What follows belongs to an exercise in optimizing a design on an open flow for small area and a short achievable clock period; a production flow would make more cautious choices.
At most, simulation tests tie the RTL to the original design; equivalence was not proved.
The series may have gaps, and a smaller design here may also do less where the tests do not look.
No functional check of the RTL was part of runs 3 to 10.

**design/flow/config.mk**
```make
export PLATFORM = sky130hd
export DESIGN_NAME = ip_stride
export DESIGN_NICKNAME = ip_stride
export VERILOG_FILES = /design/flow/design.v
export SDC_FILE = /design/flow/constraint.sdc
export NUM_CORES = 4
export LEC_CHECK = 0
export CAP_MARGIN = 20
export CORE_MARGIN = 2
export CORE_UTILIZATION = 40
export SLEW_MARGIN = 20
```
**design/flow/constraint.sdc**
```tcl
create_clock -name core_clock -period 20.0 [get_ports {clk}]
set_input_delay 4.0000 -clock core_clock [delete_from_list [all_inputs] [get_ports {clk}]]
set_output_delay 4.0000 -clock core_clock [all_outputs]
set_load 0.01 [all_outputs]
```
**design/flow/design.v**
```verilog
module ip_stride #(parameter IP_TRACKER_COUNT = 8)
(
	input   logic 			clk,
	input   logic 			rst,
	input   logic   [63:0]  addr_i,
	input 	logic 	[63:0]	ip_i,
	output 	logic 	[63:0]	pref_addr1_o,
	output 	logic 	        pref_valid1_o,
	output 	logic 	[63:0]	pref_addr2_o,
	output 	logic 	        pref_valid2_o,
	output 	logic 	[63:0]	pref_addr3_o,
	output 	logic 	        pref_valid3_o
);
parameter ADDR_SIZE = 64;
parameter LOG2_BLOCK_SIZE = 6;
parameter LOG2_PAGE_SIZE = 12;
parameter CLA_SIZE = ADDR_SIZE - LOG2_BLOCK_SIZE;
typedef logic[ADDR_SIZE-1:0]              addr_t;
typedef logic[CLA_SIZE-1:0]               cla_t;
typedef logic signed[CLA_SIZE-1:0]        stride_t;
addr_t ip[IP_TRACKER_COUNT];
cla_t last_cla[IP_TRACKER_COUNT];
stride_t last_stride[IP_TRACKER_COUNT];
logic [IP_TRACKER_COUNT-1:0] lru;
cla_t cla;
int ip_match_idx, lru_idx;
stride_t stride;
logic pref_valid1, pref_valid2, pref_valid3;
addr_t pref_addr1, pref_addr2, pref_addr3;
logic stride_match, addr1_page_match, addr2_page_match, addr3_page_match;
assign pref_valid1_o = pref_valid1;
assign pref_valid2_o = pref_valid2;
assign pref_valid3_o = pref_valid3;
assign pref_addr1_o = pref_addr1;
assign pref_addr2_o = pref_addr2;
assign pref_addr3_o = pref_addr3;
assign pref_addr1 = (cla + stride) << LOG2_BLOCK_SIZE;
assign pref_addr2 = (cla + (stride*2)) << LOG2_BLOCK_SIZE;
assign pref_addr3 = (cla + (stride*3)) << LOG2_BLOCK_SIZE;
assign cla = addr_i >> LOG2_BLOCK_SIZE;
assign stride_match = stride == last_stride[ip_match_idx] ? 1'b1 : 1'b0;
assign addr1_page_match = (pref_addr1 >> LOG2_PAGE_SIZE) == (addr_i >> LOG2_PAGE_SIZE) ? 1'b1 : 1'b0;
assign addr2_page_match = (pref_addr2 >> LOG2_PAGE_SIZE) == (addr_i >> LOG2_PAGE_SIZE) ? 1'b1 : 1'b0;
assign addr3_page_match = (pref_addr3 >> LOG2_PAGE_SIZE) == (addr_i >> LOG2_PAGE_SIZE) ? 1'b1 : 1'b0;
always_comb begin
	ip_match_idx = -1;
	for (int i = 0; i < IP_TRACKER_COUNT; i++) begin
		if (ip[i] == ip_i)
			ip_match_idx = i;
	end
end
always_comb begin
	lru_idx = -1;
	for (int i = IP_TRACKER_COUNT - 1; i >= 0; i--) begin
		if (lru[i] == 1'b0)
			lru_idx = i;
	end
end
always_comb begin
	stride = '0;
	if (ip_match_idx != -1) begin
		if (cla > last_cla[ip_match_idx])
			stride = signed'(cla - last_cla[ip_match_idx]);
		else
			stride = -1 * signed'(last_cla[ip_match_idx] - cla);
	end
end
function void reset();
	for (int i = 0; i < IP_TRACKER_COUNT; i++) begin
		ip[i] <= '0;
		last_cla[i] <= '0;
		last_stride[i] <= '0;
	end
	lru <= '0;
	pref_valid1 <= 1'b0;
	pref_valid2 <= 1'b0;
	pref_valid3 <= 1'b0;
endfunction
function automatic logic [IP_TRACKER_COUNT-1:0] set_mru(logic [IP_TRACKER_COUNT-1:0] cur, int idx);
	logic [IP_TRACKER_COUNT-1:0] nxt;
	logic found_zero;
	nxt = cur;
	found_zero = 1'b0;
	nxt[idx] = 1'b1;
	for (int i = 0; i < IP_TRACKER_COUNT; i++) begin
		if (nxt[i] == 1'b0)
			found_zero = 1'b1;
	end
	if (~found_zero)
		nxt = '0;
	nxt[idx] = 1'b1;
	set_mru = nxt;
endfunction
function void allocate_new_tracker();
	ip[lru_idx] <= ip_i;
	last_cla[lru_idx] <= cla;
	last_stride[lru_idx] <= '0;
	lru <= set_mru(lru, lru_idx);
endfunction
function void update_tracker();
	pref_valid1 <= stride_match & addr1_page_match;
	pref_valid2 <= stride_match & addr2_page_match;
	pref_valid3 <= stride_match & addr3_page_match;
    last_cla[ip_match_idx] <= cla;
    last_stride[ip_match_idx] <= stride;
	lru <= set_mru(lru, ip_match_idx);
endfunction
always_ff @(posedge clk) begin
	if (rst) begin
		reset();
	end 
	else if (ip_match_idx == -1) begin  
		allocate_new_tracker();
	end 
	else if (stride != '0) begin
		update_tracker();
	end
end
endmodule  
```
**design/flow/run.sh**
```bash
#!/bin/bash
# synth_recipe.tcl (not shown) runs the flow's synth.tcl, then flattens the netlist and writes it again
# the make line also repeats each setting of config.mk as NAME=value (left out here)
make -C /OpenROAD-flow-scripts/flow DESIGN_CONFIG=/design/flow/config.mk WORK_HOME=/design/flow/orfs CLKGATE_MAP_FILE= SYNTH_SCRIPT=/design/flow/synth_recipe.tcl finish
```
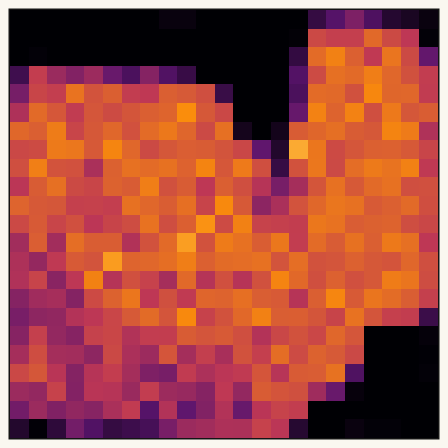
(run_1/density.png)
The die is cut into 23 by 23 equal tiles; black is low, pale yellow is high, 0 to 100% covered.
fullest tile: 82%
tiles over 75% full: 0.90%
emptiest ninth of the die: top centre
nearly empty tiles: 17%
mean over tiles: 44%

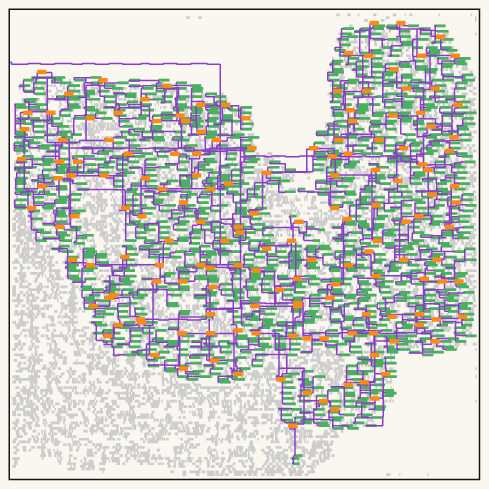
(run_1/clock_map.png)
Scale: 1 px per µm.
[cells driving clock nets] orange | count: 159
[flip-flops] green | count: 1451
[clock wires] purple | length: 18600 µm
routed clock nets: 160

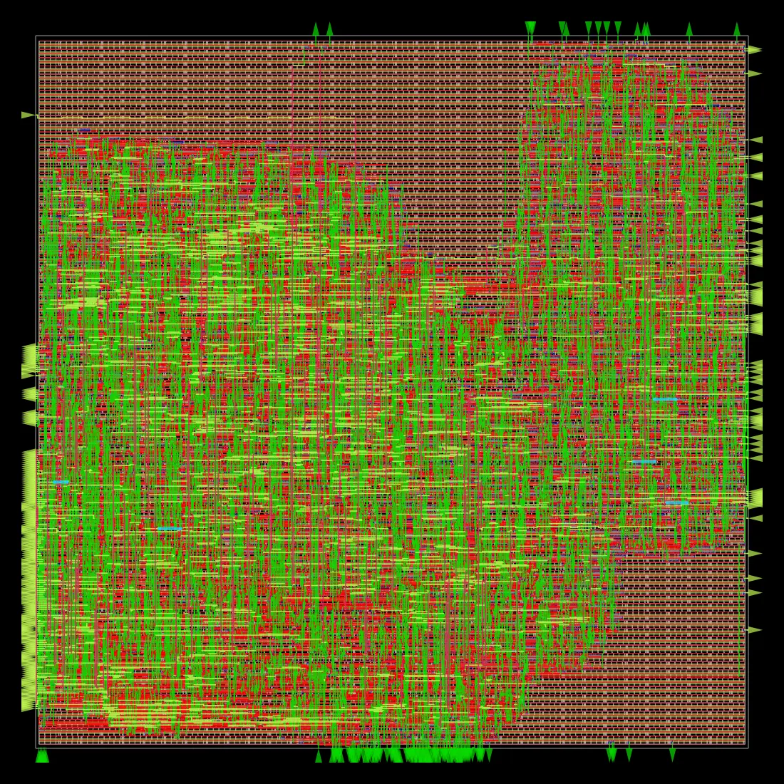
(run_1/final_routing.png)
drt total wl: 291000 µm
Avg WL per Cell: 24.8 µm
All-Layer GR Usage: 25.9%

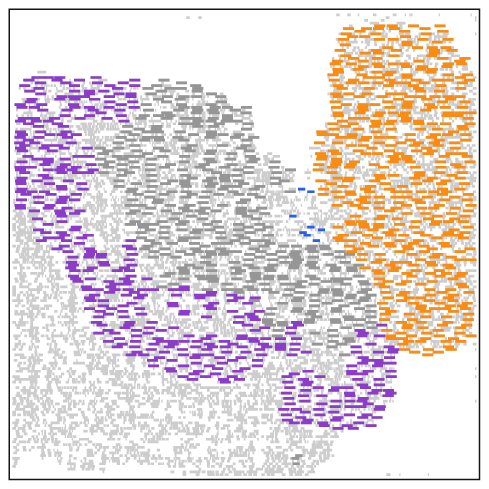
(run_1/registers.png)
Scale: 1 px per µm. Other sequential cells in the stronger grey, the rest of the logic in the fainter grey.
| signal | colour | flops |
|---|---|---|
| ip | orange | 512 |
| last_cla | purple | 464 |
| lru | blue | 8 |
not coloured: 467

==> run summary, run 1 <==
- CTS root buf: clkbuf_16
- Max incr delay on CP: ~0.88 ns
- Placed cell areas: 95900 µm²
- Worst R2R Setup Slack: 5.71 ns
- Final Hold Vio Count: 0
- Area Growth Syn to Fin: 16.8%
- Via count: around 66000
- Number of flops mapped to enable cells by yosys: 1440
- Setup Skew: ~0.064 ns
- HPWL after DPL: between 150000 and 200000 µm
- Most Crowded Layer GR: met2
- Vias per cell: 5.67
- Drt drc: 0
- DR WL met2: roughly 140000 µm
- Setup TNS: 0 ns
- Die width: between 400 and 500 µm
- Least-Margin Pin Slew: around 1.2 ns
- Yosys top cell by area: edfxtp_1
- Layout fillers: 19681
- Post-Synth Simple-Gate Area: 20.4%
- Share of layout cells above drive strength 1: 11.7%
- Number of global-route vias before repair: 64406
- Tap cells: approximately 2800
- First-pass GRT wire length: approximately 430000 µm
- Clock network area share: under 10%
- Top cells by area, synth: edfxtp_1, xnor2_1, nand2_1, and2_1, ha_1
- Top layer in use: met5
- Register area share after synthesis: 50.3%
- Dpl cells: 11423
- CTS tree: yes
- Clock Tree Buf Depth: 3
- Unrepaired setup endpoints after global routing: no
- Antenna cell count: 8
- Max-slew violations: 0
- Met3 WL: roughly 22000 µm
- Clock Latency Late Sink: 0.82 ns
- Avg Cell Area, Syn: 10.5 µm²
- WHS: 0.454 ns
- Initial drt markers: around 6500
- GPL Wtd Cong: ~0.96
- Post-CTS Setup Bufs: 0
- Fin util: between 40% and 50%
- Fmax achieved: 51.3 MHz
- WP buf/inv: 10
- Met2 Use GR: 42.8%
- Post-route setup slack: 0.526 ns
- Worst R2R Start: ip[1][4]$_SDFFCE_PN0P_
- TritonCTS Buffers: 159
- Yosys cell types: 101
- Drt first pass iters: 6
- Worst-path maximum fanout: 13
- GRT met3 Usage: 3.94%
- Clock net sink count: 1451
- Share of the clock period used by the worst path: 97.4%
- Ys Warns: 1
- Layout Nets: approximately 9200
- Critical Path RT: about 16 ns
- CTS clock-pin slew for the worst setup and hold paths: 0.06 ns
- Min-Delay Path Class: reg -> reg
- Mapped Area: 86400 µm²
- Multi-input logic area: 39900 µm²
- CP Depth: between 40 and 50
- Inverter count: approximately 160
- Initial antenna violation count: 12
- Die H: 469 µm
- Area-dominant cell class after layout: flip-flops and latches
- Post-Synth Adder-Cell Area: 5.24%
- Status: finished clean
- # IOs: 325
- Row count: 170
- Met1 Use GR: between 30% and 40%
- Synth Flop Type: edfxtp_1
- Seq area share: 43.1%
- Complex-gate fraction of the synthesized area: 7.99%
- WP data arrival: 15.47 ns
- Async S/R FF share, synth: 0%
- Resize count post-CTS: 0
- Rel. slew slack: 18.8%
-- run 1: cells in the final DEF (no fill, tap or decap), drive strengths merged, types with 12 or more instances in the layout --
| cell type | n |
|---|---|
| edfxtp | 1440 |
| nand2 | 911 |
| nor2 | 722 |
| buf | 683 |
| xnor2 | 662 |
| and2 | 547 |
| and3 | 520 |
| clkdlybuf4s50 | 299 |
| ha | 266 |
| xor2 | 258 |
| a21oi | 234 |
| nand3 | 204 |
| clkbuf | 193 |
| mux2i | 184 |
| nand4 | 181 |
| o21ai | 178 |
| inv | 155 |
| a31oi | 129 |
| a21o | 110 |
| nor4 | 102 |
| nor3 | 86 |
| clkinv | 82 |
| a311oi | 72 |
| fa | 60 |
| nand2b | 45 |
| nor2b | 43 |
| a211oi | 37 |
| or2 | 37 |
| o21bai | 36 |
| o21a | 29 |
| or3 | 24 |
| o211ai | 22 |
| a2111oi | 21 |
| conb | 18 |
| a221oi | 17 |
| o31ai | 17 |
| nor3b | 12 |
-- run 1: synth_stat cells, types with 183 or more instances --
cell type	count
nand2_1	911
and3_1	520
nand3_1	204
xor2_1	258
ha_1	266
and2_1	546
clkbuf_1	467
edfxtp_1	1440
xnor2_1	662
mux2i_1	183
nor2_1	722
a21oi_1	233
==> run_1/port_nets.png <==
Scale: 1 px per µm.
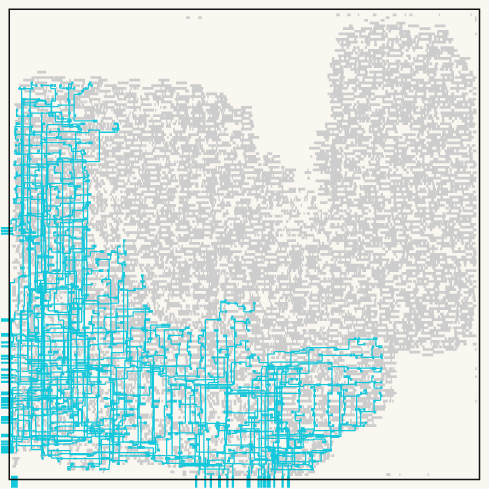

## Run 2: what changed since run 1
==> design/flow/design.v (replaced) <==
module ip_stride #(parameter IP_TRACKER_COUNT = 8)
(
	input   logic 			clk,
	input   logic 			rst,
	input   logic   [63:0]  addr_i,
	input 	logic 	[63:0]	ip_i,
	output 	logic 	[63:0]	pref_addr1_o,
	output 	logic 	        pref_valid1_o,
	output 	logic 	[63:0]	pref_addr2_o,
	output 	logic 	        pref_valid2_o,
	output 	logic 	[63:0]	pref_addr3_o,
	output 	logic 	        pref_valid3_o
);
localparam N = IP_TRACKER_COUNT;
localparam CW = 58;
logic [63:0]   ip       [N];
logic [CW-1:0] last_cla [N];
logic [CW-1:0] pred     [N];
logic [N-1:0]  vld;
logic [N-1:0]  lru;
logic          pref_valid1, pref_valid2, pref_valid3;
logic [CW-1:0] cla;
assign cla = addr_i[63:6];
logic          ip_zero;
logic [N-1:0]  vmatch, match, sel, victim, wsel;
logic          hit, vhit;
assign ip_zero = (ip_i == 64'd0);
always_comb begin
	for (int i = 0; i < N; i++) begin
		vmatch[i] = vld[i] & (ip[i] == ip_i);
		match[i]  = vmatch[i] | (~vld[i] & ip_zero);
	end
end
assign hit  = |match;
assign vhit = |vmatch;
always_comb begin
	sel = '0;
	for (int i = 0; i < N; i++) begin
		sel[i] = match[i];
		for (int j = i + 1; j < N; j++)
			if (match[j]) sel[i] = 1'b0;
	end
end
always_comb begin
	victim = '0;
	for (int i = 0; i < N; i++) begin
		victim[i] = ~lru[i];
		for (int j = 0; j < i; j++)
			if (~lru[j]) victim[i] = 1'b0;
	end
end
logic [CW-1:0] rd_cla, rd_pred, lsel;
always_comb begin
	rd_cla  = '0;
	rd_pred = '0;
	for (int i = 0; i < N; i++) begin
		rd_cla  = rd_cla  | ({CW{vmatch[i]}} & last_cla[i]);
		rd_pred = rd_pred | ({CW{vmatch[i]}} & pred[i]);
	end
end
assign lsel = hit ? rd_cla : cla;
logic [CW-1:0] p1, p2, p3;
assign p1 = (cla << 1) - lsel;
assign p2 = cla + (cla << 1) - (lsel << 1);
assign p3 = (cla << 2) - lsel - (lsel << 1);
assign pref_addr1_o = {p1, 6'b000000};
assign pref_addr2_o = {p2, 6'b000000};
assign pref_addr3_o = {p3, 6'b000000};
assign pref_valid1_o = pref_valid1;
assign pref_valid2_o = pref_valid2;
assign pref_valid3_o = pref_valid3;
logic stride_nz, we, stride_match;
assign stride_nz    = (cla != lsel);
assign we           = ~hit | stride_nz;
assign wsel         = hit ? sel : victim;
assign stride_match = (cla == rd_pred);
logic [N-1:0] lru_set, lru_nxt;
assign lru_set = lru | wsel;
assign lru_nxt = (&lru_set) ? wsel : lru_set;
always_ff @(posedge clk) begin
	for (int i = 0; i < N; i++) begin
		if (we & wsel[i]) begin
			ip[i]       <= ip_i;
			last_cla[i] <= cla;
			pred[i]     <= p1;
		end
	end
end
always_ff @(posedge clk) begin
	if (rst) begin
		vld         <= '0;
		lru         <= '0;
		pref_valid1 <= 1'b0;
		pref_valid2 <= 1'b0;
		pref_valid3 <= 1'b0;
	end else if (we) begin
		vld <= vld | wsel;
		lru <= lru_nxt;
		if (hit) begin
			pref_valid1 <= stride_match & (p1[CW-1:6] == cla[CW-1:6]);
			pref_valid2 <= stride_match & (p2[CW-1:6] == cla[CW-1:6]);
			pref_valid3 <= stride_match & (p3[CW-1:6] == cla[CW-1:6]);
		end
	end
end
endmodule  
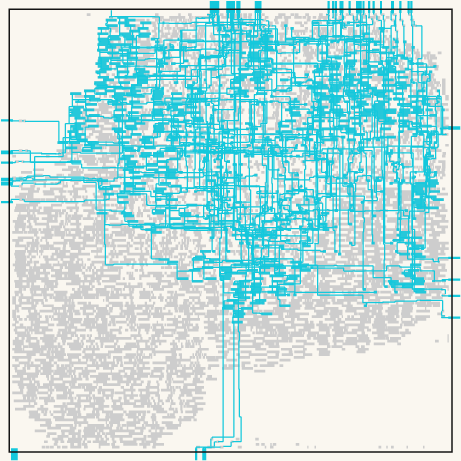
(run_2/port_nets.png)
Scale: 1 px per µm.
| port | colour | bits | direction | end cells | buffers | wire |
|---|---|---|---|---|---|---|
| addr_i | cyan | 64 | input | 1149 | 116 | 28.6 mm |

==> run summary, run 2 <==
- Vias per cell: 6.13
- Die H: 441 µm
- Met2 Use GR: 46.5%
- Top layer in use: met5
- Number of flops mapped to enable cells by yosys: approximately 1400
- Least-Margin Pin Slew: 1.34 ns
- Initial antenna violation count: 21
- Post-route setup slack: 1.02 ns
- Area Growth Syn to Fin: 16.0%
- Status: finished clean
- Register area share after synthesis: ~57%
- Most common cell in the netlist: edfxtp_1
- Final Hold Vio Count: 0
- Layout Nets: between 6000 and 7000
- Dpl cells: 8907
- Commonest non-fill, non-tap cell in the layout: edfxtp_1
- GPL Wtd Cong: 1.01
- WHS: 0.461 ns
- Clock net sink count: 1459
- Max incr delay on CP: 1.18 ns
- Worst-path maximum fanout: 16
- Post-CTS Setup Bufs: 0
- # IOs: roughly 330
- Top cells by area, synth: edfxtp_1, xnor2_1, ha_1, nand4_1, xor2_1
- Initial drt markers: 7531
- Placed cell areas: between 80000 and 90000 µm²
- Rel. slew slack: 9.78%
- CTS root buf: clkbuf_16
- GRT met3 Usage: 5.03%
- Clock Latency Late Sink: approximately 0.86 ns
- TritonCTS Buffers: 155
- Drt total wl: 289000 µm
- Synth Flop Type: edfxtp_1
- Setup TNS: 0 ns
- Setup Skew: between 0.07 and 0.08 ns
- CTS clock-pin slew for the worst setup and hold paths: 0.06 ns
- Most frequent cells in the layout: edfxtp_1, xnor2_1, nand2_1
- Avg Cell Area, Syn: 12.5 µm²
- Max-slew violations: 0
- Die width: 441 µm
- Clock Tree Buf Depth: 3
- Met1 Use GR: 38.3%
- Met3 WL: 26100 µm
- Row count: 160
- Final Cell Area: 88700 µm²
- Via count: 56358
- CP Depth: 39
- Most common library cells after synthesis: edfxtp_1, xnor2_1, nand2_1
- Most Crowded Layer GR: met2
- WP buf/inv: 8
- WP data arrival: 14.98 ns
- H-tree Lvls: 4
- Worst R2R Start: ip[6][40]$_DFFE_PP_
- Worst R2R Setup Slack: between 7 and 8 ns
- Unrepaired setup endpoints after global routing: no
- HPWL after DPL: between 200000 and 250000 µm
- Layout fillers: about 17000
- All-Layer GR Usage: 29.1%
- Critical Path RT: ~16 ns
- Drt drc: 0
- Fmax achieved: about 53 MHz
- Number of global-route vias before repair: approximately 54000
- Avg WL per Cell: 31.5 µm
- Resize count post-CTS: 0
- Drt first pass iters: 9
- Fin util: 46.7%
- Yosys top cell by area: edfxtp_1
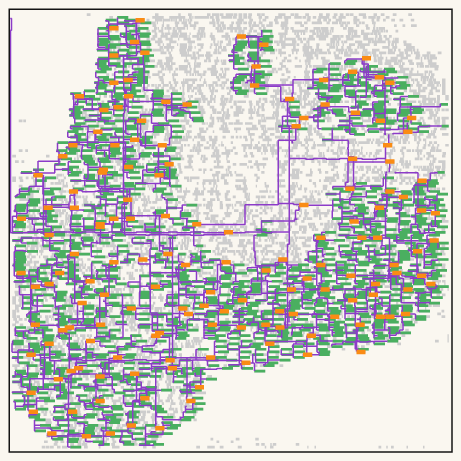
(run_2/clock_map.png)
Scale: 1 px per µm.
[cells driving clock nets] orange | count: 155
[clock wires] purple | length: 18200 µm
[flip-flops] green | count: 1459
flops lie: widely spread
routed clock nets: 156

## run 2: cell types whose count changed after synthesis, sizes merged, moves of 66 or more
cell / before / now
nand2: 911 / 332
nor2: 722 / 205
and2: 547 / 34
and3: 520 / 63
clkbuf: 467 / 170
mux2i: 184 / 27
a222oi: 0 / 148
nand2b: 45 / 185
a22oi: 3 / 132
nand4: 181 / 288
a31oi: 129 / 41
a311oi: 72 / 6
## run 2: cell families (layout without fill, tap and decap cells)
group           count (synthesis)  count (layout)  synth area share, %
compound gates               1231            1231                 12.1
mux                            30              30                0.414
flops                        1459            1459                 57.0
xor+xnor                      860             860                 10.0
other cells                     1              21              0.00490
fa+ha+maj                     296             296                 5.32
simple gates                 1690            1690                 12.0
buf+inv                       538            1091                 3.12
## run 2: area by class of cell
| type | count | area (µm²) | area share [%] |
|---|---|---|---|
| Timing Repair Buffer | 609 | 5360 | 6.04 |
| Tap cell | 2511 | 3140 | 3.54 |
| Clock inverter | 89 | 1030 | 1.16 |
| Antenna cell | 3 | 7.51 | 0.00846 |
| Multi-Input combinational cell | 4125 | 30700 | 34.6 |
| Inverter | 203 | 807 | 0.910 |
| Clock buffer | 190 | 4030 | 4.54 |
| Sequential cell | 1459 | 43600 | 49.2 |
==> run_2/final_routing.png <==
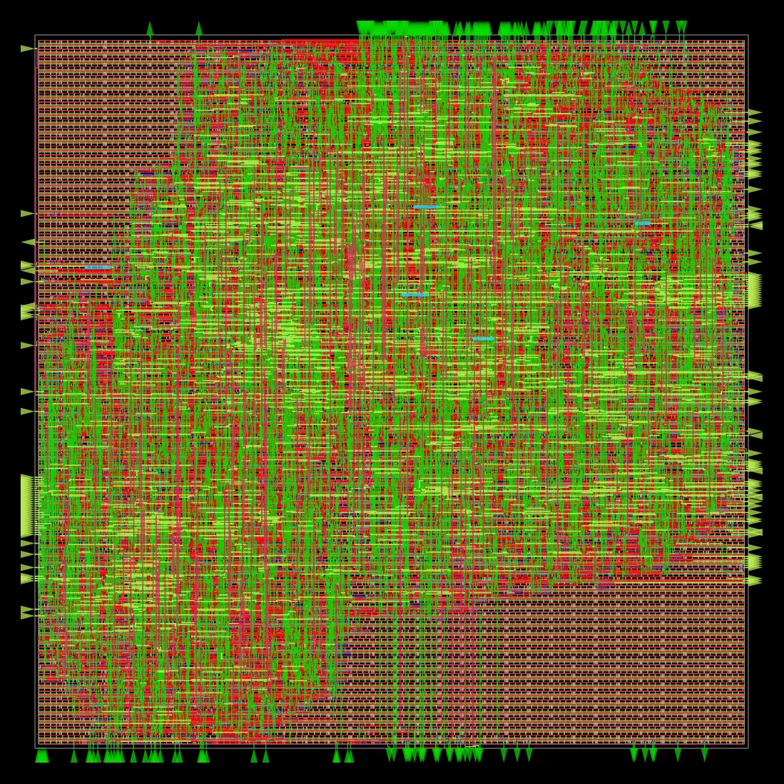

## Run 3: what changed since run 2
--- a/design/flow/design.v
+++ b/design/flow/design.v
@@ -60,7 +60,17 @@
 end
-assign lsel = hit ? rd_cla : cla;
+assign lsel = rd_cla | ({CW{~hit}} & cla);
+logic [CW-1:0] nl, nl2, c2, c4;
+assign nl  = ~lsel;
+assign nl2 = {~lsel[CW-2:0], 1'b1};
+assign c2  = {cla[CW-2:0], 1'b0};
+assign c4  = {cla[CW-3:0], 2'b00};
+logic [CW-1:0] s2, k2, s3, k3;
+assign s2 = cla ^ c2 ^ nl2;
+assign k2 = {(cla[CW-2:0] & c2[CW-2:0]) | (cla[CW-2:0] & nl2[CW-2:0]) | (c2[CW-2:0] & nl2[CW-2:0]), 1'b0};
+assign s3 = c4 ^ nl ^ nl2;
+assign k3 = {(c4[CW-2:0] & nl[CW-2:0]) | (c4[CW-2:0] & nl2[CW-2:0]) | (nl[CW-2:0] & nl2[CW-2:0]), 1'b1};
 logic [CW-1:0] p1, p2, p3;
-assign p1 = (cla << 1) - lsel;
-assign p2 = cla + (cla << 1) - (lsel << 1);
-assign p3 = (cla << 2) - lsel - (lsel << 1);
+pfx_add #(.W(CW)) u_add1 (.a(c2), .b(nl), .cin(1'b1), .s(p1));
+pfx_add #(.W(CW)) u_add2 (.a(s2), .b(k2), .cin(1'b1), .s(p2));
+pfx_add #(.W(CW)) u_add3 (.a(s3), .b(k3), .cin(1'b1), .s(p3));
 assign pref_addr1_o = {p1, 6'b000000};
@@ -106 +116,33 @@
 endmodule  
+module pfx_add #(parameter W = 58)
+(
+	input  logic [W-1:0] a,
+	input  logic [W-1:0] b,
+	input  logic         cin,
+	output logic [W-1:0] s
+);
+localparam LV = $clog2(W);
+logic [W-1:0] g [LV+1];
+logic [W-1:0] p [LV+1];
+logic [W-1:0] hp;
+always_comb begin
+	hp = a ^ b;
+	g[0] = a & b;
+	p[0] = hp;
+	g[0][0] = (a[0] & b[0]) | (hp[0] & cin);
+	for (int l = 0; l < LV; l++) begin
+		for (int i = 0; i < W; i++) begin
+			if ((i >> l) & 1) begin
+				g[l+1][i] = g[l][i] | (p[l][i] & g[l][((i >> l) << l) - 1]);
+				p[l+1][i] = p[l][i] & p[l][((i >> l) << l) - 1];
+			end else begin
+				g[l+1][i] = g[l][i];
+				p[l+1][i] = p[l][i];
+			end
+		end
+	end
+	s[0] = hp[0] ^ cin;
+	for (int i = 1; i < W; i++)
+		s[i] = hp[i] ^ g[LV][i-1];
+end
+endmodule
--- a/design/flow/config.mk
+++ b/design/flow/config.mk
@@ -10,2 +10,3 @@
 export CORE_UTILIZATION = 40
+export SETUP_SLACK_MARGIN = 5
 export SLEW_MARGIN = 20
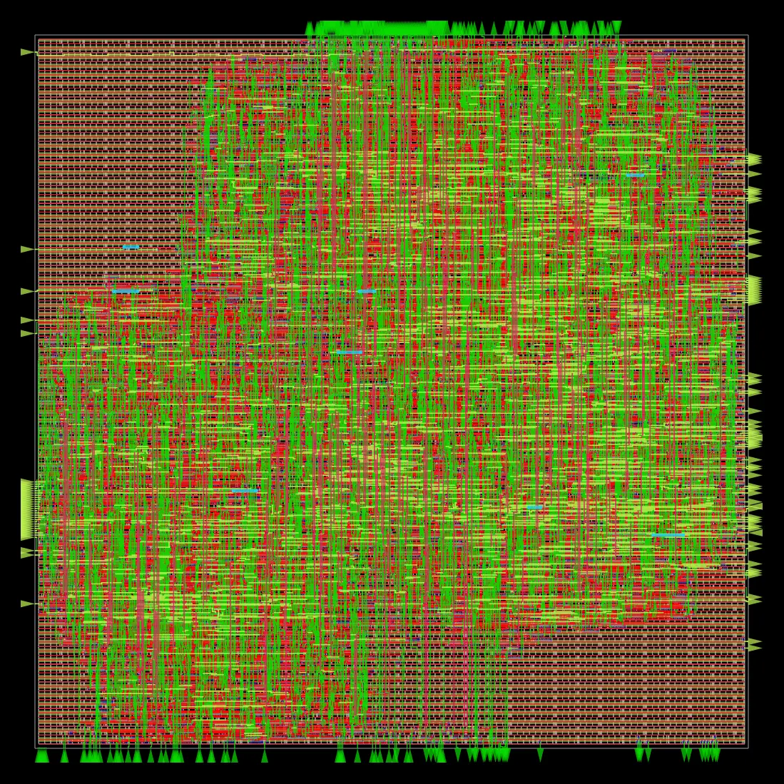
(run_3/final_routing.png)
top layer in use: met5
DR WL met2: 140000 µm
routed length on met1: 118000 µm
All-Layer GR Usage: 30.9%
via count: 56547

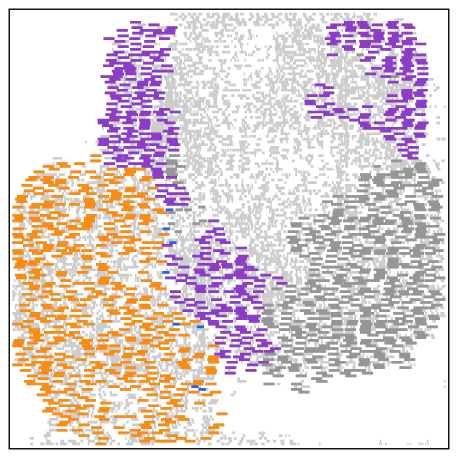
(run_3/registers.png)
Scale: 1 px per µm. Other sequential cells in the stronger grey, the rest of the logic in the fainter grey.
| signal | colour | flops |
|---|---|---|
| ip | orange | 512 |
| last_cla | purple | 464 |
| vld | blue | 8 |

==> run summary, run 3 <==
- Setup CP Type: in -> out
- Tap cells: 2495
- Non-Clock Buffer Area Fraction: 9.20%
- Critical Path Start Type: primary input
- Die H: around 440 µm
- Largest net degree at the start of global routing: 95
- Min-Delay Path Class: reg -> reg
- Max-slew violations: 0
- Non-clock buffer count: 816
- Most frequent cells in the layout: edfxtp_1, xnor2_1, buf_4
- Delay-heaviest family, CP: simple AND/OR/NAND/NOR gates
- Resize count post-CTS: 832
- Avg WL per Cell: 33.1 µm
- Async S/R FF share, synth: 0%
- Ys Warns: 7
- Drt total wl: 305000 µm
- Post-synthesis mux area share: 0.151%
- CTS clock-pin slew for the worst setup and hold paths: 0.08 ns
- Setup crit start: ip_i[30]
- Vias per cell: roughly 6.1
- Commonest non-fill, non-tap cell in the layout: edfxtp_1
- Most common library cells after synthesis: edfxtp_1, xnor2_1, nand3_1
- # IOs: 325
- Number of flops mapped to enable cells by yosys: 1440
- Num sequential: 1459
- Register area share after synthesis: 57.9%
- Overflow after GRT: 0
- Fmax achieved: 65.7 MHz
- Drt drc: 0
- WP data arrival: 11.21 ns
- Post-synth top area share: 57.4%
- Yosys cell types: 117
- HPWL after DPL: 203000 µm
- Synth Register Bits: around 1500
- Worst R2R Start: ip[7][39]$_DFFE_PP_
- Mapped Area: 75300 µm²
- CP Depth: 38
- Avg Cell Area, Syn: 12.7 µm²
- Drt first pass iters: 9
- Worst Setup EP: pref_addr2_o[63]
- Final Critical Period: 15.21 ns
- Core ar.: 187000 µm²
- Row count: 159
- Complex-gate fraction of the synthesized area: 9.28%
- Unrepaired setup endpoints after global routing: yes
- CP endpoint kind: primary output
- Post-Synth Simple-Gate Area: 13.9%
- Placed cell areas: 82000 µm²
- Number of global-route vias before repair: between 50000 and 60000
- TritonCTS Buffers: 156
- Final-layout clock buffer total: roughly 190
- Multi-In Gates: around 3900
- Sequential standard cell area: 43600 µm²
- Rel. slew slack: 16.6%
- Hold Path End: lru[7]$_SDFFE_PP0N_
- Largest register FFs: roughly 510
- Port-buffer cells: 300
- Fraction of area in multi-input gates: 33.7%
- Critical Path RT: 16.00 ns
- Status: finished clean
- Seq area share: 47.2%
- Met2 Use GR: around half
- Layout Nets: approximately 7000
- Mapped Cells: 5939
- Clock network area share: 5.35%
- Clock Tree Buf Depth: 3
- Most Crowded Layer GR: met2
- Reg-to-Reg End: pref_valid2$_SDFFE_PP0P_
- Worst r2r path cells: 38
- Worst R2R Setup Slack: 8.40 ns
- Area Growth Syn to Fin: 22.8%
- Share of the clock period used by the worst path: 76.1%
- H-tree Lvls: 4
- Initial drt markers: 7790
- Final Hold Vio Count: 0
- Max-cap violation count: 0
- Multi-input logic area: 31200 µm²
- Setup TNS: 0 ns
- Synth Flop Type: edfxtp_1
- Share of layout cells above drive strength 1: 18.0%
- Non-Filler Instances: about 9000
- Die width: 438 µm
- CTS tree: yes
- Final Cell Area: 92500 µm²
- Worst-path maximum fanout: 11
- Least-Margin Pin Slew: 1.24 ns
- Inverter count: between 200 and 300
- Cts hold-fix bufs: 0
- Top cells by area, synth: edfxtp_1, xnor2_1, ha_1, nand4_1, fa_1
- Antenna cell count: 7
- Clock net sink count: 1459
- WP buf/inv: 11
- Clock Latency Late Sink: 0.85 ns
- Dpl cells: 8689
- Initial antenna violation count: 22
- GPL Wtd Cong: 0.989
- Synth Area in XOR/XNOR: 9.02%
- Met3 WL: around 29000 µm
- Setup Skew: between 0.06 and 0.07 ns
- Slowest cell on crit path: or4_4
- Hold path startpoint: lru[7]$_SDFFE_PP0N_
- Met1 Use GR: 40.3%
- Largest family of logic cells by synthesized area: simple AND/OR/NAND/NOR gates
- Yosys top cell by area: edfxtp_1
- Layout fillers: 16424
- Post-CTS Setup Bufs: ~150
- Endpoints failing setup: 0
- DIE AREA: 192000 µm²
- CTS root buf: clkbuf_16
- WHS Path Cells: 2
- Post-Synth Adder-Cell Area: 6.24%
- Most common cell in the netlist: edfxtp_1
- Initial Utilization: 40.2%
- Max incr delay on CP: 0.54 ns
- Routed Antenna Nets: 0
- First-pass GRT wire length: 419000 µm
- GRT met3 Usage: 5.93%
- Area-dominant cell class after layout: flip-flops and latches
==> run 3: cell types whose count changed after synthesis, sizes merged, moves of 53 or more <==
cell    change
a22oi      -99
xnor2     -101
a21o       -63
nand2      -96
inv        +82
nor2b      +55
nand3     +137
a222oi     -53
a21oi      -72
a22o       +75
==> run 3: metrics by stage <==
| stage | utilization [%] | hold WS, ns | setup WS (ns) |
|---|---|---|---|
| 2_1_floorplan | - | 0.441 | 5.18 |
| 3_3_place_gp | 43.8 | 0.457 | 1.41 |
| 3_5_place_dp | 43.8 | 0.465 | 1.40 |
| 4_1_cts | 48.4 | 0.478 | 4.78 |
| 5_1_grt | 49.4 | 0.519 | 4.57 |
| 6_report | 49.4 | 0.488 | 4.79 |
==> run_3/density.png <==
The die is cut into 22 by 22 equal tiles; black is low, pale yellow is high, 0 to 100% covered.
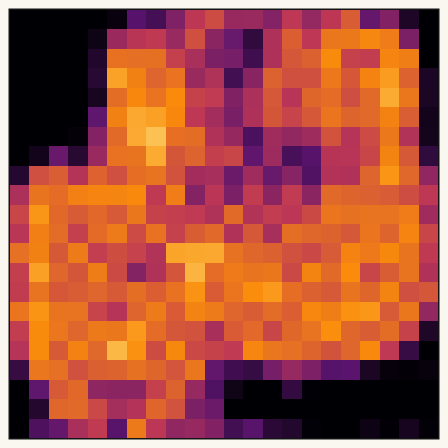

==> run 4: a larger rewrite; changed files in full <==
==> design/flow/design.v <==
module ip_stride #(parameter IP_TRACKER_COUNT = 8)
(
	input   logic 			clk,
	input   logic 			rst,
	input   logic   [63:0]  addr_i,
	input 	logic 	[63:0]	ip_i,
	output 	logic 	[63:0]	pref_addr1_o,
	output 	logic 	        pref_valid1_o,
	output 	logic 	[63:0]	pref_addr2_o,
	output 	logic 	        pref_valid2_o,
	output 	logic 	[63:0]	pref_addr3_o,
	output 	logic 	        pref_valid3_o
);
localparam N = IP_TRACKER_COUNT;
localparam CW = 58;
logic [63:0]   ip       [N];
logic [CW-1:0] last_cla [N];
logic [CW-1:0] pred     [N];
logic [N-1:0]  vld;
logic [N-1:0]  lru;
logic          pref_valid1, pref_valid2, pref_valid3;
logic [CW-1:0] cla;
assign cla = addr_i[63:6];
logic          ip_zero;
logic [N-1:0]  eq, vmatch, match, sel, victim, wsel;
logic          hit;
assign ip_zero = (ip_i == 64'd0);
genvar gi;
generate
	for (gi = 0; gi < N; gi++) begin : g_cmp
		ips_eq64 u_eq (.a(ip[gi]), .b(ip_i), .eq(eq[gi]));
	end
endgenerate
always_comb begin
	for (int i = 0; i < N; i++) begin
		vmatch[i] = vld[i] & eq[i];
		match[i]  = vmatch[i] | (~vld[i] & ip_zero);
	end
end
assign hit = |match;
always_comb begin
	sel = '0;
	for (int i = 0; i < N; i++) begin
		sel[i] = match[i];
		for (int j = i + 1; j < N; j++)
			if (match[j]) sel[i] = 1'b0;
	end
end
always_comb begin
	victim = '0;
	for (int i = 0; i < N; i++) begin
		victim[i] = ~lru[i];
		for (int j = 0; j < i; j++)
			if (~lru[j]) victim[i] = 1'b0;
	end
end
logic [N*CW-1:0] lc_flat, pr_flat;
always_comb begin
	for (int i = 0; i < N; i++) begin
		lc_flat[i*CW +: CW] = last_cla[i];
		pr_flat[i*CW +: CW] = pred[i];
	end
end
logic [CW-1:0] lsel, rd_pred;
ips_sel9 #(.W(CW)) u_lsel (.sel({~hit, vmatch}), .d({cla, lc_flat}), .q(lsel));
ips_sel8 #(.W(CW)) u_psel (.sel(vmatch), .d(pr_flat), .q(rd_pred));
logic [CW-1:0] p1, p2, p3;
ips_pref #(.W(CW)) u_pref (.c(cla), .l(lsel), .p1(p1), .p2(p2), .p3(p3));
assign pref_addr1_o = {p1, 6'b000000};
assign pref_addr2_o = {p2, 6'b000000};
assign pref_addr3_o = {p3, 6'b000000};
assign pref_valid1_o = pref_valid1;
assign pref_valid2_o = pref_valid2;
assign pref_valid3_o = pref_valid3;
logic stride_nz, we, stride_match;
assign stride_nz    = (cla != lsel);
assign we           = ~hit | stride_nz;
assign wsel         = hit ? sel : victim;
assign stride_match = (cla == rd_pred);
logic [N-1:0] lru_set, lru_nxt;
assign lru_set = lru | wsel;
assign lru_nxt = (&lru_set) ? wsel : lru_set;
always_ff @(posedge clk) begin
	for (int i = 0; i < N; i++) begin
		if (we & wsel[i]) begin
			ip[i]       <= ip_i;
			last_cla[i] <= cla;
			pred[i]     <= p1;
		end
	end
end
always_ff @(posedge clk) begin
	if (rst) begin
		vld         <= '0;
		lru         <= '0;
		pref_valid1 <= 1'b0;
		pref_valid2 <= 1'b0;
		pref_valid3 <= 1'b0;
	end else if (we) begin
		vld <= vld | wsel;
		lru <= lru_nxt;
		if (hit) begin
			pref_valid1 <= stride_match & (p1[CW-1:6] == cla[CW-1:6]);
			pref_valid2 <= stride_match & (p2[CW-1:6] == cla[CW-1:6]);
			pref_valid3 <= stride_match & (p3[CW-1:6] == cla[CW-1:6]);
		end
	end
end
endmodule  
module ips_eq64
(
	input  logic [63:0] a,
	input  logic [63:0] b,
	output logic        eq
);
assign eq = (a == b);
endmodule
module ips_sel9 #(parameter W = 58)
(
	input  logic [8:0]     sel,
	input  logic [9*W-1:0] d,
	output logic [W-1:0]   q
);
always_comb begin
	q = '0;
	for (int i = 0; i < 9; i++)
		q = q | ({W{sel[i]}} & d[i*W +: W]);
end
endmodule
module ips_sel8 #(parameter W = 58)
(
	input  logic [7:0]     sel,
	input  logic [8*W-1:0] d,
	output logic [W-1:0]   q
);
always_comb begin
	q = '0;
	for (int i = 0; i < 8; i++)
		q = q | ({W{sel[i]}} & d[i*W +: W]);
end
endmodule
module ips_pref #(parameter W = 58)
(
	input  logic [W-1:0] c,
	input  logic [W-1:0] l,
	output logic [W-1:0] p1,
	output logic [W-1:0] p2,
	output logic [W-1:0] p3
);
logic [W-1:0] nl, nl2, c2, c4;
assign nl  = ~l;
assign nl2 = {~l[W-2:0], 1'b1};
assign c2  = {c[W-2:0], 1'b0};
assign c4  = {c[W-3:0], 2'b00};
logic [W-1:0] s2, k2, s3, k3;
assign s2 = c ^ c2 ^ nl2;
assign k2 = {(c[W-2:0] & c2[W-2:0]) | (c[W-2:0] & nl2[W-2:0]) | (c2[W-2:0] & nl2[W-2:0]), 1'b0};
assign s3 = c4 ^ nl ^ nl2;
assign k3 = {(c4[W-2:0] & nl[W-2:0]) | (c4[W-2:0] & nl2[W-2:0]) | (nl[W-2:0] & nl2[W-2:0]), 1'b1};
ips_add #(.W(W)) u_add1 (.a(c2), .b(nl), .cin(1'b1), .s(p1));
ips_add #(.W(W)) u_add2 (.a(s2), .b(k2), .cin(1'b1), .s(p2));
ips_add #(.W(W)) u_add3 (.a(s3), .b(k3), .cin(1'b1), .s(p3));
endmodule
module ips_add #(parameter W = 58)
(
	input  logic [W-1:0] a,
	input  logic [W-1:0] b,
	input  logic         cin,
	output logic [W-1:0] s
);
localparam LV = $clog2(W);
logic [W-1:0] g [LV+1];
logic [W-1:0] p [LV+1];
logic [W-1:0] hp;
always_comb begin
	hp = a ^ b;
	g[0] = a & b;
	p[0] = hp;
	g[0][0] = (a[0] & b[0]) | (hp[0] & cin);
	for (int l = 0; l < LV; l++) begin
		for (int i = 0; i < W; i++) begin
			if ((i >> l) & 1) begin
				g[l+1][i] = g[l][i] | (p[l][i] & g[l][((i >> l) << l) - 1]);
				p[l+1][i] = p[l][i] & p[l][((i >> l) << l) - 1];
			end else begin
				g[l+1][i] = g[l][i];
				p[l+1][i] = p[l][i];
			end
		end
	end
	s[0] = hp[0] ^ cin;
	for (int i = 1; i < W; i++)
		s[i] = hp[i] ^ g[LV][i-1];
end
endmodule
==> design/flow/config.mk <==
export PLATFORM = sky130hd
export DESIGN_NAME = ip_stride
export DESIGN_NICKNAME = ip_stride
export VERILOG_FILES = /design/flow/design.v
export SDC_FILE = /design/flow/constraint.sdc
export NUM_CORES = 4
export LEC_CHECK = 0
export CAP_MARGIN = 20
export CORE_MARGIN = 2
export CORE_UTILIZATION = 40
export SETUP_SLACK_MARGIN = 5
export SLEW_MARGIN = 20
export SYNTH_HIERARCHICAL = 1
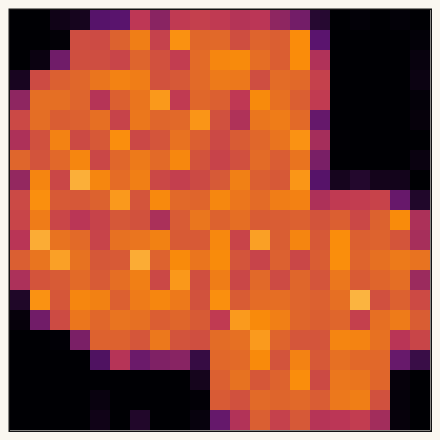
(run_4/density.png)
Scale: 1 px per µm. The die is cut into 21 by 21 equal tiles; black is low, pale yellow is high, 0 to 100% covered.
nearly empty tiles: 19%
tiles over 75% full: 5.4%
emptiest ninth of the die: upper right
mean over tiles: 47%
fullest tile: 84%

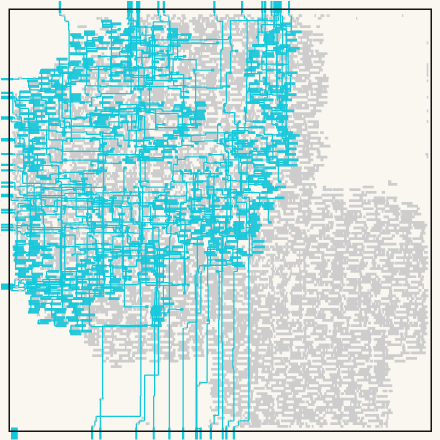
(run_4/port_nets.png)
Scale: 1 px per µm.
| port | colour | bits | direction | end cells | buffers | wire |
|---|---|---|---|---|---|---|
| addr_i | cyan | 64 | input | 971 | 109 | 19800 µm |

==> run summary, run 4 <==
- Layout fillers: 14662
- Vias per cell: 5.68
- Setup TNS: 0 ns
- Fraction of area in multi-input gates: 30.7%
- Critical Path RT: 16.00 ns
- Placed cell areas: about 76000 µm²
- Register area share after synthesis: 62.9%
- Resize count post-CTS: between 500 and 600
- Largest family of logic cells by synthesized area: XOR/XNOR gates
- Post-Synth Adder-Cell Area: 6.80%
- Port-buffer cells: 300
- Die H: 420 µm
- Cts hold-fix bufs: 0
- Synth Flop Type: edfxtp_1
- Via count: 44624
- Share of the clock period used by the worst path: 75.1%
- Dpl cells: around 7400
- Setup CP Type: in -> out
- Most Crowded Layer GR: met2
- Worst Setup EP: pref_addr2_o[63]
- Area Growth Syn to Fin: 23.5%
- Seq area share: between 50% and 60%
- Multi-input logic area: 26300 µm²
- Slowest cell on crit path: fa_1
- Clock Latency Late Sink: 0.81 ns
- Share of layout cells above drive strength 1: about a fifth
- CP Depth: 29
- Critical Path Start Type: primary input
- Rel. slew slack: 8.15%
- Most common library cells after synthesis: edfxtp_1, xor2_1, inv_1
- Non-Clock Buffer Area Fraction: 7.44%
- Num sequential: approximately 1500
- Avg WL per Cell: 27.8 µm
- GPL Wtd Cong: 0.972
- GRT met3 Usage: under 10%
- Non-clock buffer count: just under 700
- TritonCTS Buffers: 157
- DIE AREA: 177000 µm²
- Drt first pass iters: 6
- Overflow after GRT: 0
- Endpoints failing setup: 0
- Initial Utilization: 40.3%
- Status: finished clean
- WHS: 0.527 ns
- Reg-to-Reg End: pref_valid2$_SDFFE_PP0P_
- Worst R2R Setup Slack: around 11 ns
- WP buf/inv: 8
- CP endpoint kind: primary output
- WHS Path Cells: 2
- Hold Path End: lru[4]$_SDFFE_PP0N_
- Fin util: 49.8%
- Worst-path maximum fanout: 17
- Unrepaired setup endpoints after global routing: yes
- CTS root buf: clkbuf_16
- Final-layout clock buffer total: ~200
- Yosys top cell by area: edfxtp_1
- Mapped Cells: about 4700
- Antenna cell count: 3
- Clock network area share: 5.98%
- Final Critical Period: 15.03 ns
- Max incr delay on CP: approximately 0.58 ns
- Layout Nets: 5848
- Hold path startpoint: lru[4]$_SDFFE_PP0N_
- Most common cell in the netlist: edfxtp_1
- Initial antenna violation count: 16
- Largest register FFs: slightly above 500
-- run 4: cell types whose count changed in the layout (fill, tap and decap cells not counted), moves of 74 or more --
cell      delta
xor2_1     +537
xnor2_1    -392
nand3_1    -277
a22oi_1    +258
nand2b_1   -196
nand4_1    -175
nand2_1    -172
nor2_1      -78
nor3_1      -77
a22o_1      -74
nor2b_1     -74
-- run 4: routing by layer --
layer  part of all wire [%]  vias to the layer above  wire length [µm]
li1                       -                    19510                 -
met1                     40                    22887             87300
met4                    4.9                        4             10800
met5                 0.0096                        -                21
met2                     48                     1828            105000
met3                    7.1                      395             15500
-- run 4: modules after synthesis, one instance, submodules excluded, excerpt --
| module | times used | area (µm²) | cells inside |
|---|---|---|---|
| ip_stride | 1 | 48000 | 2073 |
| ips_eq64 | 8 | 698 | 85 |
==> run_4/registers.png <==
Scale: 1 px per µm. Other sequential cells in the stronger grey, the rest of the logic in the fainter grey.
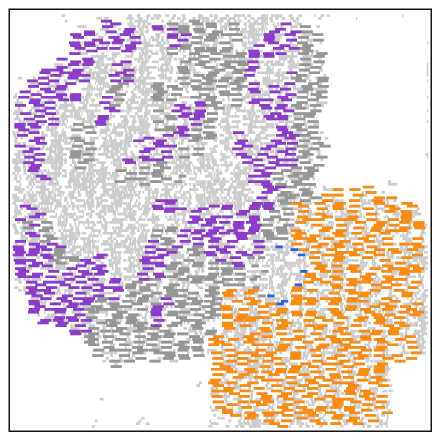

## Run 5: what changed since run 4
--- a/design/flow/design.v
+++ b/design/flow/design.v
@@ -82,10 +82,17 @@
 assign lru_nxt = (&lru_set) ? wsel : lru_set;
+localparam TW = 64 + 2*CW;
+logic [N-1:0] wen, nwen;
+logic [TW-1:0] tr_q [N];
+logic [TW-1:0] tr_d [N];
+assign wen  = {N{we}} & wsel;
+assign nwen = ~wen;
+generate
+	for (gi = 0; gi < N; gi++) begin : g_hold
+		assign tr_q[gi] = {ip[gi], last_cla[gi], pred[gi]};
+		ips_hold #(.W(TW)) u_hold (.en(wen[gi]), .nen(nwen[gi]), .d({ip_i, cla, p1}), .q(tr_q[gi]), .y(tr_d[gi]));
+	end
+endgenerate
 always_ff @(posedge clk) begin
-	for (int i = 0; i < N; i++) begin
-		if (we & wsel[i]) begin
-			ip[i]       <= ip_i;
-			last_cla[i] <= cla;
-			pred[i]     <= p1;
-		end
-	end
+	for (int i = 0; i < N; i++)
+		{ip[i], last_cla[i], pred[i]} <= tr_d[i];
 end
@@ -195 +202,11 @@
 endmodule
+module ips_hold #(parameter W = 180)
+(
+	input  logic         en,
+	input  logic         nen,
+	input  logic [W-1:0] d,
+	input  logic [W-1:0] q,
+	output logic [W-1:0] y
+);
+assign y = ({W{en}} & d) | ({W{nen}} & q);
+endmodule
==> design/flow/flow/run.sh (new file) <==
#!/bin/bash
# Layout flow: the standard flow (standard synthesis unchanged), with
#  - a larger setup margin for the resizer's timing repair, so that it keeps
#    shortening the input-to-output paths below the 20 ns clock, and
#  - plain buffers (instead of the default delay-cell buffers) on the ports.
# Each tool's full output goes to the ORFS logs under orfs/logs; make's own
# output goes to standard.log.
set -euo pipefail
MARGIN=${MARGIN:-8}
bash standard.sh \
  SETUP_SLACK_MARGIN=$MARGIN \
  "BUFFER_PORTS_ARGS=-buffer_cell sky130_fd_sc_hd__buf_2" \
  finish > standard.log 2>&1
==> design/flow/standard.sh (new file) <==
#!/bin/bash
# synth_recipe.tcl (not shown) runs the flow's synth.tcl, then flattens the netlist and writes it again
# the make line also repeats each setting of config.mk as NAME=value (left out here)
make -C /OpenROAD-flow-scripts/flow DESIGN_CONFIG=/design/flow/config.mk WORK_HOME=/design/flow/orfs CLKGATE_MAP_FILE= SYNTH_SCRIPT=/design/flow/synth_recipe.tcl "${@:-finish}"
removed: design/flow/run.sh
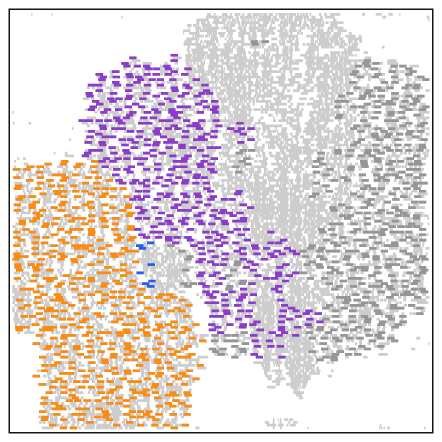
(run_5/registers.png)
Scale: 1 px per µm. Other sequential cells in the stronger grey, the rest of the logic in the fainter grey.
| signal | colour | flops |
|---|---|---|
| vld | blue | 8 |
| ip | orange | 512 |
| last_cla | purple | 464 |
not coloured: 475

==> run summary, run 5 <==
- Setup Skew: 0.0489 ns
- Commonest non-fill, non-tap cell in the layout: a22o_1
- Most Crowded Layer GR: met2
- Met1 Use GR: 38.8%
- Most frequent cells in the layout: a22o_1, dfxtp_1, xor2_1
- Largest net degree at the start of global routing: 150
- Delay-heaviest family, CP: simple AND/OR/NAND/NOR gates
- Post-Synth Adder-Cell Area: ~6.8%
- Slowest cell on crit path: nor4_4
- Setup CP Type: in -> out
- Met2 Use GR: 45.0%
- Post-synth top area share: 41.8%
- Worst-path maximum fanout: 10
- Min-Delay Path Class: reg -> reg
- Max-cap violation count: 0
- Layout Nets: 7577
- WHS Path Cells: 1
- CTS root buf: clkbuf_16
- Largest register FFs: 512
- All-Layer GR Usage: between 30% and 40%
- Initial drt markers: 6842
- Final Critical Period: 14.75 ns
- Clock Tree Buf Depth: 3
- Yosys top cell by area: dfxtp_1
- Overflow after GRT: 0
- WP buf/inv: 13
- Die H: 422 µm
- Share of layout cells above drive strength 1: between 20 and 30%
- Routed length on met1: 112000 µm
- Pre-CTS setup slack: 3.02 ns
- Layout fillers: about 15000
- Setup crit start: ip_i[8]
- Mapped Cells: 6503
- First-pass GRT wire length: 403000 µm
- Synth Area in XOR/XNOR: 11.4%
- Endpoints failing setup: 0
- Max-slew violations: 0
- Final Hold Vio Count: 0
- Initial antenna violation count: 16
- Hold path startpoint: last_cla[0][48]$_DFF_P_
- Synth Flop Type: dfxtp_1
- Register area share after synthesis: 41.8%
- Share of the clock period used by the worst path: 73.8%
- Non-Filler Instances: 9603
- Fin util: 51.8%
- Dpl cells: 8738
- Sequential standard cell area: 29200 µm²
- Multi-input logic area: 42100 µm²
- Number of flops mapped to enable cells by yosys: 0
- H-tree Lvls: 4
- Worst r2r path cells: 40
- Post-Synth Simple-Gate Area: 6.21%
- Initial Utilization: 40.2%
- Critical Path Start Type: primary input
- Number of global-route vias before repair: around 58000
- Ys Warns: 21
- TritonCTS Buffers: 154
- Status: finished clean
- Clock net sink count: ~1500
- Post-synthesis mux area share: 0.0286%
- Worst R2R Start: ip[6][30]$_DFF_P_
- Rel. slew slack: 16.1%
- WHS: 0.472 ns
- Worst R2R Setup Slack: approximately 11 ns
- CTS tree: yes
- Complex-gate fraction of the synthesized area: 27.4%
- Hold Path End: last_cla[0][48]$_DFF_P_
- Worst Setup EP: pref_addr3_o[52]
- Post-route setup slack: between 5 and 6 ns
- Largest family of logic cells by synthesized area: compound AO/OA/AOI/OAI gates
- WP data arrival: around 11 ns
- CTS clock-pin slew for the worst setup and hold paths: 0.05 ns
- Port-buffer cells: 300
- Least-Margin Pin Slew: 1.25 ns
- Yosys cell types: between 80 and 90
- GPL Wtd Cong: about 0.98
- Critical Path RT: 16.00 ns
- # IOs: 325
- Routed Antenna Nets: 0
- Vias per cell: 6.24
- Drt total wl: 283000 µm
- Die width: 422 µm
- Area Growth Syn to Fin: 28.6%
- Setup TNS: 0 ns
- Top cells by area, synth: dfxtp_1, a22o_1, xor2_1, fa_1, a22oi_1
- Clock Latency Late Sink: 0.83 ns
- Placed cell areas: 74000 µm²
- DIE AREA: 178000 µm²
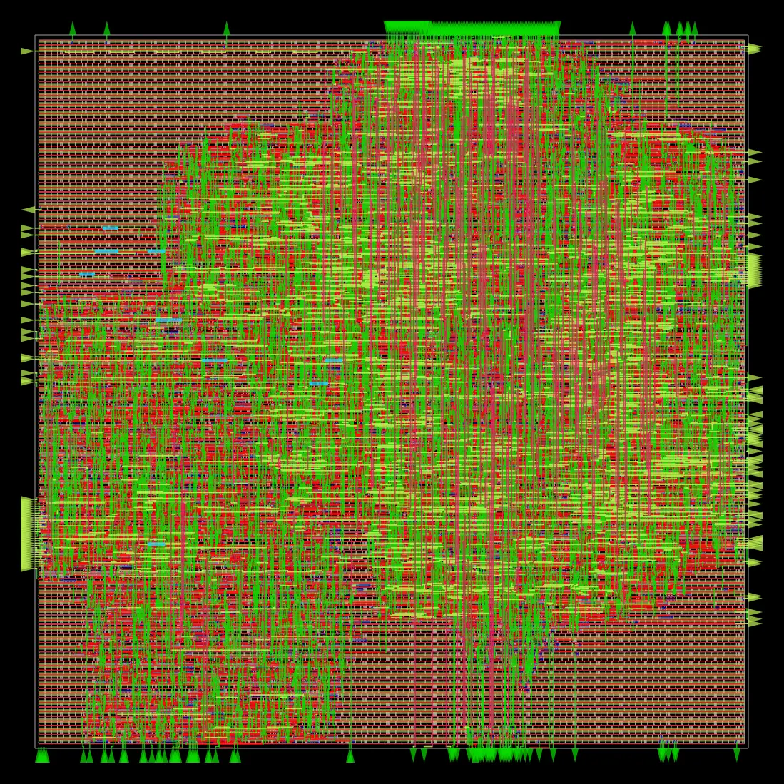
(run_5/final_routing.png)
DR WL met2: 123000 µm
met3 WL: 26800 µm

[run 5: cell count changes in the layout (fill, tap and decap cells not counted), moves of 36 or more]
cell | before | now
a21oi_1 | 87 | 49
a22o_1 | 58 | 1498
buf_2 | 24 | 130
buf_4 | 309 | 513
buf_6 | 18 | 247
clkbuf_8 | 0 | 38
clkdlybuf4s50_1 | 167 | 0
dfxtp_1 | 19 | 1459
dlygate4sd2_1 | 37 | 0
dlymetal6s2s_1 | 40 | 0
edfxtp_1 | 1440 | 0
ha_1 | 136 | 100
nor2_1 | 92 | 44
xnor2_4 | 1 | 38
[run 5: what timing repair did]
item                                     CTS  global route
setup buffers                            390           173
gates resized for setup                  802           316
endpoints found under the setup margin  1167           197
hold buffers                               0             0
gates cloned                              16             1
pin swaps                                299           259
[run 5: Yosys stat by module, one instance, submodules excluded, a selection]
module / cells inside / copies in the design
ips_eq64: 85 / 8
ip_stride: 2075 / 1
[run 5: cell type report]
cell class                 count  area share, %
antenna                        5         0.0139
clock inverter                49          0.760
sequential                  1459           32.5
inverter                     326           1.65
timing repair inverter         5         0.0487
clock buffer                 231           5.08
multi-input combinational   4242           46.9
timing repair buffer         961           9.85
tap                         2325           3.24
==> run_5/port_nets.png <==
Scale: 1 px per µm.
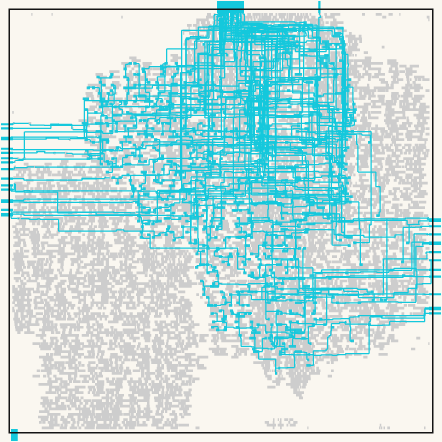

## Run 6: what changed since run 5
--- a/design/flow/design.v
+++ b/design/flow/design.v
@@ -33,9 +33,5 @@
 endgenerate
-always_comb begin
-	for (int i = 0; i < N; i++) begin
-		vmatch[i] = vld[i] & eq[i];
-		match[i]  = vmatch[i] | (~vld[i] & ip_zero);
-	end
-end
-assign hit = |match;
+logic nohit;
+ips_match #(.N(N)) u_match (.eq(eq), .vld(vld), .ipz(ip_zero), .vmatch(vmatch), .match(match), .nohit(nohit));
+assign hit = ~nohit;
 always_comb begin
@@ -64,3 +60,3 @@
 logic [CW-1:0] lsel, rd_pred;
-ips_sel9 #(.W(CW)) u_lsel (.sel({~hit, vmatch}), .d({cla, lc_flat}), .q(lsel));
+ips_sel9 #(.W(CW)) u_lsel (.sel({nohit, vmatch}), .d({cla, lc_flat}), .q(lsel));
 ips_sel8 #(.W(CW)) u_psel (.sel(vmatch), .d(pr_flat), .q(rd_pred));
@@ -212 +208,14 @@
 endmodule
+module ips_match #(parameter N = 8)
+(
+	input  logic [N-1:0] eq,
+	input  logic [N-1:0] vld,
+	input  logic         ipz,
+	output logic [N-1:0] vmatch,
+	output logic [N-1:0] match,
+	output logic         nohit
+);
+assign vmatch = vld & eq;
+assign match  = vmatch | (~vld & {N{ipz}});
+assign nohit  = ~(|vmatch) & ~(ipz & ~(&vld));
+endmodule
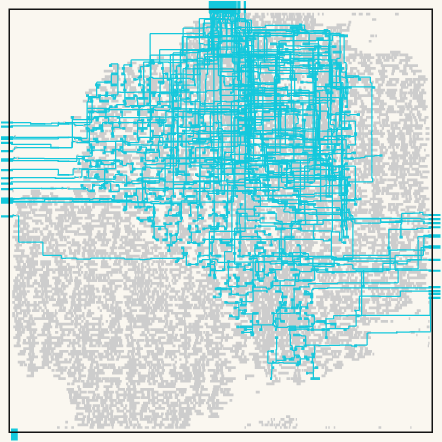
(run_6/port_nets.png)
Scale: 1 px per µm.
| port | colour | bits | direction | end cells | buffers | wire |
|---|---|---|---|---|---|---|
| addr_i | cyan | 64 | input | 971 | 95 | 29.9 mm |

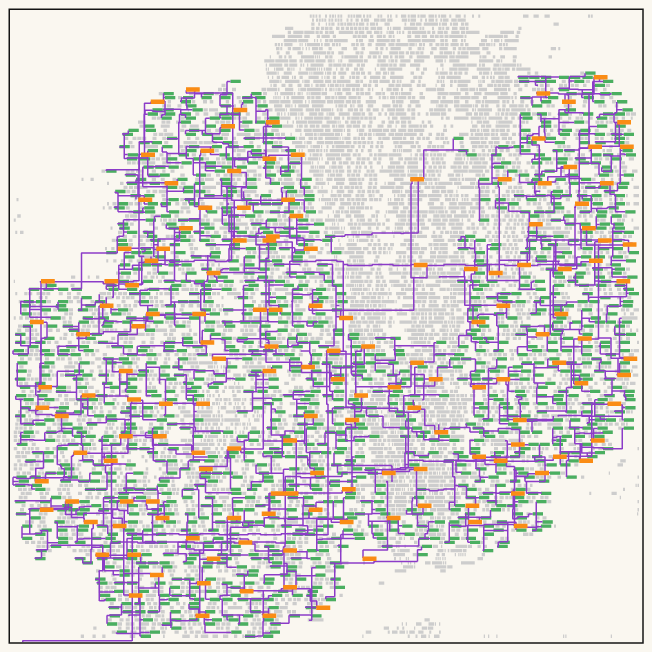
(run_6/clock_map.png)
Scale: 1.5 px per µm.
[cells driving clock nets] orange | count: 153
[clock wires] purple | length: 18500 µm
[flip-flops] green | count: 1459
flops lie: widely spread

==> run summary, run 6 <==
- Routed Antenna Nets: 0
- Largest net degree at the start of global routing: 134
- Row count: 153
- CTS root buf: clkbuf_16
- Initial antenna violation count: 25
- Number of flops mapped to enable cells by yosys: 0
- Worst r2r path cells: 34
- Setup crit start: ip_i[40]
- Top layer in use: met5
- Setup TNS: 0 ns
- Avg WL per Cell: 29.7 µm
- Reg-to-Reg End: pref_valid2$_SDFFE_PP0P_
- Most frequent cells in the layout: a22o_1, dfxtp_1, xor2_1
- Core ar.: 174000 µm²
- Routed length on met1: 112000 µm
- Sequential standard cell area: 29200 µm²
- Worst R2R Setup Slack: between 10 and 15 ns
- Layout Nets: 7558
- Yosys cell types: 80
- Clock net sink count: roughly 1500
- Tap cells: 2325
- Final Cell Area: 89800 µm²
- Die H: 422 µm
- Final-layout clock buffer total: ~230
- Layout fillers: 15018
- Commonest non-fill, non-tap cell in the layout: a22o_1
- Unrepaired setup endpoints after global routing: yes
- Clock Latency Late Sink: slightly above 0.8 ns
- Synth Register Bits: 1459
- Clock network area share: 5.85%
- Mapped Cells: approximately 6500
- Async S/R FF share, synth: 0%
- Drt total wl: about 280000 µm
- CTS clock-pin slew for the worst setup and hold paths: 0.06 ns
- Non-clock buffer count: 953
- WHS: between 0.4 and 0.5 ns
- Fmax achieved: 70.0 MHz
- WHS Path Cells: 1
- Drt first pass iters: 7
- Most common library cells after synthesis: a22o_1, dfxtp_1, xor2_1
- # IOs: around 330
- Port-buffer cells: 300
- HPWL after DPL: 162000 µm
- Delay-heaviest family, CP: simple AND/OR/NAND/NOR gates
- Num sequential: ~1500
- Ys Warns: 21
- Worst R2R Start: ip[4][42]$_DFF_P_
- Min-Delay Path Class: reg -> reg
- Met1 Use GR: about two fifths
- Antenna cell count: 7
- Fin util: approximately 52%
- Die width: 422 µm
- DR WL met2: 124000 µm
- Worst Setup EP: pref_addr3_o[63]
- Setup Skew: 0.0469 ns
- Met2 Use GR: a little under half
- All-Layer GR Usage: between 30% and 40%
- GRT met3 Usage: 6.90%
- Vias per cell: 6.29
- Yosys top cell by area: dfxtp_1
- Placed cell areas: 73600 µm²
- CTS tree: yes
- Initial Utilization: about two fifths
- Initial drt markers: ~7500
- Rel. slew slack: 15.8%
- Endpoints failing setup: 0
- Pre-CTS setup slack: 3.68 ns
- WP buf/inv: 6
- CP Depth: 24
- Least-Margin Pin Slew: 1.25 ns
- H-tree Lvls: 4
- Non-Clock Buffer Area Fraction: 9.81%
- Final Hold Vio Count: 0
- First-pass GRT wire length: between 400000 and 500000 µm
- Synth Flop Type: dfxtp_1
- Non-Filler Instances: 9582
- Seq area share: approximately a third
- Inverter count: 330
- TritonCTS Buffers: ~150
- Post-route setup slack: roughly 5.7 ns
- Max-cap violation count: 0
- Hold Path End: last_cla[7][52]$_DFF_P_
- CP endpoint kind: primary output
- GPL Wtd Cong: around 1.0
- Slowest cell on crit path: fa_1
- Critical Path, Cell by Cell: buf_4 -> xor2_1 -> nor4_1 -> nand4_1 -> nor4_2 -> nand2_2 -> buf_12 -> inv_16 -> buf_12 -> a221oi_4 -> nand3_4 -> inv_4 -> fa_1 -> ha_4 -> a21o_1 -> a21o_1 -> a221oi_4 -> o221ai_2 -> or4_4 -> o311a_4 -> a311o_1 -> and3_1 -> a211oi_2 -> buf_6
- Top cells by area, synth: dfxtp_1, a22o_1, xor2_1, fa_1, xnor2_1
- Overflow after GRT: 0
- Critical Path RT: 16.00 ns
- Status: finished clean
- Multi-input logic area: 42000 µm²
- Max incr delay on CP: 0.56 ns
- Post-synth top area share: a little over two fifths
- Met3 WL: between 20000 and 30000 µm
- Most Crowded Layer GR: met2
- Via count: 60243
- Number of global-route vias before repair: 57853
- Dpl cells: roughly 9000
- Multi-In Gates: 4233
- DIE AREA: 178000 µm²
- Most common cell in the netlist: a22o_1
- Register area share after synthesis: 41.9%
- WP data arrival: 10.28 ns
- Hold path startpoint: last_cla[7][52]$_DFF_P_
- Final Critical Period: approximately 14 ns
- Share of layout cells above drive strength 1: 27.0%
- Avg Cell Area, Syn: 10.7 µm²
- Share of the clock period used by the worst path: 71.4%
- Fraction of area in multi-input gates: 46.8%
- Mapped Area: 69700 µm²
- Worst-path maximum fanout: 45
- Setup CP Type: in -> out
- Max-slew violations: 0
- Clock Tree Buf Depth: 3
- Critical Path Start Type: primary input
- Area-dominant cell class after layout: multi-input gates
- Area Growth Syn to Fin: 28.7%
- Largest register FFs: 512
- Drt drc: 0
==> run 6: worst reg2reg max path, delay by kind of cell (launching register included) <==
family	cells	cell delay (ns)
and+or+nand+nor	11	3.47
adders and majority gates	2	0.82
DFF	1	0.36
xor gates and xnor gates	3	0.42
buffers and inverters	10	1.20
AOI/OAI and AO/OA	8	1.65
==> run 6: kinds of logic after synthesis <==
| group | Yosys count | synth area share, % |
|---|---|---|
| AO/OA/AOI/OAI | 2253 | 27.4 |
| flip-flops | 1459 | 41.9 |
| XOR/XNOR | 906 | 11.4 |
| buffers and inverters | 826 | 6.36 |
| AND/OR/NAND/NOR | 752 | 6.14 |
| adder cells (fa/ha/maj) | 298 | 6.77 |
| other | 3 | 0.0161 |
==> run 6: timing repair <==
item	in CTS	in global routing
endpoints found under the setup margin	176	171
setup buffers	374	163
gates cloned	21	4
gates resized for setup	862	311
pin swaps	297	247
hold buffers	0	0
==> run_6/registers.png <==
Scale: 1 px per µm. Other sequential cells in the stronger grey, the rest of the logic in the fainter grey.
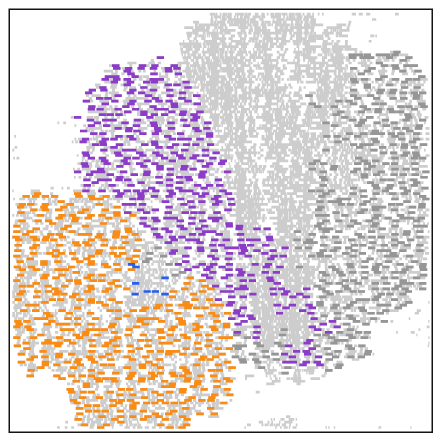

## Run 7: what changed since run 6
--- a/design/flow/flow/run.sh
+++ b/design/flow/flow/run.sh
@@ -8,3 +8,3 @@
 set -euo pipefail
-MARGIN=${MARGIN:-8}
+MARGIN=${MARGIN:-5}
 bash standard.sh \
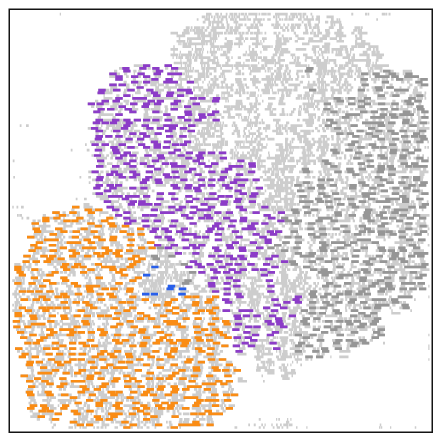
(run_7/registers.png)
Scale: 1 px per µm. Other sequential cells in the stronger grey, the rest of the logic in the fainter grey.
| signal | colour | flops |
|---|---|---|
| last_cla | purple | 464 |
| vld | blue | 8 |
| ip | orange | 512 |
not coloured: 475

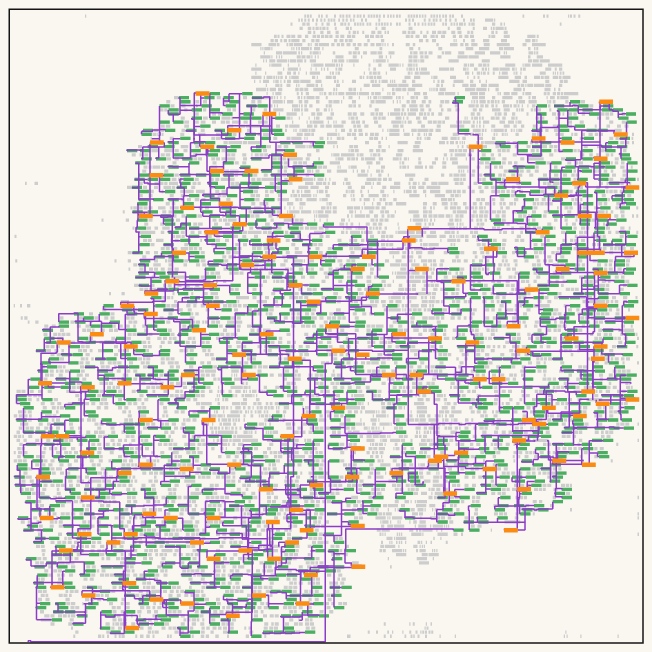
(run_7/clock_map.png)
Scale: 1.5 px per µm.
[clock wires] purple | length: 18100 µm
[flip-flops] green | count: 1459
[cells driving clock nets] orange | count: 151
routed clock nets: 152

==> run summary, run 7 <==
- Seq area share: 36.8%
- H-tree Lvls: 4
- Routed Antenna Nets: 0
- Drt first pass iters: 8
- First-pass GRT wire length: 380000 µm
- Most frequent cells in the layout: a22o_1, dfxtp_1, xor2_1
- Number of flops mapped to enable cells by yosys: 0
- Reg-to-Reg End: pref_valid3$_SDFFE_PP0P_
- Multi-input logic area: ~37000 µm²
- All-Layer GR Usage: 28.3%
- Most common library cells after synthesis: a22o_1, dfxtp_1, xor2_1
- Critical Path Start Type: primary input
- Max incr delay on CP: 0.52 ns
- Largest register FFs: approximately 510
- WHS: 0.470 ns
- Largest family of logic cells by synthesized area: compound AO/OA/AOI/OAI gates
- Clock Latency Late Sink: 0.82 ns
- Share of layout cells above drive strength 1: between 10% and 20%
- Yosys cell types: 80
- Vias per cell: 6.27
- Fin util: roughly 46%
- Antenna cell count: 5
- Pre-CTS setup slack: 3.04 ns
- Status: finished clean
- DIE AREA: 178000 µm²
- Fmax achieved: 67.0 MHz
- Layout fillers: 16131
- Max-slew violations: 0
- Cts hold-fix bufs: 0
- Post-synth top area share: 41.9%
- Synth Flop Type: dfxtp_1
- Critical Path RT: between 15 and 20 ns
- Post-synthesis mux area share: 0%
- Initial antenna violation count: 19
- Post-Synth Simple-Gate Area: between 6 and 7%
- Tap cells: approximately 2300
- Post-CTS Setup Bufs: 21
- Critical Path, Cell by Cell: buf_4 -> xor2_1 -> nor4_1 -> nand4_1 -> nor4_4 -> nand2_1 -> nand4_1 -> nor3_4 -> clkbuf_16 -> a221oi_1 -> nand3_1 -> inv_1 -> fa_1 -> ha_1 -> and4_1 -> nand2_1 -> a211o_2 -> a211oi_4 -> o21bai_1 -> a31oi_2 -> a41oi_1 -> xnor2_2 -> buf_2
- Final Critical Period: 14.93 ns
- WHS Path Cells: 1
- Unrepaired setup endpoints after global routing: yes
- CP endpoint kind: primary output
- Largest net degree at the start of global routing: 123
- Area Growth Syn to Fin: 13.9%
- Non-Clock Buffer Area Fraction: 4.05%
- Register area share after synthesis: 41.9%
- Hold Path End: pred[1][47]$_DFF_P_
- WP buf/inv: 4
- Dpl cells: 8780
- Inverter count: 326
- Drt drc: 0
- Delay-heaviest family, CP: simple AND/OR/NAND/NOR gates
- Commonest non-fill, non-tap cell in the layout: a22o_1
- Final Hold Vio Count: 0
- Worst r2r path cells: 27
- Non-Filler Instances: 9115
- Top cells by area, synth: dfxtp_1, a22o_1, xor2_1, fa_1, xnor2_1
- Non-clock buffer count: 490
- Avg Cell Area, Syn: 10.7 µm²
- Sequential standard cell area: between 20000 and 30000 µm²
- Async S/R FF share, synth: 0%
- CTS root buf: clkbuf_16
==> run 7: cell counts after synthesis <==
Identical to the previous run, type by type.
==> run 7: layer usage <==
layer	vias up	share of wire [%]	track usage, %
met4	22	6.6	17.2
met5	-	0.050	0
li1	24887	-	-
met2	2816	44	43.4
met1	28744	41	36.6
met3	661	8.4	5.73
==> run 7: worst max path at each step <==
stage                  start               end  slack (ns)  depth (start not counted)
finish              ip_i[28]  pref_addr3_o[53]        5.07                         23
global placement    ip_i[13]  pref_addr2_o[45]        3.05                         26
detailed placement  ip_i[13]  pref_addr2_o[45]        3.04                         26
CTS                 ip_i[42]  pref_addr3_o[45]        4.93                         25
global route         ip_i[3]  pref_addr3_o[32]        4.87                         26
floorplan           ip_i[10]  pref_addr1_o[44]        6.73                         20
==> run_7/final_routing.png <==
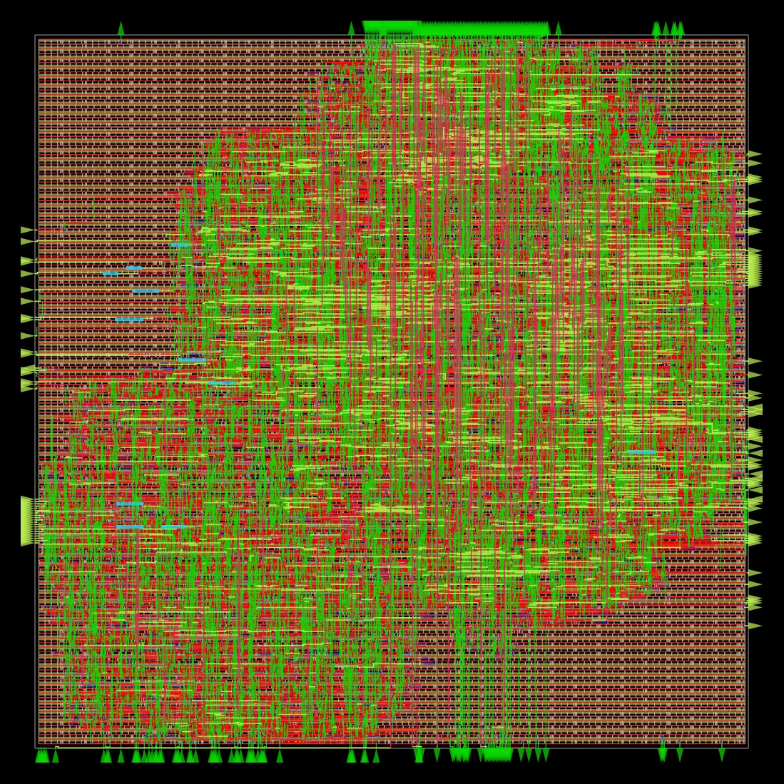

## Run 8: what changed since run 7
==> design/flow/flow/run.sh (replaced) <==
#!/bin/bash
# Layout flow: the standard flow (standard synthesis unchanged), with
#  - a setup margin for the resizer's timing repair,
#  - plain buffers (instead of the default delay-cell buffers) on the ports,
#  - a clock tree of mid-size clock buffers over larger sink clusters,
#    without dummy loads.
# Each tool's full output goes to the ORFS logs under orfs/logs; make's own
# output goes to standard.log.
set -euo pipefail
MARGIN=${MARGIN:-6.5}
bash standard.sh \
  SETUP_SLACK_MARGIN=$MARGIN \
  "BUFFER_PORTS_ARGS=-buffer_cell sky130_fd_sc_hd__buf_2" \
  "CTS_ARGS=-sink_clustering_enable -repair_clock_nets -dont_use_dummy_load -buf_list sky130_fd_sc_hd__clkbuf_8 -sink_clustering_size 16 -sink_clustering_max_diameter 50" \
  finish > standard.log 2>&1
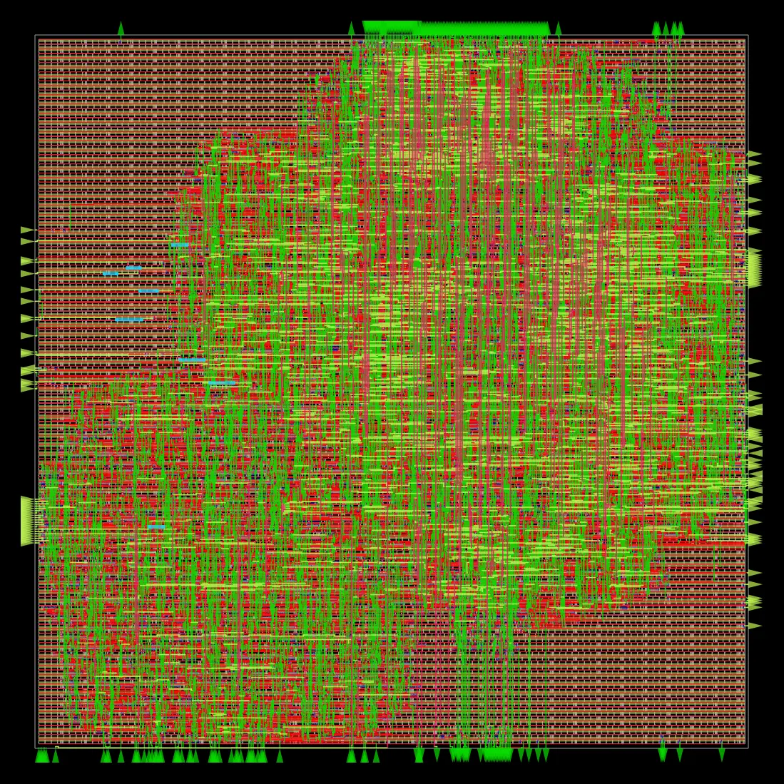
(run_8/final_routing.png)
All-Layer GR Usage: 29.5%
Avg WL per Cell: 29.4 µm
DR WL met2: 121000 µm

==> run summary, run 8 <==
- Status: finished clean
- Slowest cell on crit path: or4_4
- H-tree Lvls: 4
- Met3 WL: around 25000 µm
- Avg Cell Area, Syn: 10.7 µm²
- Inverter count: 330
- Core ar.: 174000 µm²
- Clock Latency Late Sink: 0.92 ns
- Most common library cells after synthesis: a22o_1, dfxtp_1, xor2_1
- Commonest non-fill, non-tap cell in the layout: a22o_1
- Largest register FFs: 512
- Setup TNS: 0 ns
- Max-cap violation count: 0
- Largest family of logic cells by synthesized area: compound AO/OA/AOI/OAI gates
- Worst-path maximum fanout: 8
- Delay-heaviest family, CP: simple AND/OR/NAND/NOR gates
- Complex-gate fraction of the synthesized area: 27.4%
- Worst r2r path cells: 24
- Hold path startpoint: last_cla[7][49]$_DFF_P_
- Clock network area share: 2.23%
- Sequential standard cell area: 29200 µm²
- Most common cell in the netlist: a22o_1
- Ys Warns: 21
- Setup CP Type: in -> out
- Max incr delay on CP: 0.57 ns
- Worst R2R Start: ip[0][42]$_DFF_P_
- HPWL after DPL: between 150000 and 200000 µm
- Post-synth top area share: 41.9%
- GPL Wtd Cong: 0.986
- Synth Area in XOR/XNOR: 11.4%
- Initial antenna violation count: 16
- Area-dominant cell class after layout: multi-input gates
- Yosys cell types: 80
- Unrepaired setup endpoints after global routing: yes
- DIE AREA: about 180000 µm²
- WP buf/inv: 6
- Rel. slew slack: 21.8%
- Drt first pass iters: 6
- Final-layout clock buffer total: between 100 and 150
- Area Growth Syn to Fin: 20.5%
- Hold Path End: last_cla[7][49]$_DFF_P_
- Die H: 422 µm
- CTS root buf: clkbuf_8
- Met1 Use GR: 37.8%
- Mapped Area: around 70000 µm²
- Number of flops mapped to enable cells by yosys: 0
- Met2 Use GR: 45.1%
- Synth Register Bits: 1459
- Via count: just under 60000
- Top cells by area, synth: dfxtp_1, a22o_1, xor2_1, fa_1, xnor2_1
- WP data arrival: between 10 and 15 ns
- Critical Path Start Type: primary input
- Largest net degree at the start of global routing: 123
- Yosys top cell by area: dfxtp_1
- Synth Flop Type: dfxtp_1
- Most Crowded Layer GR: met2
- Post-Synth Adder-Cell Area: 6.77%
- Most frequent cells in the layout: a22o_1, dfxtp_1, xor2_1
- Row count: around 150
- Drt total wl: 276000 µm
- Antenna cell count: 6
- Mapped Cells: 6497
- Number of global-route vias before repair: 56679
- Initial Utilization: between 40% and 50%
- Multi-In Gates: 4233
- Tap cells: roughly 2300
- Die width: 422 µm
- Max-slew violations: 0
- Fmax achieved: 68.5 MHz
- CTS clock-pin slew for the worst setup and hold paths: 0.05 ns
- Share of the clock period used by the worst path: approximately 73%
- Final Hold Vio Count: 0
- Top layer in use: met5
- Clock net sink count: around 1500
- Routed Antenna Nets: 0
- # IOs: around 330
- Drt drc: 0
- Non-clock buffer count: approximately 890
- Share of layout cells above drive strength 1: 23.9%
- Post-synthesis mux area share: 0%
- Post-Synth Simple-Gate Area: 6.14%
- Critical Path RT: approximately 16 ns
- Post-route setup slack: 5.41 ns
- Port-buffer cells: 300
- Async S/R FF share, synth: 0%
- Routed length on met1: around 110000 µm
- Least-Margin Pin Slew: 1.17 ns
- Num sequential: around 1500
- CTS tree: yes
- Layout Nets: 7474
- Clock Tree Buf Depth: 3
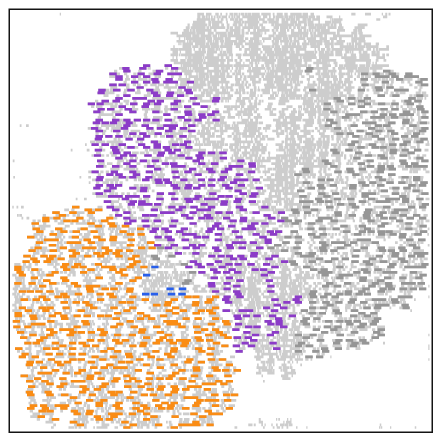
(run_8/registers.png)
Scale: 1 px per µm. Other sequential cells in the stronger grey, the rest of the logic in the fainter grey.
| signal | colour | flops |
|---|---|---|
| last_cla | purple | 464 |
| ip | orange | 512 |
| vld | blue | 8 |

run 8: cell counts after synthesis:
No cell type changed its count.
run 8: how the worst max path moves through the flow:
stage	start	endpoint	cells after the start
final	ip_i[42]	pref_addr2_o[63]	25
after global routing	ip_i[34]	pref_addr2_o[63]	25
after CTS	ip_i[42]	pref_addr2_o[63]	25
after detailed placement	ip_i[13]	pref_addr2_o[45]	26
after global placement	ip_i[13]	pref_addr2_o[45]	26
after floorplan	ip_i[10]	pref_addr1_o[44]	20
run 8: metrics by stage:
| step | cells | area, µm² | hold slack, ns | util, % |
|---|---|---|---|---|
| 5_1_grt | 9372 | 84000 | 0.474 | 48.4 |
| 3_3_place_gp | 8780 | 72300 | 0.452 | 41.6 |
| 6_report | 9375 | 84000 | 0.469 | 48.4 |
| 2_1_floorplan | 6518 | 69800 | 0.438 | - |
| 4_1_cts | 9226 | 81400 | 0.469 | 46.9 |
| 3_5_place_dp | 8780 | 72300 | 0.452 | 41.6 |
run 8: timing repair:
action,CTS,global route
hold endpoints to repair,0,0
setup buffers,298,140
gates resized for setup,903,280
pin swaps,271,247
cloned,12,1
hold buffers,0,0
endpoints found under the setup margin,172,153
==> run_8/port_nets.png <==
Scale: 1 px per µm.
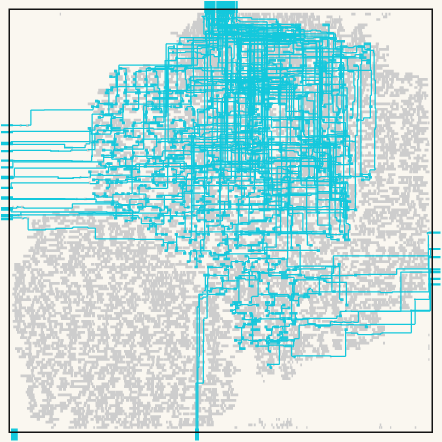

## Run 9: what changed since run 8
--- a/design/flow/flow/run.sh
+++ b/design/flow/flow/run.sh
@@ -9,3 +9,3 @@
 set -euo pipefail
-MARGIN=${MARGIN:-6.5}
+MARGIN=${MARGIN:-5}
 bash standard.sh \
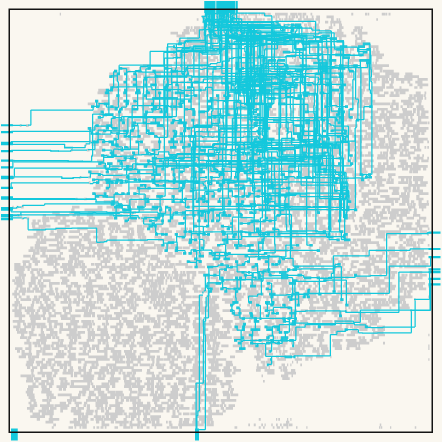
(run_9/port_nets.png)
Scale: 1 px per µm.
| port | colour | bits | direction | end cells | buffers | wire |
|---|---|---|---|---|---|---|
| addr_i | cyan | 64 | input | 971 | 103 | 32.0 mm |

==> run summary, run 9 <==
- Complex-gate fraction of the synthesized area: between 20% and 30%
- Unrepaired setup endpoints after global routing: yes
- Avg WL per Cell: 29.2 µm
- Max-cap violation count: 0
- Synth Area in XOR/XNOR: 11.4%
- Placed cell areas: ~72000 µm²
- Synth Flop Type: dfxtp_1
- Max-slew violations: 0
- Setup TNS: 0 ns
- Most frequent cells in the layout: a22o_1, dfxtp_1, xor2_1
- DIE AREA: ~180000 µm²
- Row count: 153
- Setup Skew: approximately 0.14 ns
- CTS root buf: clkbuf_8
- CTS clock-pin slew for the worst setup and hold paths: 0.05 ns
- Port-buffer cells: 300
- WHS: 0.469 ns
- Min-Delay Path Class: reg -> reg
- Delay-heaviest family, CP: simple AND/OR/NAND/NOR gates
- Yosys top cell by area: dfxtp_1
- Worst R2R Start: ip[0][42]$_DFF_P_
- Drt total wl: ~260000 µm
- First-pass GRT wire length: between 300000 and 400000 µm
- Worst Setup EP: pref_addr3_o[63]
- Number of global-route vias before repair: 54320
- H-tree Lvls: 4
- Clock Tree Buf Depth: 3
- Yosys cell types: 80
- Setup crit start: ip_i[3]
- Mapped Area: 69700 µm²
- Initial drt markers: 5997
- Layout Nets: 7067
- Initial antenna violation count: 20
- Dpl cells: 8780
- All-Layer GR Usage: roughly 28%
- WHS Path Cells: 1
- Least-Margin Pin Slew: ~1.2 ns
- Cts hold-fix bufs: 0
- CP Depth: 24
- Slowest cell on crit path: nor4_4
- Sequential standard cell area: 29200 µm²
- Worst r2r path cells: 28
- Register area share after synthesis: 41.9%
- Fmax achieved: 67.0 MHz
- Hold Path End: last_cla[2][0]$_DFF_P_
- Commonest non-fill, non-tap cell in the layout: a22o_1
- Critical Path, Cell by Cell: buf_4 -> xor2_1 -> nor4_2 -> nand4_1 -> nor4_4 -> nand2_2 -> nand4_1 -> nor3_4 -> clkbuf_16 -> a221oi_2 -> nand3_2 -> inv_2 -> fa_1 -> ha_1 -> a21o_1 -> a221oi_2 -> buf_4 -> o221ai_2 -> or4_4 -> o311a_4 -> a311o_1 -> and3_1 -> a211oi_4 -> buf_6
- Pre-CTS setup slack: 3.04 ns
- Initial Utilization: ~40%
- Clock net sink count: 1459
- Post-Synth Simple-Gate Area: 6.14%
- Post-CTS Setup Bufs: 21
- Max incr delay on CP: between 0.5 and 0.6 ns
- GPL Wtd Cong: between 0.9 and 1
- Die width: between 400 and 500 µm
- WP buf/inv: 5
- Ys Warns: 21
- Share of layout cells above drive strength 1: between 10% and 20%
- Critical Path Start Type: primary input
- Endpoints failing setup: 0
- Final Critical Period: about 15 ns
- Non-Filler Instances: ~9000
- Async S/R FF share, synth: 0%
- Most common cell in the netlist: a22o_1
- Overflow after GRT: 0
- Largest register FFs: 512
- Worst-path maximum fanout: 17
- Worst R2R Setup Slack: between 10 and 15 ns
- Top cells by area, synth: dfxtp_1, a22o_1, xor2_1, fa_1, xnor2_1
- WP data arrival: about 11 ns
- Largest family of logic cells by synthesized area: compound AO/OA/AOI/OAI gates
- Drt drc: 0
- HPWL after DPL: 162000 µm
- Resize count post-CTS: 193
- Critical Path RT: 16.00 ns
- Largest net degree at the start of global routing: 123
- Rel. slew slack: 21.3%
- Layout fillers: 16451
- Clock Latency Late Sink: ~0.92 ns
- Post-synthesis mux area share: 0%
- Setup CP Type: in -> out
- Post-synth top area share: 41.9%
- Most common library cells after synthesis: a22o_1, dfxtp_1, xor2_1
- TritonCTS Buffers: 136
- Fin util: a little over two fifths
- Hold path startpoint: last_cla[2][0]$_DFF_P_
- Share of the clock period used by the worst path: 74.7%
- Synth Register Bits: 1459
- Die H: approximately 420 µm
- Via count: 56467
- Final Cell Area: around 76000 µm²
- Status: finished clean
- Avg Cell Area, Syn: 10.7 µm²
- Drt first pass iters: 8
- Reg-to-Reg End: pref_valid3$_SDFFE_PP0P_
- Multi-input logic area: about 37000 µm²
- Number of flops mapped to enable cells by yosys: 0
- # IOs: 325
- Mapped Cells: 6497
- Routed Antenna Nets: 0
- Vias per cell: 6.30
- Post-route setup slack: 5.07 ns
- Final Hold Vio Count: 0
- Area Growth Syn to Fin: 8.90%
- CTS tree: yes
- Core ar.: 174000 µm²
- Post-Synth Adder-Cell Area: 6.77%
- CP endpoint kind: primary output
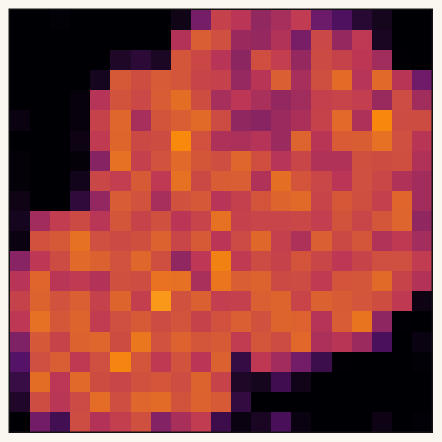
(run_9/density.png)
Scale: 1 px per µm. The die is cut into 21 by 21 equal tiles; black is low, pale yellow is high, 0 to 100% covered.
mean over tiles: 41%
fullest tile: 78%
tiles over 75% full: 0.20%
nearly empty tiles: 18%
emptiest ninth of the die: upper left

run 9: area by class of cell:
type | count | share of cell area [%]
diodes | 5 | 0.0165
clock buffers | 136 | 2.46
inverters | 324 | 1.88
multi-input cells | 4233 | 49.2
flip-flops and latches | 1459 | 38.5
well taps | 2325 | 3.83
repair buffers | 483 | 4.16
repair inverters | 2 | 0.0231
run 9: routing by layer:
| layer | up-vias | wire length (µm) | track usage (%) | part of all wire [%] |
|---|---|---|---|---|
| met5 | - | 115 | 0 | 0.044 |
| met1 | 28305 | 107000 | 36.6 | 41 |
| met3 | 607 | 21800 | 5.34 | 8.3 |
| met4 | 20 | 16700 | 16.4 | 6.4 |
| li1 | 24672 | - | - | - |
| met2 | 2863 | 115000 | 43.5 | 44 |
run 9: cells by family (layout without fill, tap and decap cells):
logic type | after synthesis | after routing
compound gates | 2253 | 2253
xor+xnor | 906 | 906
fa+ha+maj | 298 | 298
buf+inv | 826 | 945
flops | 1459 | 1459
other cells | 3 | 29
simple gates | 752 | 752
==> run_9/clock_map.png <==
Scale: 1.5 px per µm.
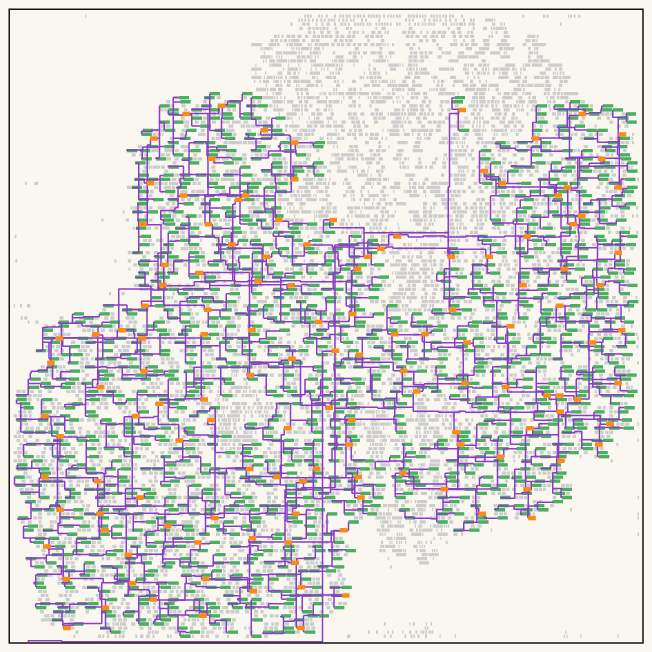

## Run 10: files that changed since run 9, shown whole
==> design/flow/design.v <==
module ip_stride #(parameter IP_TRACKER_COUNT = 8)
(
	input   logic 			clk,
	input   logic 			rst,
	input   logic   [63:0]  addr_i,
	input 	logic 	[63:0]	ip_i,
	output 	logic 	[63:0]	pref_addr1_o,
	output 	logic 	        pref_valid1_o,
	output 	logic 	[63:0]	pref_addr2_o,
	output 	logic 	        pref_valid2_o,
	output 	logic 	[63:0]	pref_addr3_o,
	output 	logic 	        pref_valid3_o
);
localparam N = IP_TRACKER_COUNT;
localparam CW = 58;
logic [63:0]   ip       [N];
logic [CW-1:0] last_cla [N];
logic [CW-1:0] pred     [N];
logic [N-1:0]  vld;
logic [N-1:0]  lru;
logic          pref_valid1, pref_valid2, pref_valid3;
logic [CW-1:0] cla;
assign cla = addr_i[63:6];
logic          ip_zero;
logic [N-1:0]  eq, vmatch, match, sel, victim, wsel;
logic          hit;
logic ip_nz;
ips_nz64 u_zero (.a(ip_i), .nz(ip_nz));
assign ip_zero = ~ip_nz;
genvar gi;
generate
	for (gi = 0; gi < N; gi++) begin : g_cmp
		logic ne;
		ips_ne64 u_ne (.a(ip[gi]), .b(ip_i), .ne(ne));
		assign eq[gi] = ~ne;
	end
endgenerate
logic nohit;
ips_match #(.N(N)) u_match (.eq(eq), .vld(vld), .ipz(ip_zero), .vmatch(vmatch), .match(match), .nohit(nohit));
assign hit = ~nohit;
always_comb begin
	sel = '0;
	for (int i = 0; i < N; i++) begin
		sel[i] = match[i];
		for (int j = i + 1; j < N; j++)
			if (match[j]) sel[i] = 1'b0;
	end
end
always_comb begin
	victim = '0;
	for (int i = 0; i < N; i++) begin
		victim[i] = ~lru[i];
		for (int j = 0; j < i; j++)
			if (~lru[j]) victim[i] = 1'b0;
	end
end
logic [N*CW-1:0] lc_flat, pr_flat;
always_comb begin
	for (int i = 0; i < N; i++) begin
		lc_flat[i*CW +: CW] = last_cla[i];
		pr_flat[i*CW +: CW] = pred[i];
	end
end
logic [CW-1:0] lsel, nlsel, rd_pred;
ips_sel9n #(.W(CW)) u_lsel (.sel({nohit, vmatch}), .d({cla, lc_flat}), .qn(nlsel));
assign lsel = ~nlsel;
ips_sel8 #(.W(CW)) u_psel (.sel(vmatch), .d(pr_flat), .q(rd_pred));
logic [CW-1:0] p1, p2, p3;
ips_pref #(.W(CW)) u_pref (.c(cla), .nl(nlsel), .p1(p1), .p2(p2), .p3(p3));
assign pref_addr1_o = {p1, 6'b000000};
assign pref_addr2_o = {p2, 6'b000000};
assign pref_addr3_o = {p3, 6'b000000};
assign pref_valid1_o = pref_valid1;
assign pref_valid2_o = pref_valid2;
assign pref_valid3_o = pref_valid3;
logic stride_nz, we, stride_match;
assign stride_nz    = (cla != lsel);
assign we           = ~hit | stride_nz;
assign wsel         = hit ? sel : victim;
assign stride_match = (cla == rd_pred);
logic [N-1:0] lru_set, lru_nxt;
assign lru_set = lru | wsel;
assign lru_nxt = (&lru_set) ? wsel : lru_set;
localparam TW = 64 + 2*CW;
logic [N-1:0] wen, nwen;
logic [TW-1:0] tr_q [N];
logic [TW-1:0] tr_d [N];
assign wen  = {N{we}} & wsel;
assign nwen = ~wen;
generate
	for (gi = 0; gi < N; gi++) begin : g_hold
		assign tr_q[gi] = {ip[gi], last_cla[gi], pred[gi]};
		ips_hold #(.W(TW)) u_hold (.en(wen[gi]), .nen(nwen[gi]), .d({ip_i, cla, p1}), .q(tr_q[gi]), .y(tr_d[gi]));
	end
endgenerate
always_ff @(posedge clk) begin
	for (int i = 0; i < N; i++)
		{ip[i], last_cla[i], pred[i]} <= tr_d[i];
end
always_ff @(posedge clk) begin
	if (rst) begin
		vld         <= '0;
		lru         <= '0;
		pref_valid1 <= 1'b0;
		pref_valid2 <= 1'b0;
		pref_valid3 <= 1'b0;
	end else if (we) begin
		vld <= vld | wsel;
		lru <= lru_nxt;
		if (hit) begin
			pref_valid1 <= stride_match & (p1[CW-1:6] == cla[CW-1:6]);
			pref_valid2 <= stride_match & (p2[CW-1:6] == cla[CW-1:6]);
			pref_valid3 <= stride_match & (p3[CW-1:6] == cla[CW-1:6]);
		end
	end
end
endmodule  
module ips_sel9n #(parameter W = 58)
(
	input  logic [8:0]     sel,
	input  logic [9*W-1:0] d,
	output logic [W-1:0]   qn
);
logic [W-1:0] q;
always_comb begin
	q = '0;
	for (int i = 0; i < 9; i++)
		q = q | ({W{sel[i]}} & d[i*W +: W]);
end
assign qn = ~q;
endmodule
module ips_sel8 #(parameter W = 58)
(
	input  logic [7:0]     sel,
	input  logic [8*W-1:0] d,
	output logic [W-1:0]   q
);
always_comb begin
	q = '0;
	for (int i = 0; i < 8; i++)
		q = q | ({W{sel[i]}} & d[i*W +: W]);
end
endmodule
module ips_hold #(parameter W = 180)
(
	input  logic         en,
	input  logic         nen,
	input  logic [W-1:0] d,
	input  logic [W-1:0] q,
	output logic [W-1:0] y
);
assign y = ({W{en}} & d) | ({W{nen}} & q);
endmodule
module ips_match #(parameter N = 8)
(
	input  logic [N-1:0] eq,
	input  logic [N-1:0] vld,
	input  logic         ipz,
	output logic [N-1:0] vmatch,
	output logic [N-1:0] match,
	output logic         nohit
);
assign vmatch = vld & eq;
assign match  = vmatch | (~vld & {N{ipz}});
assign nohit  = ~(|vmatch) & ~(ipz & ~(&vld));
endmodule
module ips_xor2 (input logic a, input logic b, output logic y);
assign y = a ^ b;
endmodule
module ips_xnor2 (input logic a, input logic b, output logic y);
assign y = ~(a ^ b);
endmodule
module ips_and2 (input logic a, input logic b, output logic y);
assign y = a & b;
endmodule
module ips_nor2 (input logic a, input logic b, output logic y);
assign y = ~(a | b);
endmodule
module ips_nand2 (input logic a, input logic b, output logic y);
assign y = ~(a & b);
endmodule
module ips_ao21 (input logic g, input logic p, input logic x, output logic y);
assign y = g | (p & x);
endmodule
module ips_gp (input logic gh, input logic ph, input logic gl, input logic pl,
               output logic g, output logic p);
assign g = gh | (ph & gl);
assign p = ph & pl;
endmodule
module ips_pg (input logic a, input logic b, output logic p, output logic g);
assign p = a ^ b;
assign g = a & b;
endmodule
module ips_ne64
(
	input  logic [63:0] a,
	input  logic [63:0] b,
	output logic        ne
);
logic [63:0] d;
logic [31:0] e1;
logic [15:0] n2;
logic [7:0]  e3;
logic [3:0]  n4;
logic [1:0]  e5;
genvar i;
generate
	for (i = 0; i < 64; i++) begin : g_d
		ips_xor2 u (.a(a[i]), .b(b[i]), .y(d[i]));
	end
	for (i = 0; i < 32; i++) begin : g_e1
		ips_nor2 u (.a(d[2*i]), .b(d[2*i+1]), .y(e1[i]));
	end
	for (i = 0; i < 16; i++) begin : g_n2
		ips_nand2 u (.a(e1[2*i]), .b(e1[2*i+1]), .y(n2[i]));
	end
	for (i = 0; i < 8; i++) begin : g_e3
		ips_nor2 u (.a(n2[2*i]), .b(n2[2*i+1]), .y(e3[i]));
	end
	for (i = 0; i < 4; i++) begin : g_n4
		ips_nand2 u (.a(e3[2*i]), .b(e3[2*i+1]), .y(n4[i]));
	end
	for (i = 0; i < 2; i++) begin : g_e5
		ips_nor2 u (.a(n4[2*i]), .b(n4[2*i+1]), .y(e5[i]));
	end
endgenerate
ips_nand2 u_top (.a(e5[0]), .b(e5[1]), .y(ne));
endmodule
module ips_nz64
(
	input  logic [63:0] a,
	output logic        nz
);
logic [31:0] e1;
logic [15:0] n2;
logic [7:0]  e3;
logic [3:0]  n4;
logic [1:0]  e5;
genvar i;
generate
	for (i = 0; i < 32; i++) begin : g_e1
		ips_nor2 u (.a(a[2*i]), .b(a[2*i+1]), .y(e1[i]));
	end
	for (i = 0; i < 16; i++) begin : g_n2
		ips_nand2 u (.a(e1[2*i]), .b(e1[2*i+1]), .y(n2[i]));
	end
	for (i = 0; i < 8; i++) begin : g_e3
		ips_nor2 u (.a(n2[2*i]), .b(n2[2*i+1]), .y(e3[i]));
	end
	for (i = 0; i < 4; i++) begin : g_n4
		ips_nand2 u (.a(e3[2*i]), .b(e3[2*i+1]), .y(n4[i]));
	end
	for (i = 0; i < 2; i++) begin : g_e5
		ips_nor2 u (.a(n4[2*i]), .b(n4[2*i+1]), .y(e5[i]));
	end
endgenerate
ips_nand2 u_top (.a(e5[0]), .b(e5[1]), .y(nz));
endmodule
module ips_pref #(parameter W = 58)
(
	input  logic [W-1:0] c,
	input  logic [W-1:0] nl,
	output logic [W-1:0] p1,
	output logic [W-1:0] p2,
	output logic [W-1:0] p3
);
logic [W-1:0] nl2, c2, c4;
assign nl2 = {nl[W-2:0], 1'b1};
assign c2  = {c[W-2:0], 1'b0};
assign c4  = {c[W-3:0], 2'b00};
logic [W-1:0] t2, g2, s2, k2v;
logic [W-1:0] u3, h3, s3, k3v;
genvar i;
generate
	for (i = 0; i < W; i++) begin : g_csa
		ips_pg   u_t2 (.a(c[i]), .b(c2[i]), .p(t2[i]), .g(g2[i]));
		ips_xor2 u_s2 (.a(t2[i]), .b(nl2[i]), .y(s2[i]));
		ips_ao21 u_k2 (.g(g2[i]), .p(t2[i]), .x(nl2[i]), .y(k2v[i]));
		ips_pg   u_u3 (.a(nl[i]), .b(nl2[i]), .p(u3[i]), .g(h3[i]));
		ips_xor2 u_s3 (.a(u3[i]), .b(c4[i]), .y(s3[i]));
		ips_ao21 u_k3 (.g(h3[i]), .p(u3[i]), .x(c4[i]), .y(k3v[i]));
	end
endgenerate
logic [W-1:0] k2, k3;
assign k2 = {k2v[W-2:0], 1'b0};
assign k3 = {k3v[W-2:0], 1'b1};
ips_add #(.W(W)) u_add1 (.a(c2), .b(nl), .cin(1'b1), .s(p1));
ips_add #(.W(W)) u_add2 (.a(s2), .b(k2), .cin(1'b1), .s(p2));
ips_add #(.W(W)) u_add3 (.a(s3), .b(k3), .cin(1'b1), .s(p3));
endmodule
module ips_add #(parameter W = 58)
(
	input  logic [W-1:0] a,
	input  logic [W-1:0] b,
	input  logic         cin,
	output logic [W-1:0] s
);
localparam LV = $clog2(W);
logic [W-1:0] g [LV+1];
logic [W-1:0] p [LV+1];
logic [W-1:0] hp, hg;
logic         g0;
genvar l, i;
generate
	for (i = 0; i < W; i++) begin : g_pg
		ips_pg u (.a(a[i]), .b(b[i]), .p(hp[i]), .g(hg[i]));
	end
	ips_ao21 u_g0 (.g(hg[0]), .p(hp[0]), .x(cin), .y(g0));
	for (i = 0; i < W; i++) begin : g_l0
		if (i == 0) begin : g_b0
			assign g[0][i] = g0;
		end else begin : g_bi
			assign g[0][i] = hg[i];
		end
		assign p[0][i] = hp[i];
	end
	for (l = 0; l < LV; l++) begin : g_lv
		for (i = 0; i < W; i++) begin : g_bit
			if ((i >> l) & 1) begin : g_node
				if ((i >> (l + 1)) == 0) begin : g_gonly
					ips_ao21 u (.g(g[l][i]), .p(p[l][i]), .x(g[l][((i >> l) << l) - 1]), .y(g[l+1][i]));
					assign p[l+1][i] = 1'b0;
				end else begin : g_full
					ips_gp u (.gh(g[l][i]), .ph(p[l][i]), .gl(g[l][((i >> l) << l) - 1]),
					          .pl(p[l][((i >> l) << l) - 1]), .g(g[l+1][i]), .p(p[l+1][i]));
				end
			end else begin : g_pass
				assign g[l+1][i] = g[l][i];
				assign p[l+1][i] = p[l][i];
			end
		end
	end
	for (i = 0; i < W; i++) begin : g_sum
		if (i == 0) begin : g_s0
			ips_xor2 u (.a(hp[0]), .b(cin), .y(s[0]));
		end else begin : g_si
			ips_xor2 u (.a(hp[i]), .b(g[LV][i-1]), .y(s[i]));
		end
	end
endgenerate
endmodule
==> design/flow/flow/run.sh <==
#!/bin/bash
# Layout flow: the standard flow (standard synthesis unchanged), with
#  - a setup margin for the resizer's timing repair,
#  - plain buffers (instead of the default delay-cell buffers) on the ports,
#  - a clock tree of mid-size clock buffers over larger sink clusters,
#    without dummy loads.
# Each tool's full output goes to the ORFS logs under orfs/logs; make's own
# output goes to standard.log.
set -euo pipefail
MARGIN=${MARGIN:-7}
bash standard.sh \
  SETUP_SLACK_MARGIN=$MARGIN \
  "BUFFER_PORTS_ARGS=-buffer_cell sky130_fd_sc_hd__buf_2" \
  "CTS_ARGS=-sink_clustering_enable -repair_clock_nets -dont_use_dummy_load -buf_list sky130_fd_sc_hd__clkbuf_8 -sink_clustering_size 16 -sink_clustering_max_diameter 50" \
  finish > standard.log 2>&1
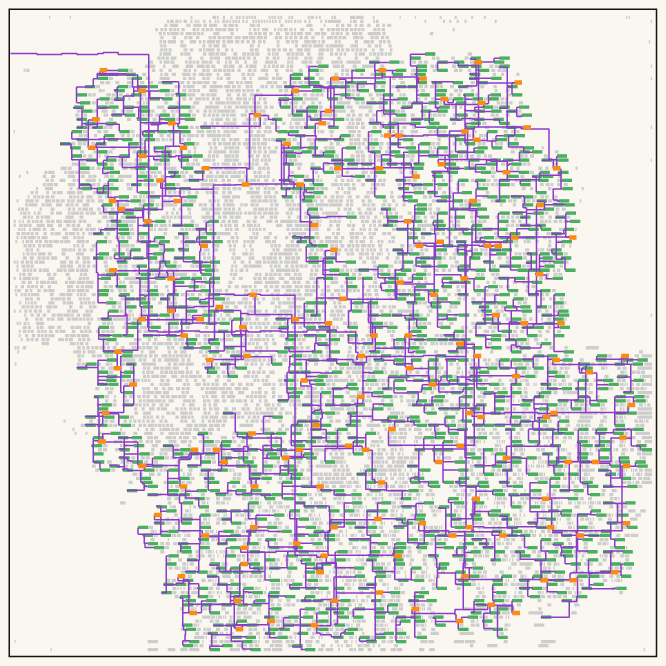
(run_10/clock_map.png)
Scale: 1.5 px per µm.
[flip-flops] green | count: 1459
[cells driving clock nets] orange | count: 152
[clock wires] purple | length: 17900 µm
routed clock nets: 153
flops lie: widely spread

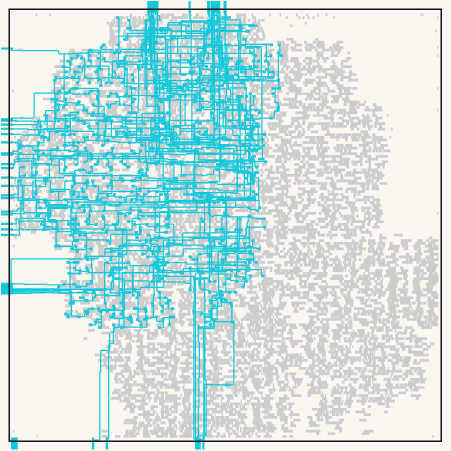
(run_10/port_nets.png)
Scale: 1 px per µm.
| port | colour | bits | direction | end cells | buffers | wire |
|---|---|---|---|---|---|---|
| addr_i | cyan | 64 | input | 1020 | 82 | 23.2 mm |

==> run summary, run 10 <==
- Status: finished clean
- Max-slew violations: 0
- Synth Area in XOR/XNOR: 13.0%
- Post-Synth Simple-Gate Area: between 7 and 8%
- Dpl cells: between 9000 and 10000
- Hold path startpoint: last_cla[4][48]$_DFF_P_
- Die width: around 430 µm
- Slowest cell on crit path: ha_1
- Final Critical Period: about 13 ns
- Register area share after synthesis: 40.1%
- Non-clock buffer count: 743
- Worst-path maximum fanout: 26
- Clock Tree Buf Depth: 3
- Endpoints failing setup: 0
- Non-Clock Buffer Area Fraction: roughly 8.2%
- GRT met3 Usage: 5.89%
- Yosys top cell by area: dfxtp_1
- Async S/R FF share, synth: 0%
- Fmax achieved: 75.2 MHz
- Setup CP Type: in -> out
- First-pass GRT wire length: 389000 µm
- Largest register FFs: approximately 510
- Mapped Area: 72800 µm²
- Unrepaired setup endpoints after global routing: yes
- Drt drc: 0
- Initial antenna violation count: 20
- Post-synth top area share: 40.1%
- Cts hold-fix bufs: 0
- Most Crowded Layer GR: met2
- Post-synthesis mux area share: 0%
- Final Cell Area: 84100 µm²
- Commonest non-fill, non-tap cell in the layout: dfxtp_1
- Layout fillers: approximately 17000
- Clock Latency Late Sink: 0.97 ns
- Most frequent cells in the layout: dfxtp_1, a22o_1, xor2_1
- CP endpoint kind: primary output
- Worst R2R Start: ip[6][56]$_DFF_P_
- Fraction of area in multi-input gates: 50.7%
- Critical Path Start Type: primary input
- Met2 Use GR: 42.1%
- All-Layer GR Usage: 27.6%
- Critical Path RT: 16.00 ns
- Drt first pass iters: 8
- Synth Flop Type: dfxtp_1
- Multi-input logic area: 42700 µm²
- Max incr delay on CP: 0.38 ns
- Area-dominant cell class after layout: multi-input gates
- Yosys cell types: 48
- Rel. slew slack: 19.8%
- Final Hold Vio Count: 0
- Drt total wl: between 200000 and 300000 µm
- Via count: just over 60000
- Met1 Use GR: 36.5%
- HPWL after DPL: 162000 µm
- Setup crit start: ip_i[62]
- Number of flops mapped to enable cells by yosys: 0
- Share of layout cells above drive strength 1: about 17%
- Min-Delay Path Class: reg -> reg
- TritonCTS Buffers: between 150 and 200
- Tap cells: 2370
- Sequential standard cell area: 29200 µm²
- Setup Skew: 0.114 ns
- Overflow after GRT: 0
- Pre-CTS setup slack: 4.61 ns
- Core ar.: roughly 180000 µm²
- H-tree Lvls: 4
- CTS clock-pin slew for the worst setup and hold paths: 0.03 ns
- Delay-heaviest family, CP: simple AND/OR/NAND/NOR gates
- Inverter count: 38
- Most common cell in the netlist: dfxtp_1
- Largest net degree at the start of global routing: 134
- DIE AREA: 185000 µm²
- Vias per cell: 6.15
- Number of global-route vias before repair: 57946
- Avg Cell Area, Syn: between 10 and 15 µm²
- WP data arrival: 9.31 ns
- Initial drt markers: 6894
- Max-cap violation count: 0
- Complex-gate fraction of the synthesized area: between 20 and 30%
- Die H: approximately 430 µm
- Multi-In Gates: 5105
- Fin util: 46.6%
- Post-route setup slack: around 6.7 ns
- Synth Register Bits: 1459
- Initial Utilization: 40.3%
- Clock network area share: 2.49%
- Row count: 156
- Area Growth Syn to Fin: 15.6%
- Largest family of logic cells by synthesized area: compound AO/OA/AOI/OAI gates
- CTS root buf: clkbuf_8
- WHS: between 0.4 and 0.5 ns
- Mapped Cells: ~7100
- Final-layout clock buffer total: approximately 150
- Most common library cells after synthesis: dfxtp_1, a22o_1, xor2_1
- Seq area share: approximately a third
- Port-buffer cells: 300
- CTS tree: yes
- Antenna cell count: 8
- Clock net sink count: 1459
- Ys Warns: 23
- Post-Synth Adder-Cell Area: about 5%
- GPL Wtd Cong: 0.975
- Top cells by area, synth: dfxtp_1, a22o_1, xor2_1, a21o_1, ha_1
- Layout Nets: 7919
- Non-Filler Instances: 9875
- Avg WL per Cell: 27.6 µm
- # IOs: 325
[run 10: final timing paths]
path	end	slack (ns)	cells after the start
min reg2reg	last_cla[4][48]$_DFF_P_	0.47	1
min	last_cla[4][48]$_DFF_P_	0.47	1
max	pref_addr3_o[55]	6.69	32
max reg2reg	last_cla[3][15]$_DFF_P_	11.94	28
[run 10: Yosys stat by module (local to each module, per instance), excerpt]
module     area [µm²]  cells  flops+latches  copies in the design
ips_gp           13.8      2              0                   309
ips_nor2         3.75      1              0                   378
ip_stride       33500   2029           1459                     1
ips_nand2        3.75      1              0                   189
ips_pg           12.5      1              0                   290
ips_ao21         7.51      1              0                   285
ips_xor2         8.76      1              0                   802
[run 10: metal layers]
layer,wire length [µm],up-vias
met2,118000,2979
met3,23700,625
met4,16100,8
met5,44,-
met1,115000,30145
li1,-,26983
[run 10: timing repair]
action | 4_1_cts | 5_1_grt
setup endpoints to repair | 167 | 135
setup buffers | 165 | 91
gates resized for setup | 482 | 329
cloned | 6 | 21
pin swaps | 103 | 104
## Run 11: what changed since run 10
--- a/design/flow/design.v
+++ b/design/flow/design.v
@@ -297,3 +297,3 @@
 );
-localparam LV = $clog2(W);
+localparam LV = (W > 32) ? 6 : (W > 16) ? 5 : (W > 8) ? 4 : (W > 4) ? 3 : (W > 2) ? 2 : 1;
 logic [W-1:0] g [LV+1];
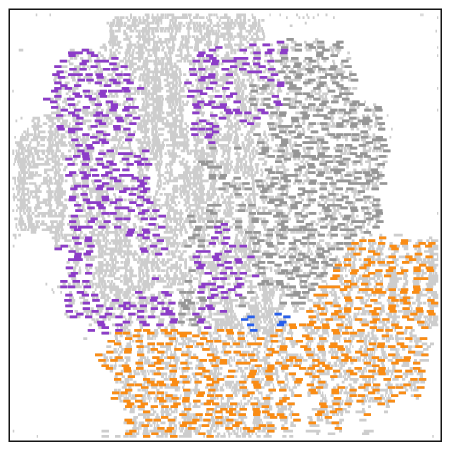
(run_11/registers.png)
Scale: 1 px per µm. Other sequential cells in the stronger grey, the rest of the logic in the fainter grey.
| signal | colour | flops |
|---|---|---|
| last_cla | purple | 464 |
| ip | orange | 512 |
| vld | blue | 8 |

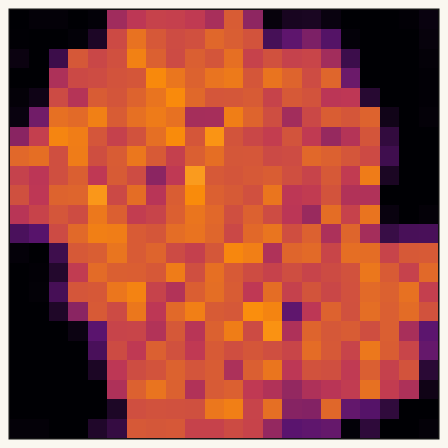
(run_11/density.png)
The die is cut into 22 by 22 equal tiles; black is low, pale yellow is high, 0 to 100% covered.
mean over tiles: 44%
fullest tile: 78%
nearly empty tiles: 18%

==> run summary, run 11 <==
- Status: finished clean
- Non-Filler Instances: 9875
- Yosys cell types: 48
- Avg WL per Cell: ~28 µm
- Routed length on met1: 115000 µm
- Layout Nets: ~7900
- Most Crowded Layer GR: met2
- Max-cap violation count: 0
- Register area share after synthesis: 40.1%
- Final Cell Area: approximately 84000 µm²
- Async S/R FF share, synth: 0%
- Hold path startpoint: last_cla[4][48]$_DFF_P_
- Endpoints failing setup: 0
- Via count: 60740
- Placed cell areas: approximately 75000 µm²
- Reg-to-Reg End: last_cla[3][15]$_DFF_P_
- Fin util: 46.6%
- Synth Flop Type: dfxtp_1
- Clock Latency Late Sink: approximately 0.97 ns
- Multi-input logic area: 42700 µm²
- Largest net degree at the start of global routing: 134
- Most frequent cells in the layout: dfxtp_1, a22o_1, xor2_1
- Max-slew violations: 0
- Worst r2r path cells: 28
- Dpl cells: 9432
- Clock Tree Buf Depth: 3
- Port-buffer cells: 300
- Setup TNS: 0 ns
- Rel. slew slack: 19.8%
- Mapped Area: 72800 µm²
- Largest family of logic cells by synthesized area: compound AO/OA/AOI/OAI gates
- Die H: 431 µm
- Final Critical Period: 13.31 ns
- Met3 WL: 23700 µm
- Least-Margin Pin Slew: 1.20 ns
- GPL Wtd Cong: 0.975
- Unrepaired setup endpoints after global routing: yes
- Setup CP Type: in -> out
- Slowest cell on crit path: ha_1
- Drt first pass iters: 8
- Mapped Cells: between 7000 and 8000
- Complex-gate fraction of the synthesized area: 29.3%
- Initial antenna violation count: 20
- Most common library cells after synthesis: dfxtp_1, a22o_1, xor2_1
- Number of flops mapped to enable cells by yosys: 0
- Clock net sink count: 1459
- Met1 Use GR: between 30% and 40%
- Cts hold-fix bufs: 0
- Critical Path Start Type: primary input
- Worst-path maximum fanout: 26
- Yosys top cell by area: dfxtp_1
- # IOs: about 330
- Min-Delay Path Class: reg -> reg
- Setup crit start: ip_i[62]
- CP endpoint kind: primary output
- Hold Path End: last_cla[4][48]$_DFF_P_
- Die width: approximately 430 µm
- All-Layer GR Usage: roughly 28%
- WHS Path Cells: 1
- Synth Area in XOR/XNOR: ~13%
- Drt total wl: 273000 µm
- Max incr delay on CP: about 0.38 ns
- Post-Synth Simple-Gate Area: 7.88%
- Number of global-route vias before repair: 57946
- Routed Antenna Nets: 0
- Post-CTS Setup Bufs: 165
- CTS root buf: clkbuf_8
- Fmax achieved: 75.2 MHz
- First-pass GRT wire length: 389000 µm
- WHS: around 0.47 ns
- Overflow after GRT: 0
- DIE AREA: 185000 µm²
- Pre-CTS setup slack: around 4.6 ns
- DR WL met2: 118000 µm
- Resize count post-CTS: 482
- Share of layout cells above drive strength 1: 16.9%
- Largest register FFs: 512
- WP data arrival: just over 9 ns
- Initial Utilization: 40.3%
- Critical Path RT: 16.00 ns
- Top cells by area, synth: dfxtp_1, a22o_1, xor2_1, a21o_1, ha_1
- Sequential standard cell area: 29200 µm²
- Area Growth Syn to Fin: 15.6%
- Most common cell in the netlist: dfxtp_1
- Met2 Use GR: 42.1%
- H-tree Lvls: 4
- Share of the clock period used by the worst path: roughly 67%
- Post-Synth Adder-Cell Area: 4.99%
- Post-synthesis mux area share: 0%
- Setup Skew: approximately 0.11 ns
- TritonCTS Buffers: 152
- Core ar.: 181000 µm²
- Initial drt markers: 6894
- Vias per cell: 6.15
- HPWL after DPL: 162000 µm
- Post-synth top area share: about 40%
- Layout fillers: about 17000
- Drt drc: 0
- Final Hold Vio Count: 0
- Commonest non-fill, non-tap cell in the layout: dfxtp_1
- Row count: 156
- Avg Cell Area, Syn: 10.3 µm²
- Top layer in use: met5
-- run 11: cell counts after synthesis --
Identical to the previous run, type by type.
-- run 11: worst max-delay path: cells and delay by family --
family / cells / cell delay (ns)
and+or+nand+nor: 12 / 1.48
buffers and inverters: 9 / 1.35
AOI/OAI and AO/OA: 6 / 1.22
adders and majority gates: 2 / 0.63
xor gates and xnor gates: 3 / 0.52
-- run 11: area by class of cell --
type,instances,share of cell area (%)
tap,2370,3.52
multi-input combinational,5105,50.7
timing repair buffer,743,8.15
timing repair inverter,1,0.0104
inverter,37,0.366
clock buffer,152,2.49
antenna,8,0.0238
sequential,1459,34.7
-- run 11: kinds of logic (layout without fill, tap and decap cells) --
family	after synthesis	count (layout)
AOI/OAI and AO/OA	2549	2549
xor gates and xnor gates	1073	1073
adders and majority gates	290	290
buffers and inverters	534	933
DFF	1459	1459
other	3	43
and+or+nand+nor	1158	1158
-- run 11: per-module statistics from Yosys, one instance, submodules excluded, excerpt --
module / flops+latches / area, µm² / cells
ips_nand2: 0 / 3.75 / 1
ips_pg: 0 / 12.5 / 1
ips_nor2: 0 / 3.75 / 1
ips_xor2: 0 / 8.76 / 1
ip_stride: 1459 / 33500 / 2029
ips_ao21: 0 / 7.51 / 1

==> gallery <==
Routed clock nets over the placement.
panel A
Scale: 1.5 px per µm.
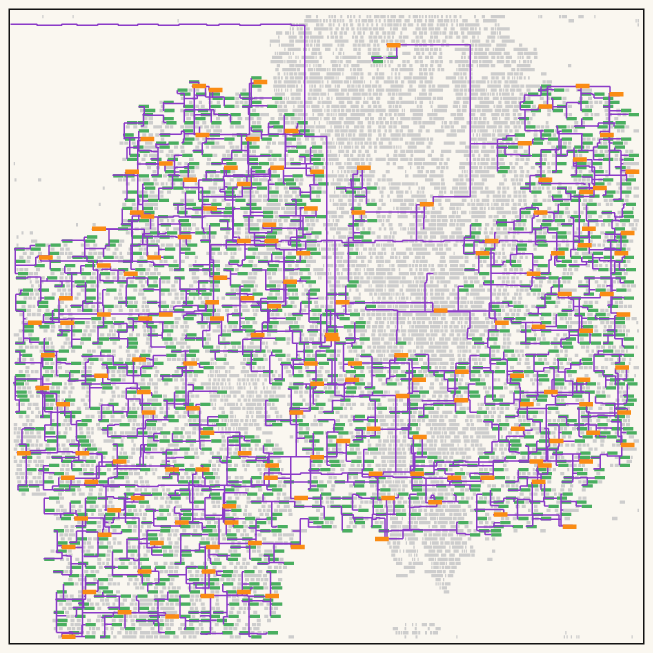
panel B
Scale: 1.5 px per µm.
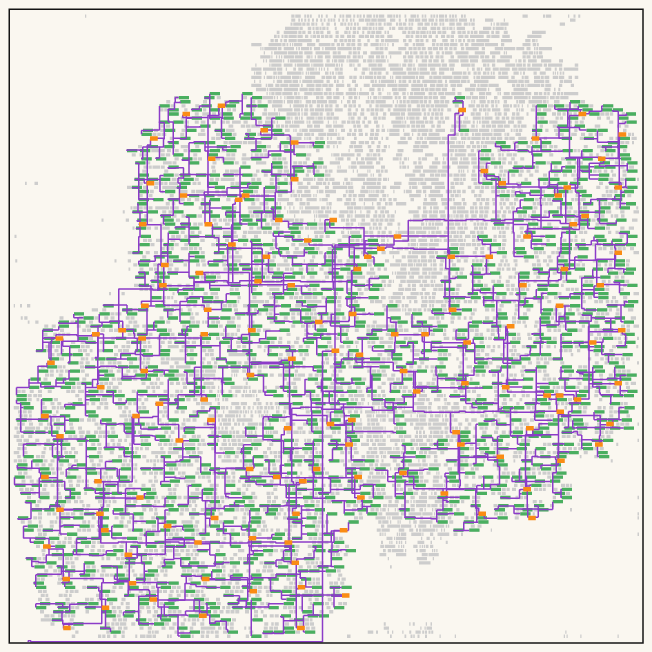
panel C
Scale: 1.5 px per µm.
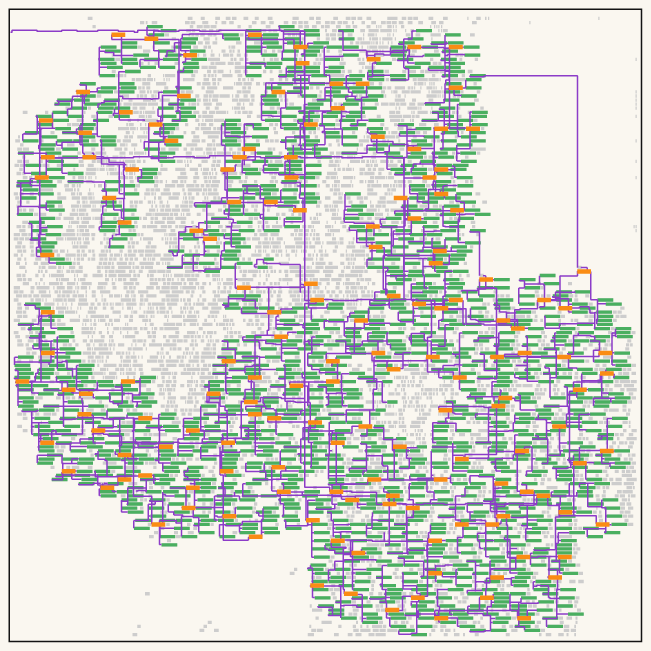
panel D
Scale: 1 px per µm.
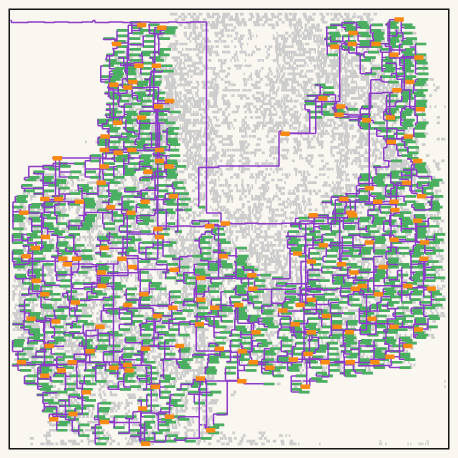
For run 4, see panel C.
For run 3, see panel D.
For run 5, see panel A.
For run 8, see panel B.


==> gallery <==
Wires after detailed routing.
(a)
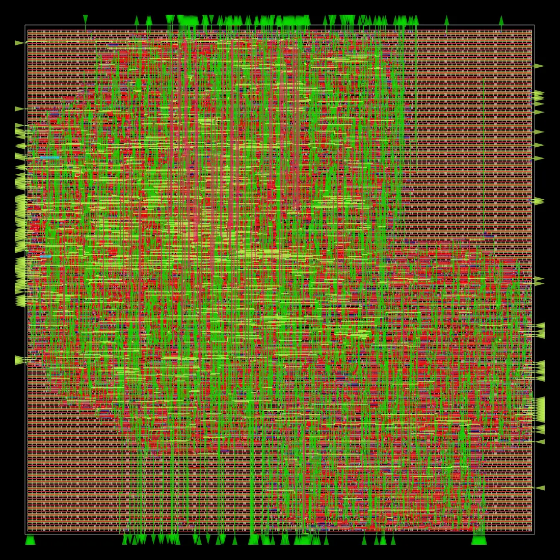
(b)
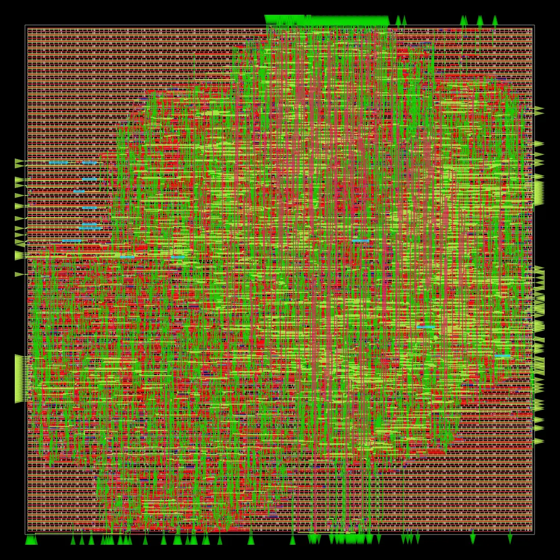
The one with the highest track usage is (b).
For run 4, see (a).
For run 6, see (b).

## port drivers added, routing unchanged
The flow's constraints put no driver on any port. The routed layouts listed below were extracted and timed again, unchanged, in two steps. Step 1, drivers: a clkbuf_16 drives clk and a buf_2 each remaining input, both assumed. Step 2 moves the port delays by t, midway between the first and last clock arrival at a register: inputs arrive t later, outputs are due t later. That takes back most of the time a late clock gives input paths. Three values: no drivers, after step 1, after step 2; two values: the first two.
run	shift t [ns]	slack for setup (ns)	worst setup path after step 2
run 1	0.873	0.526 / 0.501 / 0.501	input to output
run 2	0.907	1.016 / 0.992 / 0.992	input to output
run 3	0.901	4.790 / 4.758 / 4.564	input to register
run 4	0.875	4.970 / 4.945 / 4.945	input to output
run 5	0.893	5.246 / 5.176 / 5.176	input to output
run 6	0.889	5.720 / 5.637 / 5.637	input to output
run 7	0.877	5.069 / 5.033 / 5.033	input to output
run 8	0.934	5.412 / 5.350 / 5.350	input to output
run 9	0.933	5.066 / 4.998 / 4.998	input to output
run 10	1.005	6.694 / 6.596 / 6.596	input to output
run 11	1.005	6.694 / 6.596 / 6.596	input to output
After both steps setup and hold are still met in every run listed. The setup slack of run 3, which loses most, moves by -0.032 ns with the drivers and by -0.226 ns with both steps.
